This design comes from an exercise in tuning for small area on the open sky130 flow, not from production work.
In this exercise RTL edits were held to simulation tests only and were not proved equivalent to the original.
Not every run is shown, and edits may drop behaviour that the tests do not exercise.
The flow treats the clock pin as an ideal source. Dropping or thinning the clock tree relies on that and would not hold on a real chip.

===== design/flow/config.mk =====
export PLATFORM = sky130hd
export DESIGN_NAME = ethernet_parser
export DESIGN_NICKNAME = ethernet_parser
export VERILOG_FILES = /design/flow/design.v
export SDC_FILE = /design/flow/constraint.sdc
export NUM_CORES = 4
export LEC_CHECK = 0
export CAP_MARGIN = 20
export CORE_MARGIN = 2
export CORE_UTILIZATION = 40
export SLEW_MARGIN = 20

===== design/flow/constraint.sdc =====
create_clock -name core_clock -period 5.0 [get_ports {clk}]
set_input_delay 1.0000 -clock core_clock [delete_from_list [all_inputs] [get_ports {clk}]]
set_output_delay 1.0000 -clock core_clock [all_outputs]
set_load 0.01 [all_outputs]

===== design/flow/design.v =====
module ethernet_parser (
    input wire clk,
    input wire rst_n,
    input  wire [63:0] s_axis_tdata,   
    input  wire [7:0]  s_axis_tkeep,   
    input  wire        s_axis_tvalid,  
    output wire        s_axis_tready,  
    input  wire        s_axis_tlast,   
    output reg  [63:0] m_axis_tdata,   
    output reg  [7:0]  m_axis_tkeep,   
    output reg         m_axis_tvalid,  
    input  wire        m_axis_tready,  
    output reg         m_axis_tlast,   
    output reg         parsed_valid_pulse, 
    output reg [47:0]  dst_mac,
    output reg [47:0]  src_mac,
    output reg [15:0]  ethertype,
    output reg [31:0]  src_ip,
    output reg [31:0]  dst_ip,
    output reg [15:0]  src_port,
    output reg [15:0]  dst_port
);
localparam IDLE    = 3'd0, 
           WORD1   = 3'd1, 
           WORD2   = 3'd2, 
           WORD3   = 3'd3, 
           WORD4   = 3'd4, 
           WORD5   = 3'd5, 
           PAYLOAD = 3'd6; 
reg [2:0] state;            
reg [2:0] word_count;       
reg parsing_done;           
assign s_axis_tready = (m_axis_tready || !m_axis_tvalid);
always @(posedge clk or negedge rst_n) begin
    if (!rst_n) begin
        state <= IDLE;
        word_count <= 0;
        parsing_done <= 0;
        parsed_valid_pulse <= 0;
        dst_mac <= 0; src_mac <= 0; ethertype <= 0;
        src_ip <= 0; dst_ip <= 0;
        src_port <= 0; dst_port <= 0;
        m_axis_tdata <= 0;
        m_axis_tkeep <= 0;
        m_axis_tvalid <= 0;
        m_axis_tlast <= 0;
    end else begin
        parsed_valid_pulse <= 0;
        if (m_axis_tvalid && m_axis_tready) begin
            m_axis_tvalid <= 0;
            m_axis_tlast <= 0;
        end
        if (s_axis_tvalid && s_axis_tready) begin
            m_axis_tdata  <= s_axis_tdata;
            m_axis_tkeep  <= s_axis_tkeep;
            m_axis_tvalid <= 1;
            m_axis_tlast  <= s_axis_tlast;
            case (state)
                IDLE: begin
                    state <= WORD1;
                    word_count <= 0;
                    parsing_done <= 0;
                    dst_mac[47:0]   <= s_axis_tdata[63:16];  
                    src_mac[47:32]  <= s_axis_tdata[15:0];   
                end
                WORD1: begin
                    state <= WORD2;
                    src_mac[31:0]  <= s_axis_tdata[63:32];  
                    ethertype      <= s_axis_tdata[31:16];  
                end
                WORD2: begin
                    state <= WORD3;                
                end
                WORD3: begin
                    state <= WORD4;
                    src_ip <= s_axis_tdata[63:32];  
                    dst_ip <= s_axis_tdata[31:0];   
                end
                WORD4: begin
                    state <= WORD5;
                    src_port <= s_axis_tdata[63:48];  
                    dst_port <= s_axis_tdata[47:32];  
                    parsed_valid_pulse <= 1;       
                    parsing_done <= 1;
                end
                WORD5: begin
                    state <= PAYLOAD;
                end
                PAYLOAD: begin
                    if (s_axis_tlast) begin
                        state <= IDLE;
                    end
                end
            endcase
        end
    end
end
endmodule

===== design/flow/run.sh =====
#!/bin/bash
# synth_recipe.tcl (not shown) runs the flow's synth.tcl, then flattens the netlist and writes it again
# the make line also repeats each setting of config.mk as NAME=value (left out here)
make -C /OpenROAD-flow-scripts/flow DESIGN_CONFIG=/design/flow/config.mk WORK_HOME=/design/flow/orfs CLKGATE_MAP_FILE= SYNTH_SCRIPT=/design/flow/synth_recipe.tcl finish

**Run 1: sequential cells grouped by signal name**

The bar under the picture is 50 um long. Other sequential cells in the stronger grey, the rest of the logic in the fainter grey.
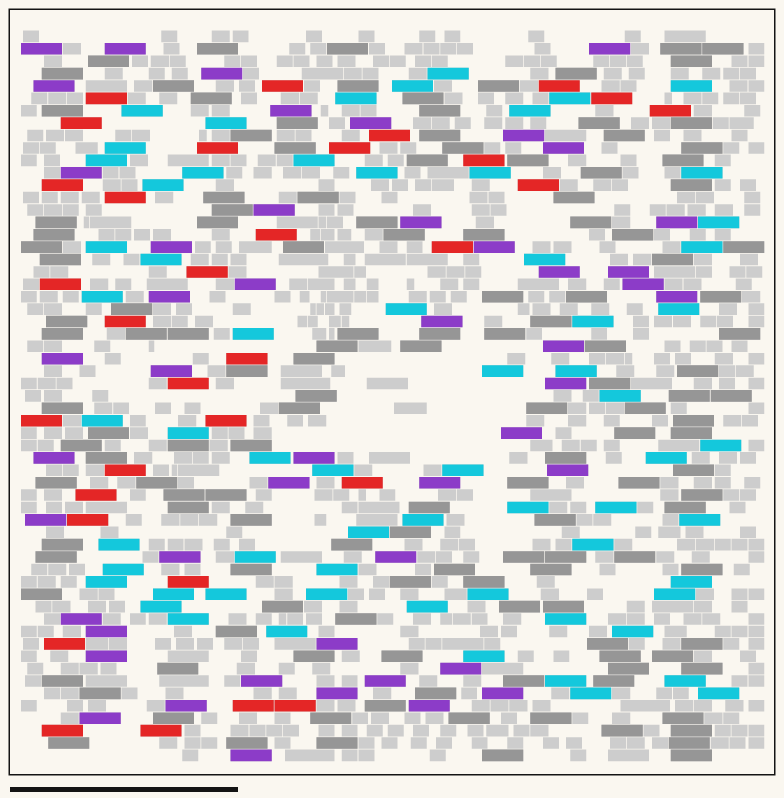
| colour | name in the netlist | placed flops | where |
|---|---|---|---|
| cyan | m_axis_tdata | 64 | spread over the die |
| red | src_ip | 32 | spread over the die |
| purple | dst_mac | 48 | spread over the die |
not coloured: 142
sequential share of cell area: 45.4%
final core occ: 60.1%
FF+latch area: 7160 um2

**Run 1: the metal 1 layer**

Supply wires on this layer in grey.
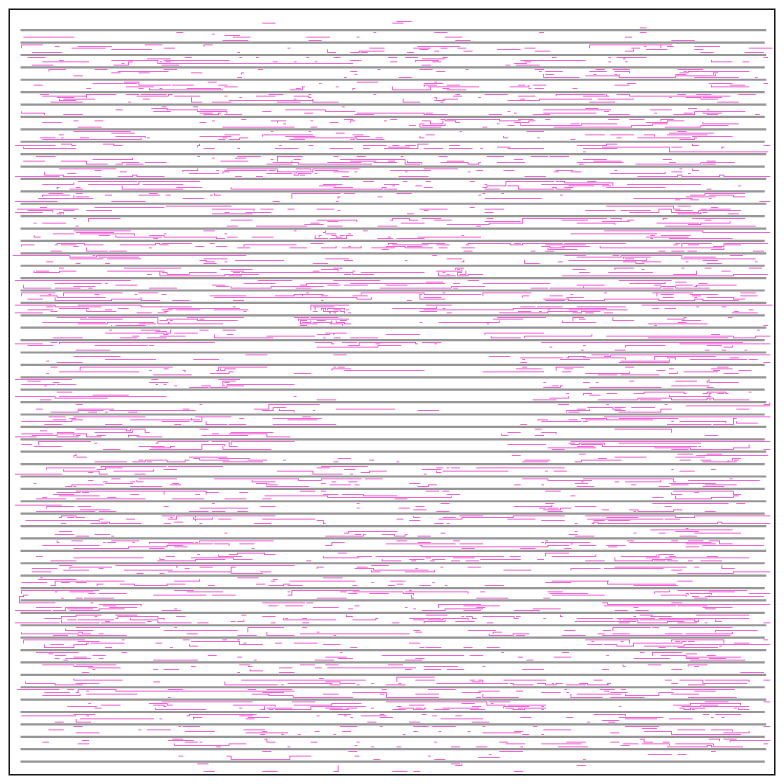
wire length on this layer: 11300 um
longest straight run: 44.2 um
Routed WL: 29.0 mm
vias: 6748
met1 usage: 24.4%

==> impl_metrics.ini, run 1 <==
[critical_path]
critPathArrivalTime_ns = 3.17
critPathMaxFanout = 7
critPathCaptureType = output pin

[final_layout]
nonClockBufferCount = 371
largest_reg_flops = 64
n_antenna_cell = 2
final_nets = 1069
mostFrequentLayoutCells = 359 x clkdlybuf4s50_1, 286 x dfrtp_1, 226 x mux2_2
largest_class = sequential cells

[timing]
max_slew_margin_pct = 39.0
finalMaxSlewViolations = 0
setup_violations = 0
fin_crit_sh_pct = 83.5

[clocking]
cts_root_buf = clkbuf_16
clockBufferDepth = 3
cts_buffers = 30
clk_pin_slew_ns = 0.06

[drt]
wl_per_cell_um = 21.5
drc_errors = 0

[die]
initial_core_util_pct = 40.9
tapCellCount = 335

[global_route]
gr-usage-all-layers_pct = 20.6
grt_pass1_wl_mm = 44.9

[synthesis]
syn_area_per_cell_um2 = 17.3
syn_nets = 697
synth-seq-cells = 286
synth-edff-count = 0

[place]
port_buffers = 360

[status]
status = complete, no violations

[pwr]
**Run 1: wires after detailed routing**

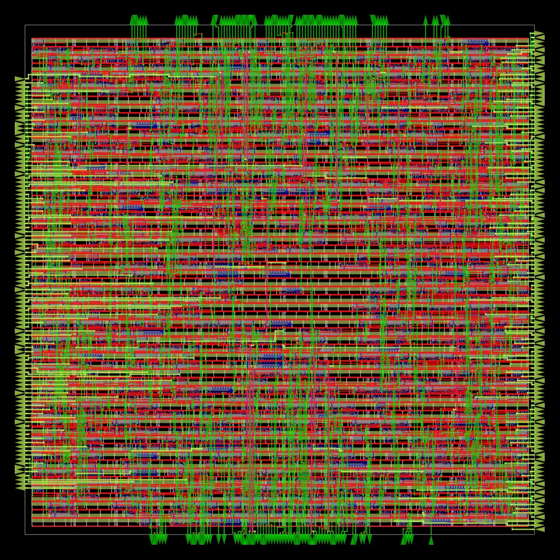
DR top layer: met4
Post-Route M1 WL: 11.3 mm

-- run 1: path summary, 6_finish.rpt --
path	startpoint	to	slack, ns
worst min-delay path	dst_mac[8]$_DFFE_PN0P_	dst_mac[8]$_DFFE_PN0P_	0.48
min in group asynchronous	rst_n	dst_ip[16]$_DFFE_PN0P_	0.52
worst max register to register	m_axis_tvalid$_DFFE_PN0P_	m_axis_tdata[7]$_DFFE_PN0P_	2.16
worst min register to register	dst_mac[8]$_DFFE_PN0P_	dst_mac[8]$_DFFE_PN0P_	0.48
max in group asynchronous	rst_n	m_axis_tdata[12]$_DFFE_PN0P_	3.21
worst max-delay path	m_axis_tready	s_axis_tready	0.83
-- run 1: routing by layer --
layer / GRT usage, % / share of wire [%] / vias to the layer above
li1: - / - / 2963
met1: 24.4 / 39 / 3446
met2: 34.1 / 48 / 286
met3: 8.63 / 10 / 53
met4: 6.54 / 2.8 / 0
met5: 0 / 0 / -
-- run 1: logic make-up (layout without fill, tap and decap cells) --
logic type                after synthesis  in the layout  share of synthesized area (%)
AOI/OAI and AO/OA                       6              6                          0.374
muxes                                 281            281                           29.5
other                                   0              2                              0
xor gates and xnor gates                1              1                         0.0818
buffers and inverters                  32            427                           2.03
DFF                                   286            286                           66.8
and+or+nand+nor                        14             14                           1.16
-- run 1: synthesized netlist by cell type (2+ instances only) --
library cell | instances | area (um2)
dfrtp_1 | 286 | 7160
mux2_1 | 54 | 608
mux2_2 | 226 | 2540
nand2_1 | 2 | 7.51
a31oi_1 | 2 | 12.5
buf_2 | 15 | 75.1
nand3b_1 | 2 | 15.0
o21ai_0 | 2 | 10.0
buf_6 | 6 | 67.6
buf_4 | 9 | 67.6
-- run 1: worst max-delay path: stages --
cell and delay, ns:
clkdlybuf4s50_1 0.42, nor2b_1 0.66, clkinv_1 0.45, clkdlybuf4s50_1 0.64
-- run 1: metrics by stage --
step           std cells  instance area (um2)  utilization [%]
2_1_floorplan        620                10700                -
3_3_place_gp        1295                14700             56.0
3_5_place_dp        1295                14700             56.0
4_1_cts             1350                15800             60.1
5_1_grt             1352                15800             60.1
6_report            1352                15800             60.1
--- run 2 (diff from run 1) ---
==> design/flow/design.v (replaced) <==
module ethernet_parser (
    input wire clk,
    input wire rst_n,
    input  wire [63:0] s_axis_tdata,
    input  wire [7:0]  s_axis_tkeep,
    input  wire        s_axis_tvalid,
    output wire        s_axis_tready,
    input  wire        s_axis_tlast,
    output reg  [63:0] m_axis_tdata,
    output reg  [7:0]  m_axis_tkeep,
    output reg         m_axis_tvalid,
    input  wire        m_axis_tready,
    output reg         m_axis_tlast,
    output wire        parsed_valid_pulse,
    output wire [47:0] dst_mac,
    output wire [47:0] src_mac,
    output wire [15:0] ethertype,
    output wire [31:0] src_ip,
    output wire [31:0] dst_ip,
    output wire [15:0] src_port,
    output wire [15:0] dst_port
);
localparam IDLE    = 3'd0,
           WORD1   = 3'd1,
           WORD2   = 3'd2,
           WORD3   = 3'd3,
           WORD4   = 3'd4,
           PULSE   = 3'd5,
           WORD5   = 3'd6,
           PAYLOAD = 3'd7;
reg [2:0]  state;
reg [63:0] beat0;      
reg [63:16] beat1;     
reg [63:0] prev_beat;  
assign s_axis_tready = m_axis_tready | ~m_axis_tvalid;
wire accept = s_axis_tvalid & s_axis_tready;
assign parsed_valid_pulse = (state == PULSE);
assign dst_mac   = beat0[63:16];
assign src_mac   = {beat0[15:0], beat1[63:32]};
assign ethertype = beat1[31:16];
assign src_ip    = prev_beat[63:32];
assign dst_ip    = prev_beat[31:0];
assign src_port  = m_axis_tdata[63:48];
assign dst_port  = m_axis_tdata[47:32];
always @(posedge clk or negedge rst_n) begin
    if (!rst_n) begin
        state <= IDLE;
        m_axis_tvalid <= 1'b0;
    end else begin
        m_axis_tvalid <= s_axis_tvalid | (m_axis_tvalid & ~m_axis_tready);
        if (accept) begin
            case (state)
                IDLE:    state <= WORD1;
                WORD1:   state <= WORD2;
                WORD2:   state <= WORD3;
                WORD3:   state <= WORD4;
                WORD4:   state <= PULSE;
                PAYLOAD: if (s_axis_tlast) state <= IDLE;
                default: state <= PAYLOAD;
            endcase
        end else if (state == PULSE) begin
            state <= WORD5;
        end
    end
end
always @(posedge clk) begin
    prev_beat <= m_axis_tdata;
    if (accept) begin
        m_axis_tdata <= s_axis_tdata;
        m_axis_tkeep <= s_axis_tkeep;
        m_axis_tlast <= s_axis_tlast;
    end
    if (accept && state == IDLE)
        beat0 <= s_axis_tdata;
    if (accept && state == WORD1)
        beat1 <= s_axis_tdata[63:16];
end
endmodule
--- a/design/flow/config.mk
+++ b/design/flow/config.mk
@@ -7,5 +7,6 @@
 export LEC_CHECK = 0
 export CAP_MARGIN = 20
 export CORE_MARGIN = 2
-export CORE_UTILIZATION = 40
+export CORE_UTILIZATION = 60
+export CTS_BUF_LIST = sky130_fd_sc_hd__clkbuf_4 sky130_fd_sc_hd__clkbuf_2
 export SLEW_MARGIN = 20
==> run 2 against run 1 <==
The flow now stops in 4_1_cts. Synthesized cell count fell by 51%. Synthesized area fell by 32%.
==> impl_metrics.ini, run 2 <==
[die]
die_height_um = 114
die-width_um = 114

[synthesis]
syn_area_per_cell_um2 = 23.9
yosysTopAreaCell = edfxtp_1
synth_area_um2 = 7320
yosysMostFrequentCell = edfxtp_1
synthTopCellsByCount = 185 x edfxtp_1, 64 x dfxtp_1, 32 x buf_4, 4 x dfrtp_1, 3 x nand2b_1
synth_compound_area_share_pct = 0.564
synthTopCellsByArea = edfxtp_1 76%, dfxtp_1 18%, buf_4 3.3%, dfrtp_1 1.4%, nand2b_1 0.26%
synth-edff-count = 185
synth_top_family_by_area = buffers and inverters
syn_nets = 383
synth_mux_area_share_pct = 0.205
synth_fa_ha_area_share_pct = 0
synth_top_area_share_pct = 75.9
synth-xor-area-share_pct = 0
synth-seq-cells = 253

[status]
status = did not finish
stop_error = [ERROR DPL-0033] detailed placement checks failed during check placement.
lastStage = 4_1_cts

[clocking]
cts_buffers = 56
postCtsHoldBufs = 0
clockBufferDepth = 3
cts_root_buf = clkbuf_4

[place]
placed_cell_area_um2 = 10900
run 2: kinds of logic after synthesis:
logic type	after synthesis
AO/OA/AOI/OAI	6
multiplexers	1
flip-flops	253
buffers and inverters	36
AND/OR/NAND/NOR	10
run 2: through the flow:
| step | std cells | worst slack [ns] |
|---|---|---|
| after detailed placement | 784 | 1.68 |
| after global placement | 784 | 1.72 |
| after floorplan | 306 | 1.19 |
run 2: worst max path at each step:
| stage | startpoint | to | slack (ns) | cells past startpoint |
|---|---|---|---|---|
| detailed placement | m_axis_tready | s_axis_tready | 1.68 | 3 |
| floorplan | m_axis_tready | beat0[0]$_DFFE_PP_ | 1.19 | 4 |
| global placement | m_axis_tready | s_axis_tready | 1.72 | 3 |
--- run 3 (diff from run 2) ---
--- a/design/flow/config.mk
+++ b/design/flow/config.mk
@@ -7,6 +7,5 @@
 export LEC_CHECK = 0
 export CAP_MARGIN = 20
 export CORE_MARGIN = 2
-export CORE_UTILIZATION = 60
-export CTS_BUF_LIST = sky130_fd_sc_hd__clkbuf_4 sky130_fd_sc_hd__clkbuf_2
+export CORE_UTILIZATION = 40
 export SLEW_MARGIN = 20
==> run 3 against run 2 <==
Now clean on timing, DRC and antenna. Synthesized area is the same. Synthesized cell count is the same.
==> impl_metrics.ini, run 3 <==
[synthesis]
syn_area_per_cell_um2 = 23.9
yosysMostFrequentCell = edfxtp_1
synth-seq-cells = 253
synth_top_area_share_pct = 75.9
yosysTopAreaCell = edfxtp_1
synthTopCellsByCount = 185 x edfxtp_1, 64 x dfxtp_1, 32 x buf_4, 4 x dfrtp_1, 3 x nand2b_1
synth_area_um2 = 7320
synth-edff-count = 185
syn_nets = 383
synthTopCellsByArea = edfxtp_1 76%, dfxtp_1 18%, buf_4 3.3%, dfrtp_1 1.4%, nand2b_1 0.26%
syn_inst = 306
ys_warn_count = 1

[drt]
drt-pass1-iter-count = 4

[die]
die_height_um = 139
fp-row-count = 49
die-width_um = 139

[timing]
max_freq_mhz = 303
setup_violations = 0

[final_layout]
final_nets = 742
drive_gt1_share_pct = 8.03

[place]
pre_cts_slack_ns = 1.56
dp_hpwl_mm = 13.8

[clocking]
cts_buffers = 26
cts_root_buf = clkbuf_16
postCtsHoldBufs = 0
clockBufferDepth = 3

[global_route]
grt_pass1_vias = 4160
grt_pass1_wl_mm = 27.2
antenna_found_initial = 0

[critical_path]
regToRegEndpoint = m_axis_tdata[46]$_DFFE_PP_

[status]
status = complete, no violations
## run 3: worst max path at each step
stage                              from                         end  slack (ns)  cells after the start
after global placement    m_axis_tready  m_axis_tdata[37]$_DFFE_PP_        1.64                      5
after floorplan           m_axis_tready          beat0[0]$_DFFE_PP_        1.19                      4
after global routing      m_axis_tready               s_axis_tready        1.63                      3
after detailed placement  m_axis_tready  m_axis_tdata[33]$_DFFE_PP_        1.56                      5
after CTS                 m_axis_tready               s_axis_tready        1.71                      3
final                     m_axis_tready               s_axis_tready        1.70                      3
## run 3: kinds of logic (layout without fill, tap and decap cells)
| kind of cell | Yosys count | count (layout) | synth area share, % |
|---|---|---|---|
| AND/OR/NAND/NOR | 10 | 10 | 0.855 |
| flip-flops | 253 | 253 | 94.8 |
| AO/OA/AOI/OAI | 6 | 6 | 0.564 |
| buffers and inverters | 36 | 415 | 3.61 |
| multiplexers | 1 | 1 | 0.205 |
## run 3: metal layers
metal / GRT usage (%) / up-vias
met5: 0 / -
met1: 21.4 / 1997
met4: 6.22 / 0
met3: 5.88 / 30
li1: - / 1836
met2: 33.3 / 229
## run 3: through the flow
step	cell area [um2]	hold slack (ns)	std cells
finish	11900	0.365	914
global route	11900	0.382	914
CTS	11900	0.365	914
detailed placement	11000	0.354	866
global placement	11000	0.357	866
floorplan	7340	0.416	306
## run 3: final cells by class
class	instances	area [um2]	share of cell area [%]
well taps	229	287	2.40
clock inverters	8	71.3	0.598
multi-input cells	17	145	1.22
inverters	2	8.76	0.0734
clock buffers	40	836	7.01
flip-flops and latches	253	6940	58.2
repair buffers	365	3640	30.5
## run 3: worst max-delay path, cell delays in order
cell,delay (ns)
clkdlybuf4s50_1,0.45
nand2b_1,0.25
clkdlybuf4s50_1,0.60
**Run 3: routing congestion map**

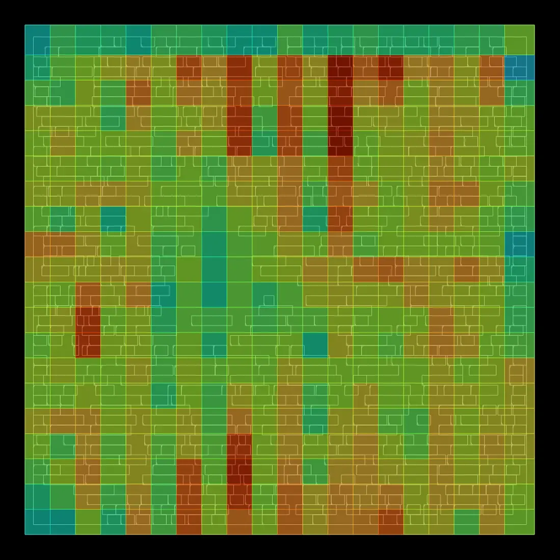
grt met3 use: 5.88%
final core occ: 66.4%

**Run 3: the metal 1 layer**

Supply wires on this layer in grey.
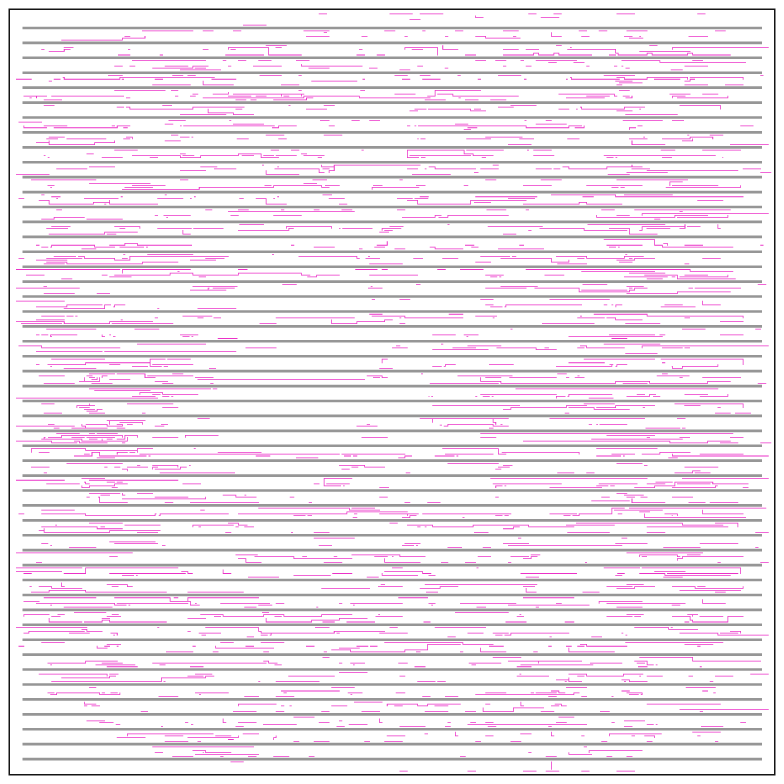
wire length on this layer: 6910 um
nets with wire on the layer: 629
main direction: horizontal
share of all routed wire: 37%
Routed WL: 18.9 mm
vias: 4092
met1 usage: 21.4%

**Run 3: cell sizes after repair**

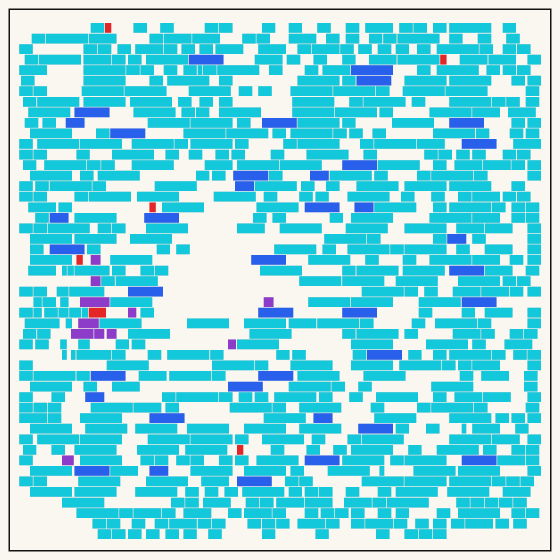
| colour | size | cells | share | most used |
|---|---|---|---|---|
| blue | x6 and larger | 38 | 5.5% | clkbuf_16 |
| red | x2 | 6 | 0.88% | clkinv_2 |
| purple | x3 and x4 | 11 | 1.6% | buf_4 |
| cyan | x1 and smaller | 630 | 92% | clkdlybuf4s50_1 |
synthesis-to-finish area growth: 62.9%
Final Cell Area: 11900 um2
slack of the critical path: 1.70 ns

**Run 3: wires after detailed routing**

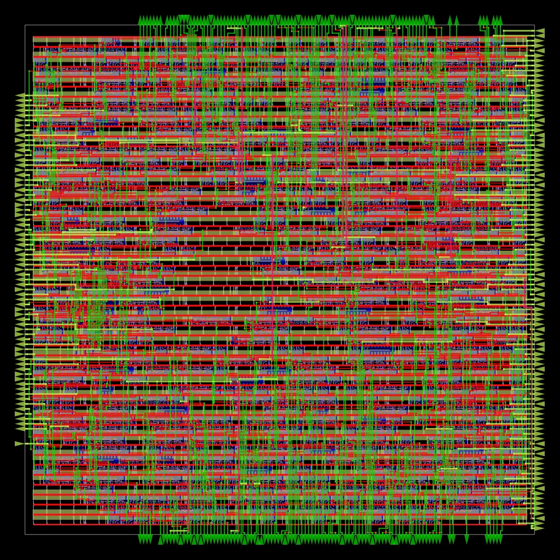
Post-Route M1 WL: 6.91 mm
GRT Total Usage: 18.7%
wire per inst: 20.6 um
WL met3: 1.68 mm
routed wl met2: 9.78 mm

--- run 4 (diff from run 3) ---
==> design/flow/flow/run.sh (new file) <==
#!/bin/bash
# The standard layout with two changes: port buffers use the smallest
# buffer cell, and clock tree synthesis uses larger sink clusters of small
# clock buffers without dummy loads.
export BUFFER_PORTS_ARGS="-buffer_cell sky130_fd_sc_hd__buf_1"
export CTS_ARGS="-sink_clustering_enable -repair_clock_nets -sink_clustering_size 20 -sink_clustering_max_diameter 60 -buf_list {sky130_fd_sc_hd__clkbuf_4 sky130_fd_sc_hd__clkbuf_8} -dont_use_dummy_load"
bash standard.sh > standard_flow.log 2>&1
==> design/flow/standard.sh (new file) <==
#!/bin/bash
# synth_recipe.tcl (not shown) runs the flow's synth.tcl, then flattens the netlist and writes it again
# the make line also repeats each setting of config.mk as NAME=value (left out here)
make -C /OpenROAD-flow-scripts/flow DESIGN_CONFIG=/design/flow/config.mk WORK_HOME=/design/flow/orfs CLKGATE_MAP_FILE= SYNTH_SCRIPT=/design/flow/synth_recipe.tcl "${@:-finish}"
==> design/flow/config.mk (replaced) <==
export PLATFORM = sky130hd
export DESIGN_NAME = ethernet_parser
export DESIGN_NICKNAME = ethernet_parser
export VERILOG_FILES = /design/flow/design.v
export SDC_FILE = /design/flow/constraint.sdc
export NUM_CORES = 4
export LEC_CHECK = 0
export CAP_MARGIN = 10
export CORE_MARGIN = 2
export CORE_UTILIZATION = 60
export SLEW_MARGIN = 10
removed: design/flow/run.sh
==> run 4 against run 3 <==
Still clean. Register-to-register slack improved by 0.09 ns. Synthesized area did not move. Die area fell by 32%. Synthesized cell count did not move. Largest cell class unchanged.
==> impl_metrics.ini, run 4 <==
[status]
status = complete, no violations

[synthesis]
syn_area_per_cell_um2 = 23.9
syn_nets = 383
synth-seq-cells = 253
synthTopCellsByArea = edfxtp_1 76%, dfxtp_1 18%, buf_4 3.3%, dfrtp_1 1.4%, nand2b_1 0.26%
synth_compound_area_share_pct = 0.564
yosysTopAreaCell = edfxtp_1
synthTopCellsByCount = 185 x edfxtp_1, 64 x dfxtp_1, 32 x buf_4, 4 x dfrtp_1, 3 x nand2b_1
synth_fa_ha_area_share_pct = 0
synth-edff-count = 185
synth-xor-area-share_pct = 0
synth_area_um2 = 7320
synth_top_area_share_pct = 75.9
synth_top_flop_cell = edfxtp_1
ys_warn_count = 1
synth_mux_area_share_pct = 0.205
syn_inst = 306
synth-simple-area-share_pct = 0.855
post_synth_num_cell_types = 20
yosysMostFrequentCell = edfxtp_1
synth_top_family_by_area = buffers and inverters

[global_route]
grt_pass1_wl_mm = 21.9
grt_util_met3_pct = 6.83
antenna_found_initial = 0
met2_usage_pct = 40.4
grt_max_degree = 52
grt_pass1_vias = 3721

[place]
placed_cell_area_um2 = 8650
dp_hpwl_mm = 12.0
dp.cells = 783

[final_layout]
drive_gt1_share_pct = 3.83
final_area_um2 = 8870
final_cells = 799
final_nets = 731
mostFrequentLayoutCells = 360 x buf_1, 185 x edfxtp_1, 64 x dfxtp_1

[die]
core_area_um2 = 12000
io_pins = 361
fp-row-count = 40
die-width_um = 114
die_height_um = 114

[drt]
drt_iter0_drc = 233
drt-pass1-iter-count = 5

[timing]
fin_crit_sh_pct = 50.4
max_freq_mhz = 397
setup_violations = 0
hold_slack_ns = 0.361
finalSetupTns_ns = 0

[critical_path]
worstPathCellList = inv_1, nor3b_1, buf_1
slowest_delay_ns = 0.52
worstSetupPathType = reg2out
start_kind = flip-flop
cp_slowest_cell = dfrtp_1

[clocking]
clockBufferDepth = 3
postCtsHoldBufs = 0
cts_buffers = 16
cts_root_buf = clkbuf_8
## run 4: logic make-up (layout without fill, tap and decap cells)
kind of cell / after synthesis / after routing
DFF: 253 / 253
and+or+nand+nor: 10 / 10
buffers and inverters: 36 / 382
muxes: 1 / 1
AOI/OAI and AO/OA: 6 / 6
## run 4: through the flow
step	setup slack, ns	utilization (%)
CTS	2.47	74.2
detailed placement	2.00	72.4
finish	2.48	74.2
global route	2.37	74.2
global placement	2.08	72.4
floorplan	1.19	-
## run 4: worst paths after layout
kind / start / to / slack, ns / cells past startpoint
hold / removal: rst_n / m_axis_tvalid$_DFF_PN0_ / 0.36 / 1
max in group asynchronous: rst_n / state[0]$_DFFE_PN0P_ / 4.44 / 1
setup reg to reg: m_axis_tvalid$_DFF_PN0_ / m_axis_tdata[30]$_DFFE_PP_ / 2.75 / 4
hold reg to reg: m_axis_tdata[14]$_DFFE_PP_ / prev_beat[14]$_DFF_P_ / 0.38 / 0
min in group core_clock: m_axis_tdata[14]$_DFFE_PP_ / prev_beat[14]$_DFF_P_ / 0.38 / 0
setup / recovery: state[2]$_DFFE_PN0P_ / parsed_valid_pulse / 2.48 / 3
## run 4: cell type report
class	instances	area, um2	share of cell area, %
sequential	253	6940	78.2
timing repair buffer	364	1380	15.6
clock buffer	16	220	2.48
tap	147	184	2.07
multi-input combinational	17	145	1.64
inverter	2	7.51	0.0846
## run 4: critical path: cells and delay by family (launching register included)
family | cells | cell delay, ns
and+or+nand+nor | 1 | 0.22
buffers and inverters | 2 | 0.32
DFF | 1 | 0.52
## run 4: routing by layer
metal | wire [um] | share of wire, % | vias to the layer above
met1 | 5570 | 35 | 1947
met4 | 311 | 2.0 | 0
li1 | - | - | 1782
met3 | 1440 | 9.0 | 23
met2 | 8560 | 54 | 212
met5 | 0 | 0 | -
**Run 4: routing congestion map**

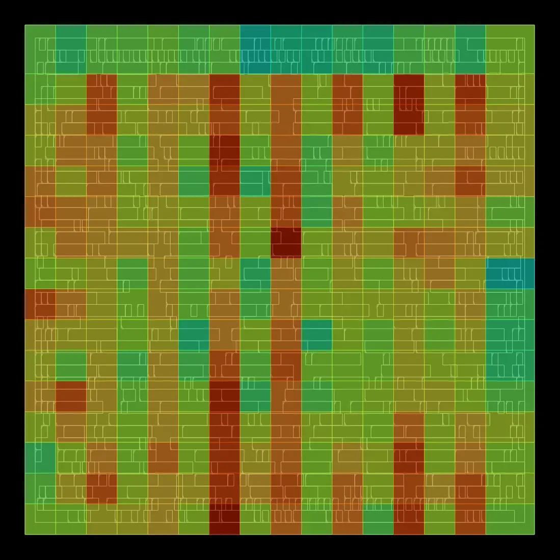
GRT Max-Usage Layer: met2
wire per inst: 19.9 um

**Run 4: the metal 1 layer**

Supply wires on this layer in grey.
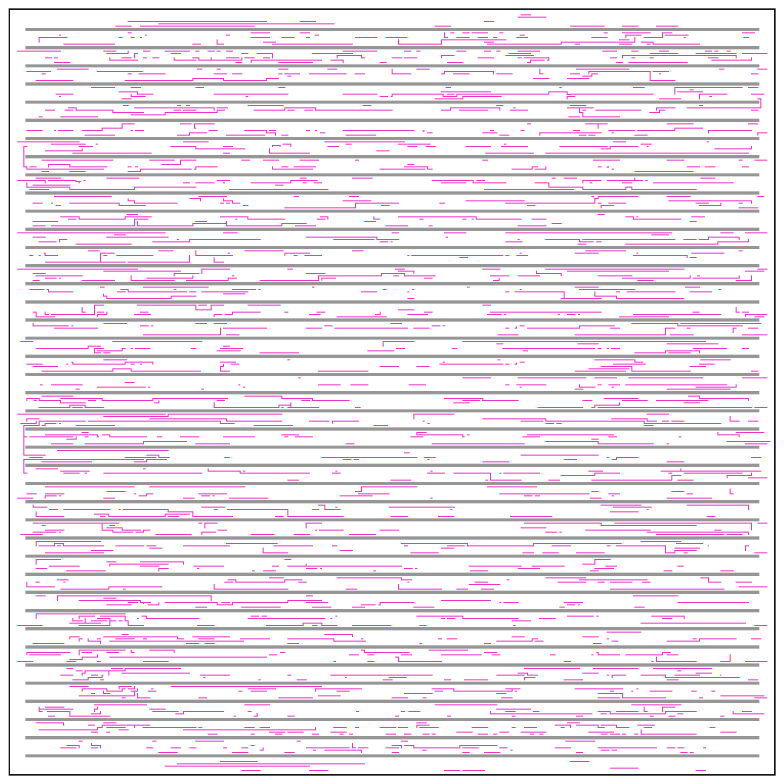
nets with wire on the layer: 612
main direction: horizontal
wire length on this layer: 5570 um
share of all routed wire: 35%
longest straight run: 36.3 um
vias: 3964
Routed WL: 15.9 mm
met1 usage: 28.0%

**Run 4: wires after detailed routing**

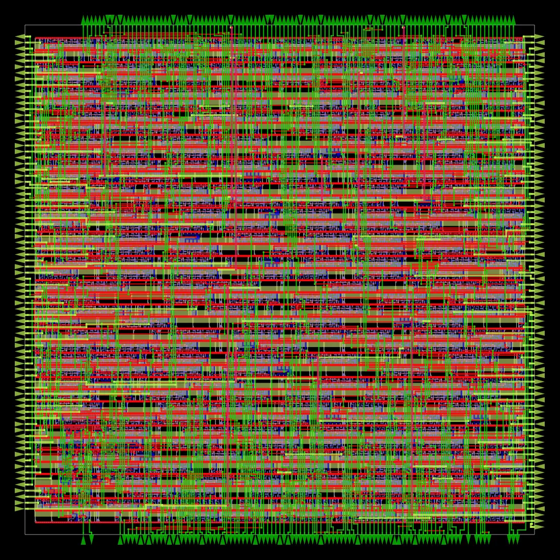
routed wl met2: 8.56 mm
GRT Total Usage: 23.1%

**Run 4: cell sizes after repair**

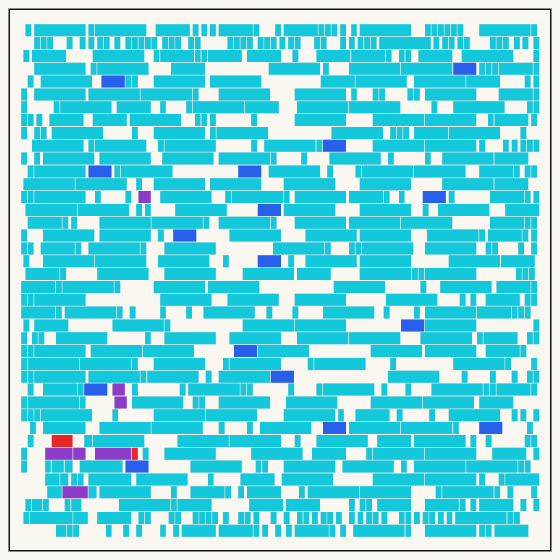
| colour | size | cells | share |
|---|---|---|---|
| red | x2 | 2 | 0.31% |
| cyan | x1 and smaller | 627 | 96% |
| purple | x3 and x4 | 7 | 1.1% |
| blue | x6 and larger | 16 | 2.5% |
synthesis-to-finish area growth: 21.2%
Non-clk bufs: 364

--- run 5 (diff from run 4) ---
--- a/design/flow/design.v
+++ b/design/flow/design.v
@@ -22,12 +22,12 @@
 );
 localparam IDLE    = 3'd0,
            WORD1   = 3'd1,
-           WORD2   = 3'd2,
-           WORD3   = 3'd3,
-           WORD4   = 3'd4,
-           PULSE   = 3'd5,
-           WORD5   = 3'd6,
-           PAYLOAD = 3'd7;
+           WORD2   = 3'd3,
+           WORD3   = 3'd2,
+           WORD4   = 3'd6,
+           PULSE   = 3'd7,
+           WORD5   = 3'd5,
+           PAYLOAD = 3'd4;
 reg [2:0]  state;
 reg [63:0] beat0;      
 reg [63:16] beat1;     
@@ -70,9 +70,9 @@
         m_axis_tkeep <= s_axis_tkeep;
         m_axis_tlast <= s_axis_tlast;
     end
-    if (accept && state == IDLE)
+    if (state == IDLE)
         beat0 <= s_axis_tdata;
-    if (accept && state == WORD1)
+    if (state == WORD1)
         beat1 <= s_axis_tdata[63:16];
 end
 endmodule
--- a/design/flow/config.mk
+++ b/design/flow/config.mk
@@ -5,7 +5,7 @@
 export SDC_FILE = /design/flow/constraint.sdc
 export NUM_CORES = 4
 export LEC_CHECK = 0
-export CAP_MARGIN = 10
+export CAP_MARGIN = 0
 export CORE_MARGIN = 2
 export CORE_UTILIZATION = 60
-export SLEW_MARGIN = 10
+export SLEW_MARGIN = 0
==> run 5 against run 4 <==
Non-clock buffer count is 1 lower. Fmax increased by 6.1%. Global-route usage decreased by 0.14 points. Synthesized cell count shrank 2.0%. Utilization down 0.066 points. Synthesized area is 0.55% lower. Critical path type is now in2out. Largest cell class unchanged. Highest routed layer unchanged.
==> impl_metrics.ini, run 5 <==
[die]
die-width_um = 114
die_height_um = 114
io_pins = 361

[synthesis]
synth-xor-area-share_pct = 0
synth_top_family_by_area = buffers and inverters
synth-simple-area-share_pct = 0.928
synth_mux_area_share_pct = 0
yosysMostFrequentCell = edfxtp_1
syn_nets = 377
ys_warn_count = 1

[critical_path]
cp_top_family = buffers and inverters
critPathBufInv = 2

[timing]
setup_violations = 0
finalSetupTns_ns = 0

[status]
status = complete, no violations

[place]
placed_cell_area_um2 = 8610
pre_cts_slack_ns = 2.51

[final_layout]
final_nets = 726
syn2layout_area_growth_pct = 21.3
final_area_um2 = 8830

[clocking]
clockBufferDepth = 3
postCtsHoldBufs = 0
[run 5: cells by family after synthesis]
family / Yosys count
AO/OA/AOI/OAI: 6
buffers and inverters: 32
flip-flops: 253
AND/OR/NAND/NOR: 9
[run 5: cell type report]
cell class                      instances  area, um2
Timing Repair Buffer                  363       1370
Sequential cell                       253       6940
Fill cell                             769       3080
Tap cell                              147        184
Clock buffer                           16        220
Multi-Input combinational cell         15        115
[run 5: routing by layer]
layer | global-route usage [%] | vias to the layer above | share of wire, %
met4 | 7.48 | 0 | 3.1
met5 | 0 | - | 0
met3 | 7.36 | 31 | 9.2
met2 | 40.9 | 231 | 53
li1 | - | 1769 | -
met1 | 26.5 | 1887 | 35
[run 5: path summary, 6_finish.rpt]
path,startpoint,end,slack (ns),cells after the start
min,rst_n,m_axis_tvalid$_DFF_PN0_,0.32,1
min in group core_clock,m_axis_tdata[5]$_DFFE_PN_,prev_beat[5]$_DFF_P_,0.37,0
max reg2reg,m_axis_tvalid$_DFF_PN0_,m_axis_tdata[20]$_DFFE_PN_,3.19,2
min reg2reg,m_axis_tdata[5]$_DFFE_PN_,prev_beat[5]$_DFF_P_,0.37,0
max in group asynchronous,rst_n,state[1]$_DFFE_PN0P_,4.50,1
max,m_axis_tready,s_axis_tready,2.62,3
[run 5: per-stage QoR]
stage / std cells
6_report: 794
5_1_grt: 794
4_1_cts: 794
3_5_place_dp: 778
2_1_floorplan: 300
3_3_place_gp: 778
**Run 5: routing congestion map**

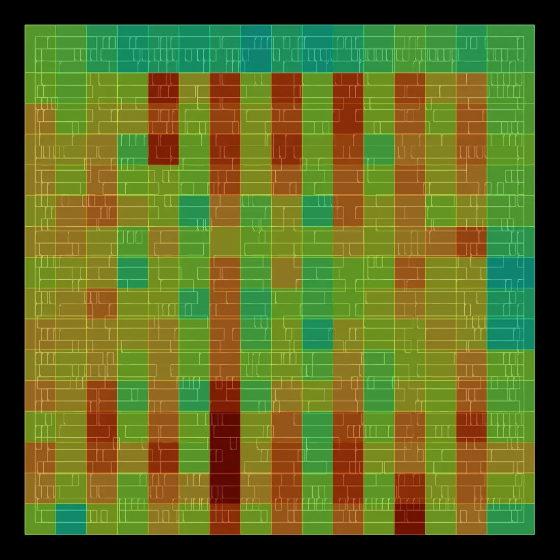
met1 usage: 26.5%
M2 GR Usage: 40.9%
wire per inst: 19.8 um

**Run 5: clock distribution**

The bar under the picture is 20 um long.
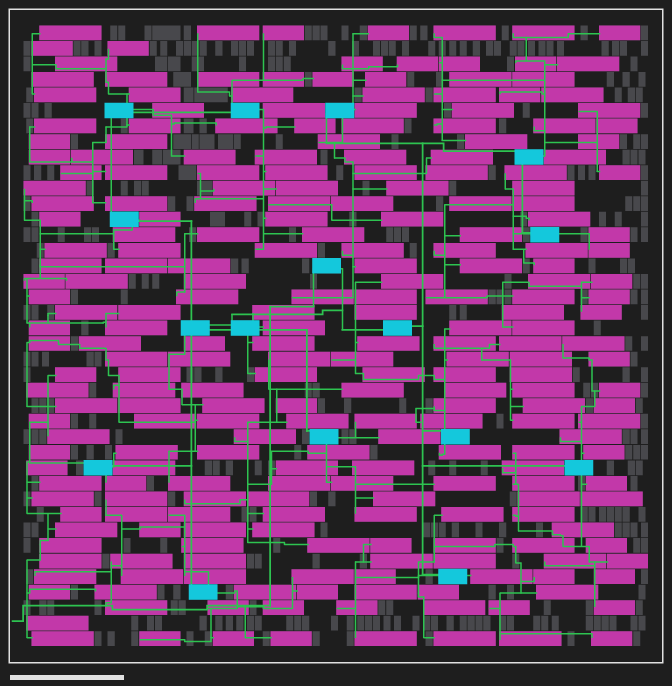
[magenta] flip-flops | count: 253
[cyan] clock-net drivers | count: 16
[green] clock wires | length: 2120 um
flops lie: spread over the die
skew final: 0.0133 ns
worst-skew pair later-pin latency: 0.49 ns

**Run 5: the metal 1 layer**

Supply wires on this layer in grey.
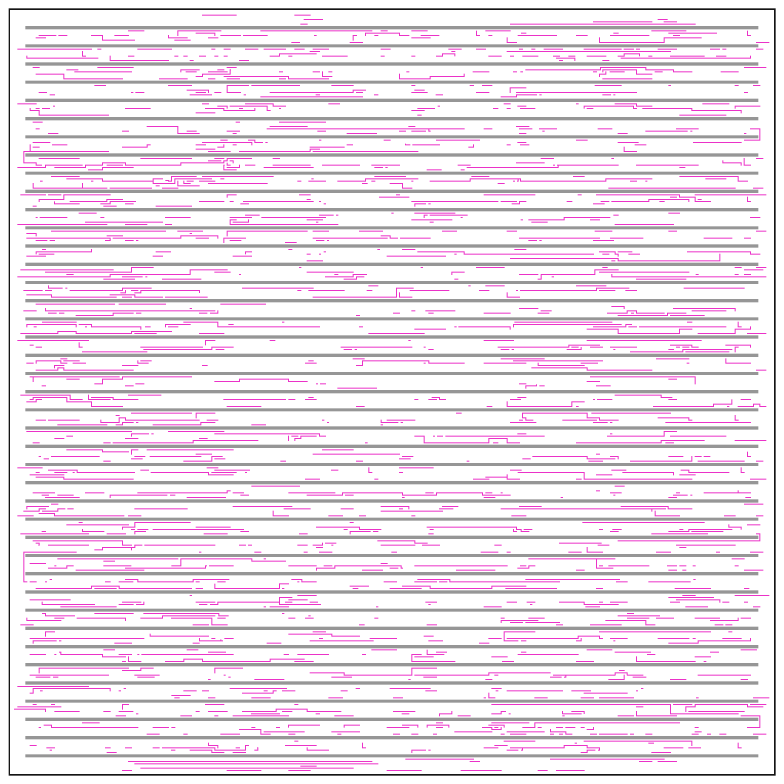
longest straight run: 36.3 um
nets with wire on the layer: 600
Routed WL: 15.7 mm
vias: 3918

**Run 5: wires after detailed routing**

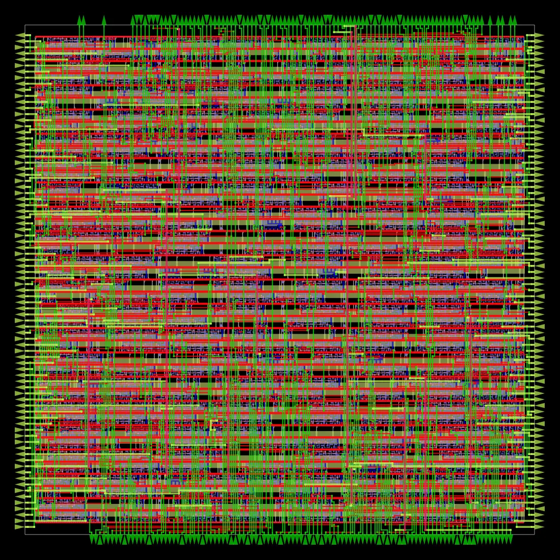
GRT Total Usage: 23.0%
routed wl met2: 8.26 mm
Post-Route M1 WL: 5.52 mm
WL met3: 1.45 mm

--- run 6 (diff from run 5) ---
--- a/design/flow/config.mk
+++ b/design/flow/config.mk
@@ -7,5 +7,5 @@
 export LEC_CHECK = 0
 export CAP_MARGIN = 0
 export CORE_MARGIN = 2
-export CORE_UTILIZATION = 60
+export CORE_UTILIZATION = 85
 export SLEW_MARGIN = 0
==> run 6 against run 5 <==
The flow now stops in 3_2_place_iop. Synthesized cell count did not move. Synthesized area did not move.
==> impl_metrics.ini, run 6 <==
[die]
die_height_um = 96.5
die-width_um = 96.5
fp-row-count = 33
initial_core_util_pct = 88.2

[synthesis]
synth_top_flop_cell = edfxtp_1
yosysTopAreaCell = edfxtp_1
synth_area_um2 = 7280
synthTopCellsByCount = 185 x edfxtp_1, 64 x dfxtp_1, 32 x buf_4, 4 x a21oi_1, 4 x dfrtp_1
yosysMostFrequentCell = edfxtp_1
syn_inst = 300
ys_warn_count = 1
synth-edff-count = 185
post_synth_num_cell_types = 16
syn_nets = 377
synth-seq-cells = 253
yosysSeqAreaShare_pct = 95.3
synthTopCellsByArea = edfxtp_1 76%, dfxtp_1 18%, buf_4 3.3%, dfrtp_1 1.4%, a21oi_1 0.28%
synth_top_area_share_pct = 76.3
syn_area_per_cell_um2 = 24.3
synthArstFlopShare_pct = 1.58

[status]
stop_error = [ERROR PPL-0024] Number of IO pins (361) exceeds maximum number of available positions (340). Increase the die perimeter from 386.16um to 490.96um.
status = did not finish
lastStage = 3_2_place_iop
==> run 6: cells by family after synthesis <==
kind of cell	after synthesis	share of synthesized area, %
compound gates	6	0.481
flops	253	95.3
simple gates	9	0.928
buf+inv	32	3.30
--- run 7 (diff from run 6) ---
--- a/design/flow/config.mk
+++ b/design/flow/config.mk
@@ -7,5 +7,5 @@
 export LEC_CHECK = 0
 export CAP_MARGIN = 0
 export CORE_MARGIN = 2
-export CORE_UTILIZATION = 85
+export CORE_UTILIZATION = 75
 export SLEW_MARGIN = 0
==> run 7 against run 6 <==
Now clean on timing, DRC and antenna. Synthesized area did not move. Synthesized cell count is the same.
==> impl_metrics.ini, run 7 <==
[synthesis]
synth_area_um2 = 7280
synth_top_area_share_pct = 76.3
synthTopCellsByCount = 185 x edfxtp_1, 64 x dfxtp_1, 32 x buf_4, 4 x a21oi_1, 4 x dfrtp_1
yosysTopAreaCell = edfxtp_1
post_synth_num_cell_types = 16
syn_area_per_cell_um2 = 24.3
synth_top_flop_cell = edfxtp_1
syn_inst = 300
yosysSeqAreaShare_pct = 95.3
ys_warn_count = 1
synthTopCellsByArea = edfxtp_1 76%, dfxtp_1 18%, buf_4 3.3%, dfrtp_1 1.4%, a21oi_1 0.28%
yosysMostFrequentCell = edfxtp_1
syn_nets = 377
synth-seq-cells = 253
synth-edff-count = 185
synthArstFlopShare_pct = 1.58

[final_layout]
final_nets = 725
reg.largest.list = beat0: 64 flops, m_axis_tdata: 64 flops, prev_beat: 64 flops

[place]
dp_hpwl_mm = 15.0
port_buffers = 360

[die]
initial_core_util_pct = 78.0
fp-row-count = 35
die-width_um = 103
core_area_um2 = 9330
die_height_um = 103

[global_route]
antenna_found_initial = 0
grt_max_degree = 76

[critical_path]
critPathCaptureType = flip-flop
critPathMaxFanout = 40
worstPathCellList = nor3_4, buf_4
start_kind = flip-flop
cp_slowest_cell = nor3_4

[drt]
drt-pass1-iter-count = 5
wl_per_cell_um = 29.2

[clocking]
clk_pin_slew_ns = 0.11
cts_tree = yes
cts_sinks = 253
cts_buffers = 16

[timing]
max_freq_mhz = 374
finalSetupTns_ns = 0
worstMarginPinSlew_ns = 1.32
max_slew_margin_pct = 11.7

[worst_hold_path]
hp-class = in2async

[status]
status = complete, no violations

[run]
max-cap-violations = 0
-- run 7: critical path, delay by kind of cell (launching register included) --
family | cells | cell delay (ns)
simple gates | 1 | 1.10
buf+inv | 1 | 0.64
flops | 1 | 0.51
-- run 7: worst paths after layout --
path	start	to	slack (ns)	depth (start not counted)
min in group core_clock	m_axis_tdata[14]$_DFFE_PN_	prev_beat[14]$_DFF_P_	0.38	0
max	state[2]$_DFFE_PN0P_	beat0[27]$_DFFE_PN_	2.32	2
min	rst_n	state[1]$_DFFE_PN0P_	0.31	1
min reg2reg	m_axis_tdata[14]$_DFFE_PN_	prev_beat[14]$_DFF_P_	0.38	0
max reg2reg	state[2]$_DFFE_PN0P_	beat0[27]$_DFFE_PN_	2.32	2
max in group asynchronous	rst_n	state[2]$_DFFE_PN0P_	4.50	1
-- run 7: through the flow --
stage	cell area, um2	hold slack [ns]	std cells	worst slack [ns]
global placement	8580	0.354	759	2.55
CTS	8800	0.318	775	2.35
global route	8800	0.325	775	2.26
floorplan	7280	0.416	300	1.58
finish	8800	0.313	775	2.32
detailed placement	8580	0.357	759	2.49
-- run 7: cells by family after synthesis --
family | after synthesis | share of synthesized area, %
AO/OA/AOI/OAI | 6 | 0.481
AND/OR/NAND/NOR | 9 | 0.928
buffers and inverters | 32 | 3.30
flip-flops | 253 | 95.3
-- run 7: area by class of cell --
type	count	area, um2
clock buffer	16	220
multi-input combinational	15	115
timing repair buffer	362	1370
fill	216	528
tap	129	161
sequential	253	6940
-- run 7: metal layers --
layer,global-route usage [%],share of wire [%],vias to the layer above,routed length [um]
met1,45.5,28,2207,6390
met2,73.5,52,500,11900
li1,-,-,1764,-
met4,26.9,7.7,0,1740
met5,0,0,-,0
met3,13.5,12,106,2640
**Run 7: sequential cells grouped by signal name**

The bar under the picture is 20 um long. Other sequential cells in the stronger grey, the rest of the logic in the fainter grey.
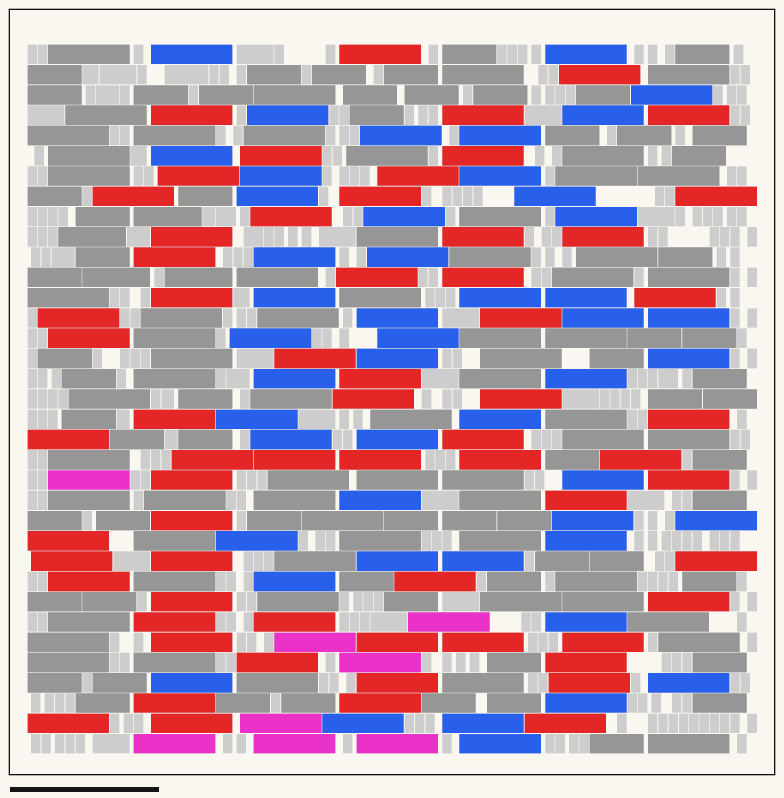
| colour | name in the netlist | placed flops |
|---|---|---|
| blue | beat1 | 48 |
| red | beat0 | 64 |
| magenta | m_axis_tkeep | 8 |
not coloured: 133
FF+latch area: 6940 um2

**Run 7: clock distribution**

The bar under the picture is 20 um long.
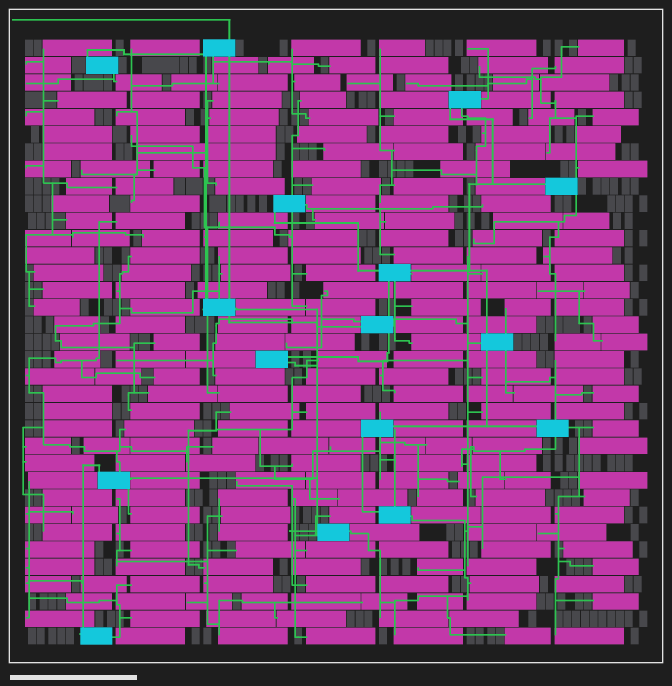
[magenta] flip-flops | count: 253
[green] clock wires | length: 2180 um
[cyan] clock-net drivers | count: 16
flops lie: spread over the die
worst-skew pair later-pin latency: 0.50 ns
skew final: 0.0292 ns

**Run 7: cell sizes after repair**

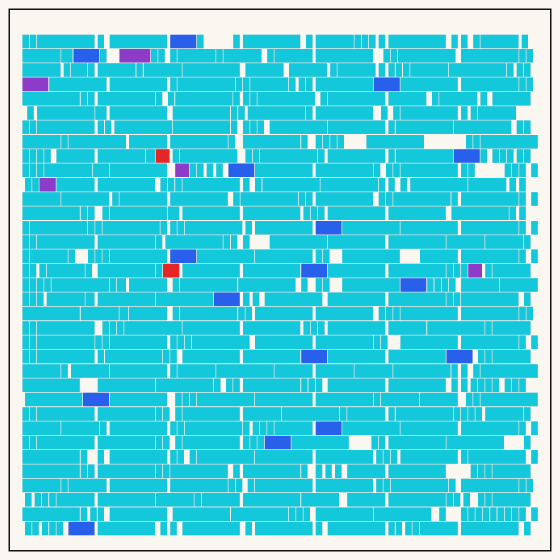
| colour | size | cells | share |
|---|---|---|---|
| blue | x6 and larger | 16 | 2.5% |
| cyan | x1 and smaller | 623 | 96% |
| red | x2 | 2 | 0.31% |
| purple | x3 and x4 | 5 | 0.77% |
synthesis-to-finish area growth: 20.9%
slack of the critical path: 2.32 ns
Non-clk bufs: 362
Final Cell Area: 8800 um2

**Run 7: wires after detailed routing**

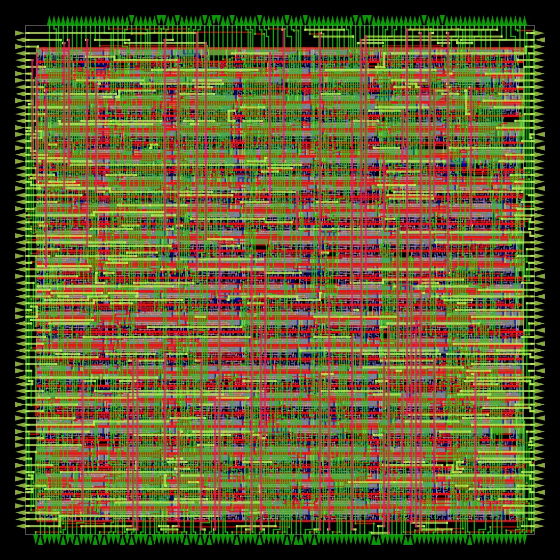
GRT Total Usage: 42.6%
Routed WL: 22.6 mm
WL met3: 2.64 mm
Post-Route M1 WL: 6.39 mm

--- run 8 (diff from run 7) ---
==> design/flow/flow/run.sh (replaced) <==
#!/bin/bash
# The standard layout with three changes: port buffers use the smallest
# buffer cell, clock tree synthesis uses sink clusters of 20 without dummy
# loads, and the clock tree's root buffer is removed so the clock port drives
# the two first-level tree buffers directly.
set -e
export BUFFER_PORTS_ARGS="-buffer_cell sky130_fd_sc_hd__buf_1"
export CTS_ARGS="-sink_clustering_enable -repair_clock_nets -sink_clustering_size 20 -sink_clustering_max_diameter 60 -buf_list {sky130_fd_sc_hd__clkbuf_4 sky130_fd_sc_hd__clkbuf_8} -dont_use_dummy_load"
bash standard.sh cts > standard_cts.log 2>&1
RDIR=$PWD/orfs/results/sky130hd/ethernet_parser/base openroad -no_init -exit flow/rm_root.tcl > rm_root.log 2>&1
bash standard.sh > standard_flow.log 2>&1
==> design/flow/flow/rm_root.tcl (new file) <==
# Remove the clock tree's root buffer: the clock port then drives the
# root's loads (the two first-level tree buffers) directly.
set R $::env(RDIR)
read_db $R/4_1_cts.odb
set block [ord::get_db_block]
set port_net [$block findNet clk]
set root ""
foreach it [$port_net getITerms] {
  set inst [$it getInst]
  if {[string match "*clkbuf*" [[$inst getMaster] getName]]} { lappend root $inst }
}
if {[llength $root] != 1} { puts "root buffers: [llength $root], leaving the tree as it is"; exit 0 }
set inst [lindex $root 0]
set out_net ""
foreach it [$inst getITerms] {
  if {[$it isOutputSignal]} { set out_net [$it getNet] }
}
set loads {}
foreach it [$out_net getITerms] {
  if {[$it getInst] != $inst} { lappend loads $it }
}
if {[llength $loads] > 4} { puts "root drives [llength $loads] pins, leaving the tree as it is"; exit 0 }
puts "removing [$inst getName] ([[$inst getMaster] getName]), moving [llength $loads] loads to clk"
foreach it $loads { $it disconnect; $it connect $port_net }
odb::dbInst_destroy $inst
odb::dbNet_destroy $out_net
write_db $R/4_1_cts.odb
write_db $R/4_cts.odb
==> run 8 against run 7 <==
Still clean. Clock skew is 0.0037 ns higher. Cell count is 0.13% lower. Hold slack better by 0.067 ns. Register-to-register slack hardly changed. Setup slack better by 0.0031 ns. Synthesized cell count stayed put. Utilization is 0.15 points lower. Fmax is 0.12% higher. Sequential share of layout area is 0.12 points higher. Critical endpoint is now beat0[7]$_DFFE_PN_.
==> impl_metrics.ini, run 8 <==
[critical_path]
cp_slowest_cell = nor3_4
start_kind = flip-flop
cp_top_family = simple AND/OR/NAND/NOR gates
worstPathCellList = nor3_4, buf_4
critPathBufInv = 1
critPathMaxFanout = 40

[die]
die_height_um = 103
core_area_um2 = 9330
fp-row-count = 35
die-width_um = 103
initial_core_util_pct = 78.0
io_pins = 361

[synthesis]
synth-edff-count = 185
synth-simple-area-share_pct = 0.928
synth-seq-cells = 253
syn_nets = 377
synth_mux_area_share_pct = 0
synthArstFlopShare_pct = 1.58
synthTopCellsByCount = 185 x edfxtp_1, 64 x dfxtp_1, 32 x buf_4, 4 x a21oi_1, 4 x dfrtp_1
post_synth_num_cell_types = 16
synth_area_um2 = 7280
synth_top_area_share_pct = 76.3
syn_inst = 300
ys_warn_count = 1
yosysMostFrequentCell = edfxtp_1
synth_compound_area_share_pct = 0.481
yosysSeqAreaShare_pct = 95.3
synth-xor-area-share_pct = 0
syn_area_per_cell_um2 = 24.3
yosysTopAreaCell = edfxtp_1
synthTopCellsByArea = edfxtp_1 76%, dfxtp_1 18%, buf_4 3.3%, dfrtp_1 1.4%, a21oi_1 0.28%

[global_route]
antenna_found_initial = 0
grt_pass1_vias = 4515

[timing]
worstMarginPinSlew_ns = 1.33
hold_slack_ns = 0.380
setup_violations = 0
max_slew_margin_pct = 11.3
rsz0062_at_grt = false
clock_skew_ns = 0.0329
max_freq_mhz = 374

[place]
placed_cell_area_um2 = 8580
gp_congestion = 0.875
port_buffers = 360
dp_hpwl_mm = 15.0

[clocking]
clk_pin_slew_ns = 0.11
cts_sinks = 253
clk-insertion-delay-late_ns = 0.38

[status]
status = complete, no violations

[final_layout]
num-fill-cells = 219
final_nets = 724
reg.largest.list = beat0: 64 flops, m_axis_tdata: 64 flops, prev_beat: 64 flops

[drt]
drt-pass1-iter-count = 5

[run]
max-cap-violations = 0
[run 8: cell families after synthesis]
family                 after synthesis
flip-flops                         253
buffers and inverters               32
AND/OR/NAND/NOR                      9
AO/OA/AOI/OAI                        6
[run 8: worst reg2reg max path, stage by stage (launching register included)]
cell,delay (ns)
dfrtp_1,0.50
nor3_4,1.10
buf_4,0.65
[run 8: metrics by stage]
step,utilization (%),instances,setup WS [ns]
2_1_floorplan,-,300,1.58
3_3_place_gp,92.0,759,2.55
3_5_place_dp,92.0,759,2.49
4_1_cts,94.3,775,2.35
5_1_grt,94.2,774,2.25
6_report,94.2,774,2.33
[run 8: per-layer routing]
layer	track usage (%)	wire length, um	part of all wire [%]
met5	0	0	0
met4	28.0	1940	8.6
met1	46.0	6240	28
met2	72.6	11600	52
met3	12.7	2620	12
[run 8: worst paths after layout]
check / from / endpoint / slack [ns] / cells after the start
worst max-delay path: state[2]$_DFFE_PN0P_ / beat0[7]$_DFFE_PN_ / 2.33 / 2
worst min-delay path: m_axis_tdata[14]$_DFFE_PN_ / prev_beat[14]$_DFF_P_ / 0.38 / 0
worst max register to register: state[2]$_DFFE_PN0P_ / beat0[7]$_DFFE_PN_ / 2.33 / 2
worst min register to register: m_axis_tdata[14]$_DFFE_PN_ / prev_beat[14]$_DFF_P_ / 0.38 / 0
max in group asynchronous: rst_n / state[2]$_DFFE_PN0P_ / 4.37 / 1
min in group asynchronous: rst_n / state[1]$_DFFE_PN0P_ / 0.44 / 1
[run 8: layout make-up]
type	count	area (um2)	share of cell area (%)
Clock buffer	15	206	2.35
Sequential cell	253	6940	79.0
Multi-Input combinational cell	15	115	1.31
Timing Repair Buffer	362	1370	15.6
Tap cell	129	161	1.84
**Run 8: the metal 1 layer**

Supply wires on this layer in grey.
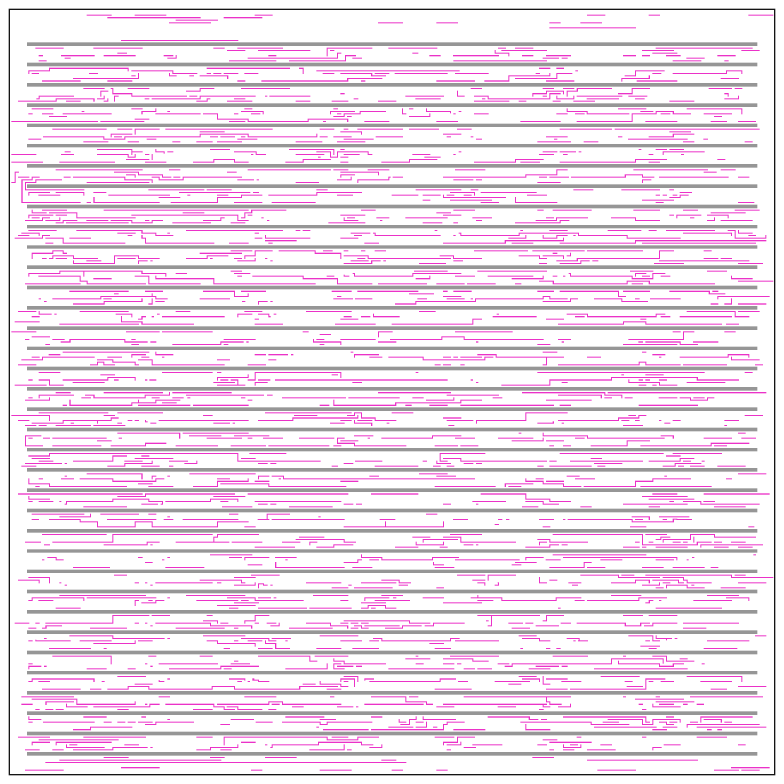
wire length on this layer: 6240 um
nets with wire on the layer: 639
share of all routed wire: 28%
met1 usage: 46.0%
vias: 4569
Routed WL: 22.4 mm

**Run 8: cell sizes after repair**

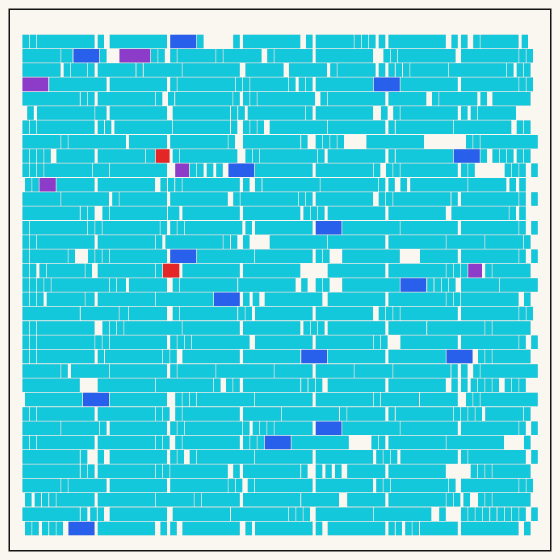
| colour | size | cells | share |
|---|---|---|---|
| purple | x3 and x4 | 5 | 0.78% |
| red | x2 | 2 | 0.31% |
| blue | x6 and larger | 15 | 2.3% |
| cyan | x1 and smaller | 623 | 97% |
synthesis-to-finish area growth: 20.7%
Final Cell Area: 8790 um2
slack of the critical path: 2.33 ns

**Run 8: routing congestion map**

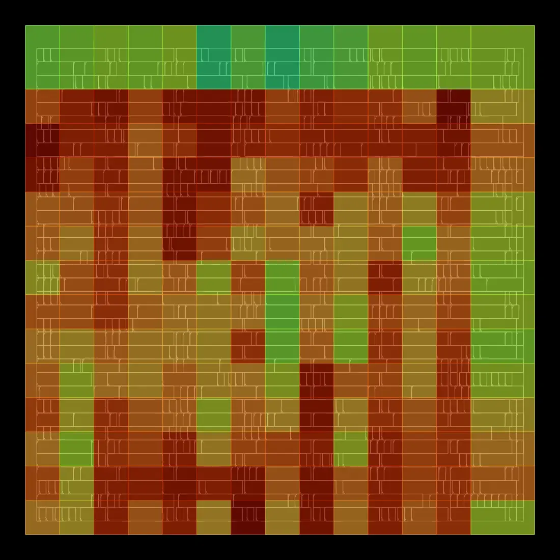
M2 GR Usage: 72.6%
final core occ: 94.2%
wire per inst: 29.0 um
grt met3 use: 12.7%

**Run 8: wires after detailed routing**

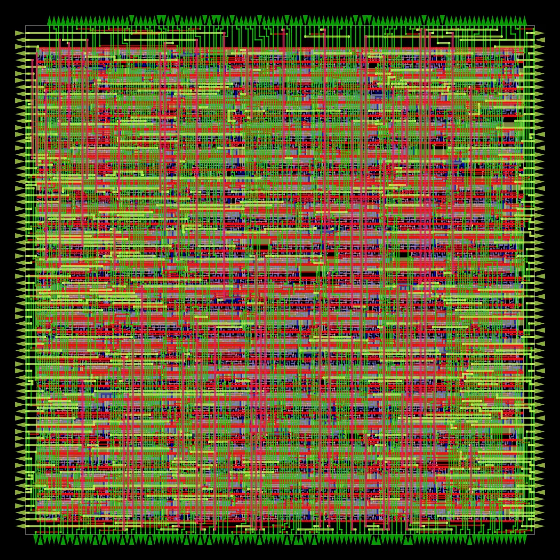
routed wl met2: 11.6 mm
Post-Route M1 WL: 6.24 mm
GRT Total Usage: 42.5%
WL met3: 2.62 mm


==> notes/layouts.md <==
Pictures saved along the way, in no particular order.

Clock distribution.
Plate I
The bar under the picture is 20 um long.
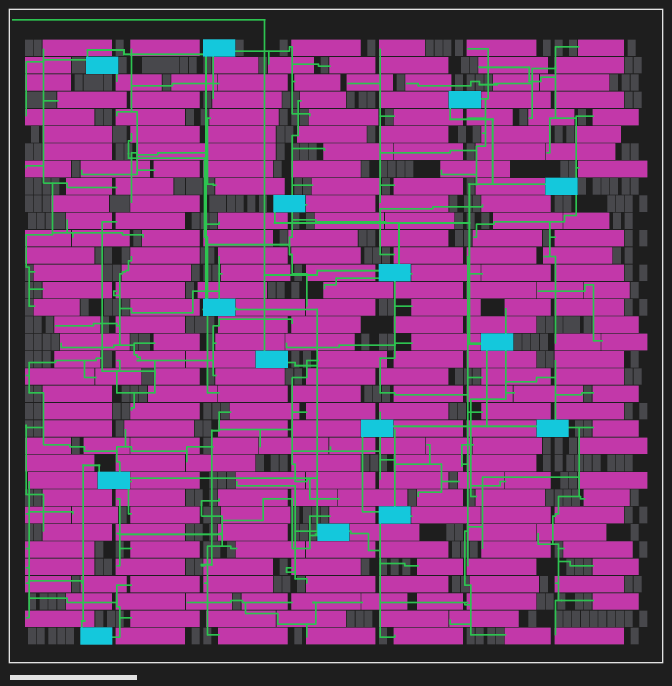
Plate II
The bar under the picture is 50 um long.
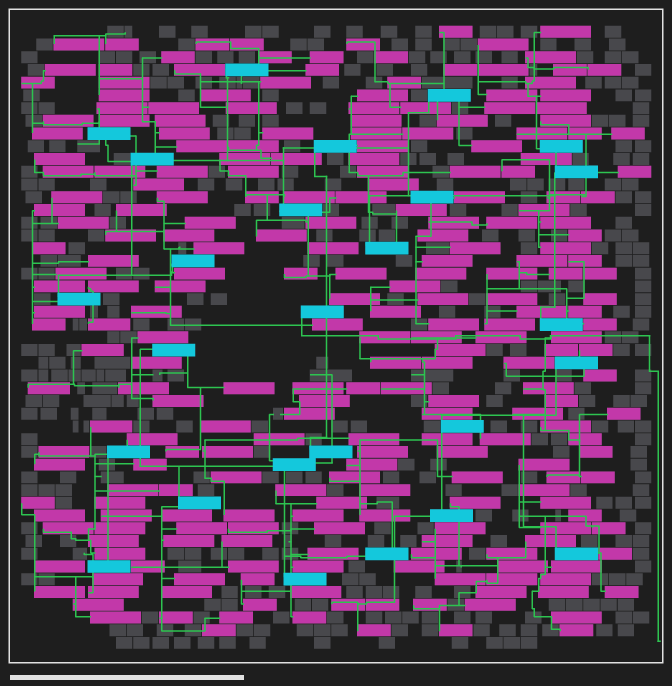
Plate III
The bar under the picture is 50 um long.
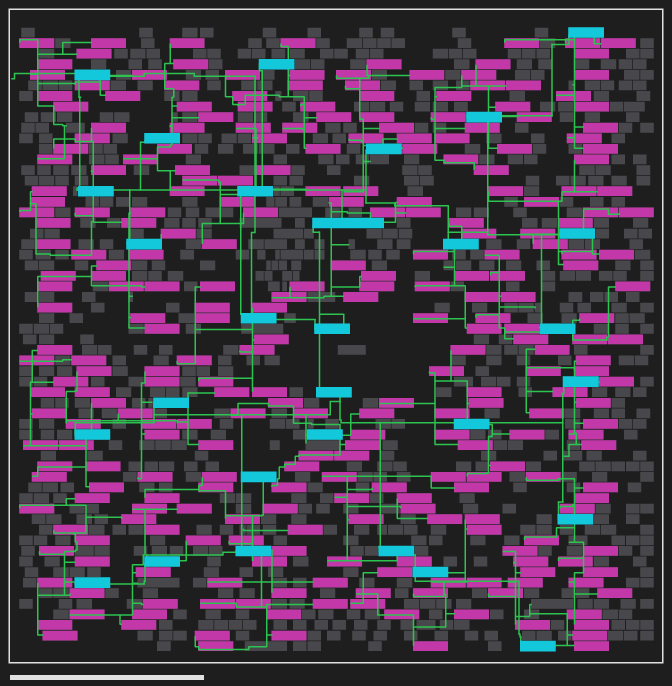
Plate IV
The bar under the picture is 20 um long.
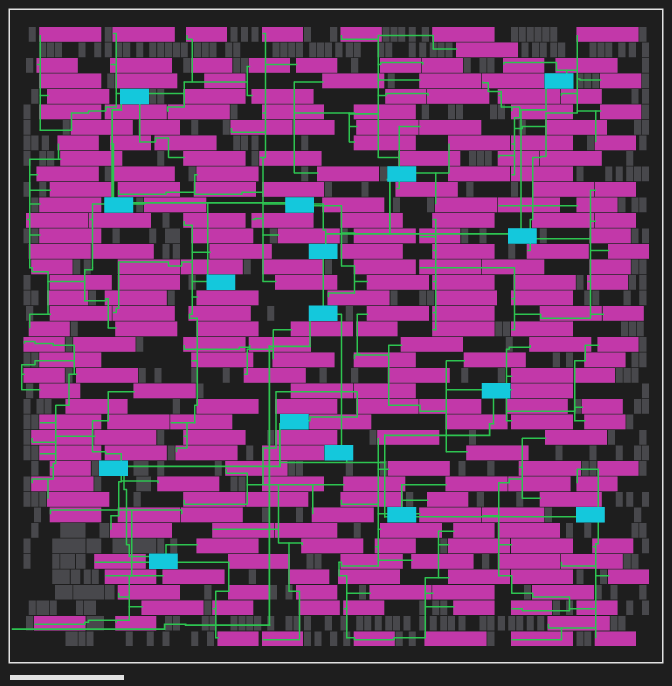
Plate I: run 8
Plate IV: run 4
Plate III: run 1
Plate II: run 3
Of these, smallest die: Plate I
Of these, largest die: Plate III

Key to Plate IV:
[magenta] flip-flops | count: 253
[cyan] clock-net drivers | count: 16
[green] clock wires | length: 2140 um
routed clock nets: 17


==> gallery <==
Sequential cells grouped by signal name.
(a)
The bar under the picture is 20 um long. Other sequential cells in the stronger grey, the rest of the logic in the fainter grey.
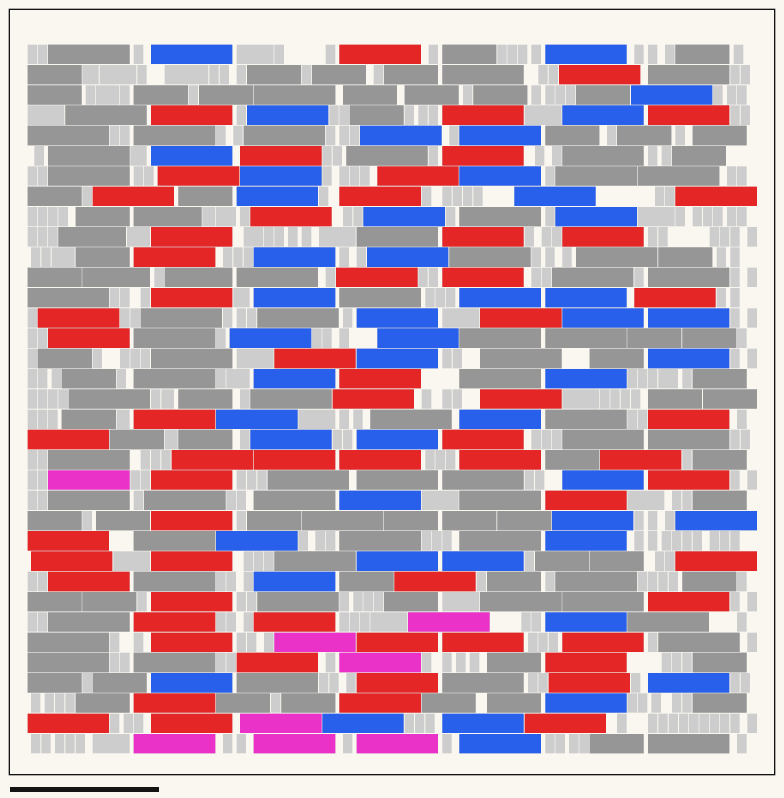
(b)
The bar under the picture is 20 um long. Other sequential cells in the stronger grey, the rest of the logic in the fainter grey.
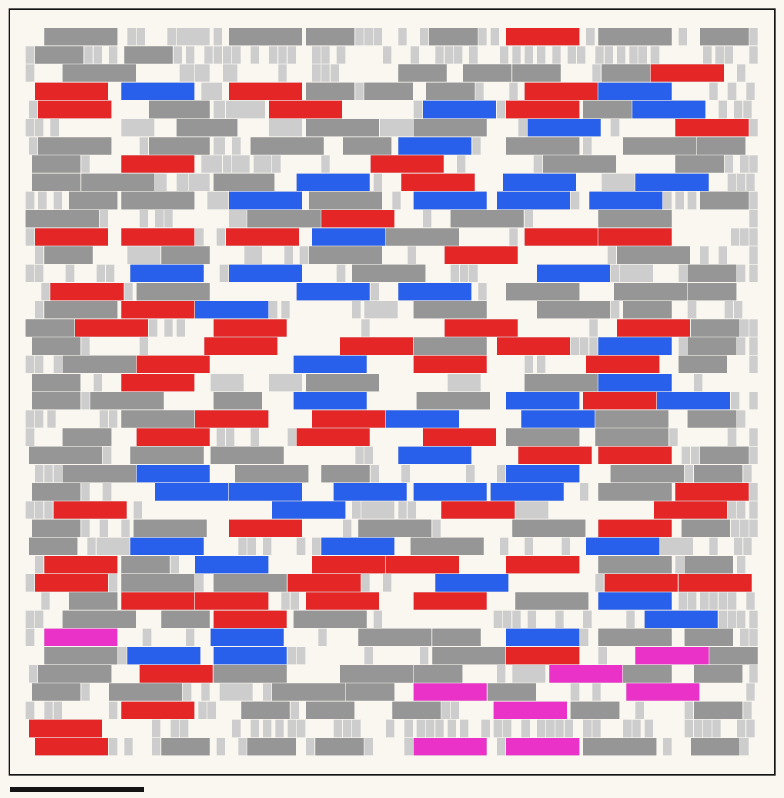
(c)
The bar under the picture is 20 um long. Other sequential cells in the stronger grey, the rest of the logic in the fainter grey.
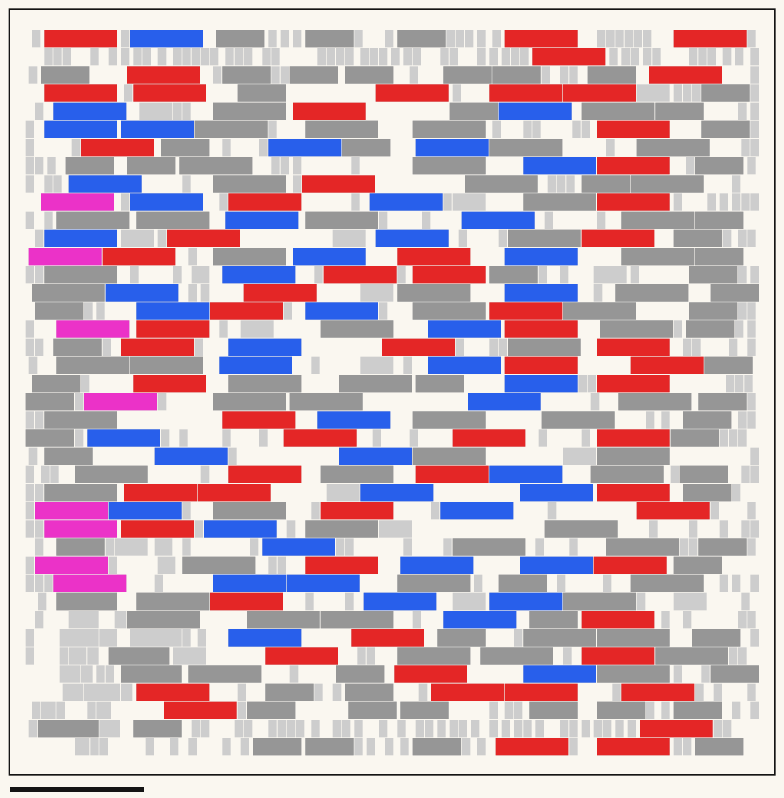
(d)
The bar under the picture is 50 um long. Other sequential cells in the stronger grey, the rest of the logic in the fainter grey.
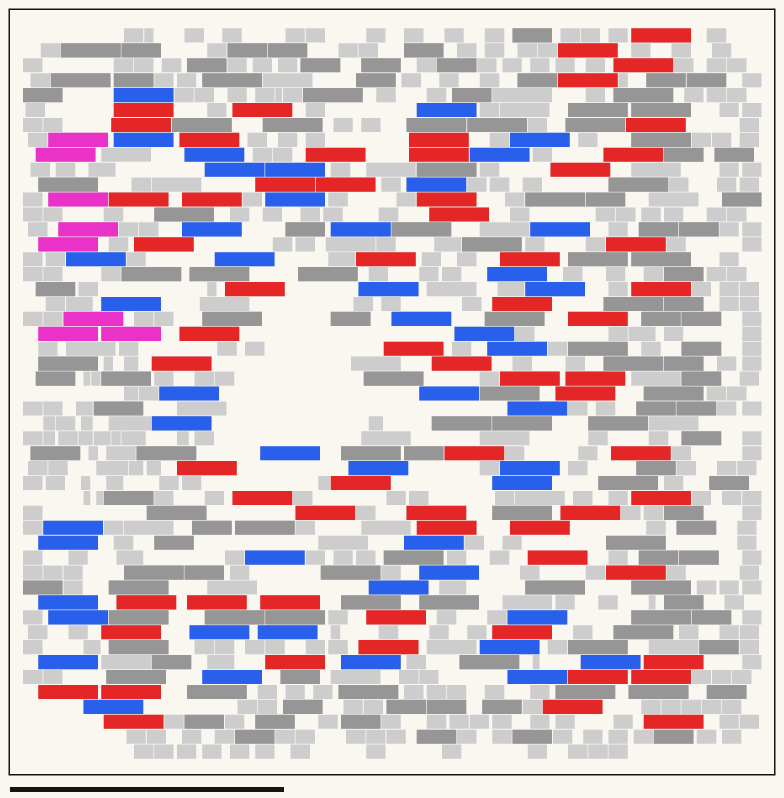
| from | picture |
|---|---|
| run 5 | (b) |
| run 3 | (d) |
| run 8 | (a) |
| run 4 | (c) |
Of these, smallest die: (a)

Key to (c):
| colour | name in the netlist | placed flops |
|---|---|---|
| blue | beat1 | 48 |
| magenta | m_axis_tkeep | 8 |
| red | beat0 | 64 |
not coloured: 133

-- separate check: timing with driven ports --
The flow's constraints put no driver on any port. The routed layouts listed below were extracted and timed again, unchanged, in two steps. Step 1 (the two cells are an assumption about what drives the block):
set clk [get_ports {clk}]
set_driving_cell -lib_cell sky130_fd_sc_hd__clkbuf_16 $clk
set_driving_cell -lib_cell sky130_fd_sc_hd__buf_2 [delete_from_list [all_inputs] $clk]
Step 2, shift: input delay + t, output delay - t, t = (earliest + latest rising clock arrival at the registers) / 2. This alone moves slack from input paths to output paths. Three values: ideal ports, drivers, drivers and shift; two values: the first two.
| run | t (ns) | setup WS [ns] | hold slack, ns | worst setup path at the end | slew at the worst register clock pin (ns) |
|---|---|---|---|---|---|
| run 1 | 0.583 | 0.827 / 0.775 / 0.775 | 0.481 / 0.481 / 0.481 | input to output | 0.06 / 0.06 |
| run 3 | 0.559 | 1.701 / 1.677 / 1.544 | 0.365 / 0.365 / 0.365 | input to register | 0.06 / 0.06 |
| run 4 | 0.508 | 2.479 / 2.441 / 2.010 | 0.361 / 0.344 / 0.379 | input to register | 0.12 / 0.12 |
| run 5 | 0.520 | 2.624 / 2.600 / 2.481 | 0.318 / 0.303 / 0.371 | input to register | 0.11 / 0.11 |
| run 7 | 0.521 | 2.325 / 2.325 / 2.325 | 0.313 / 0.312 / 0.381 | register to register | 0.12 / 0.12 |
| run 8 | 0.409 | 2.328 / 2.328 / 2.328 | 0.380 / 0.380 / 0.380 | register to register | 0.12 / 0.12 |
After both steps every run listed still meets setup and hold. The setup slack of run 4, which loses most, moves by -0.038 ns with the drivers and by -0.469 ns with both steps.
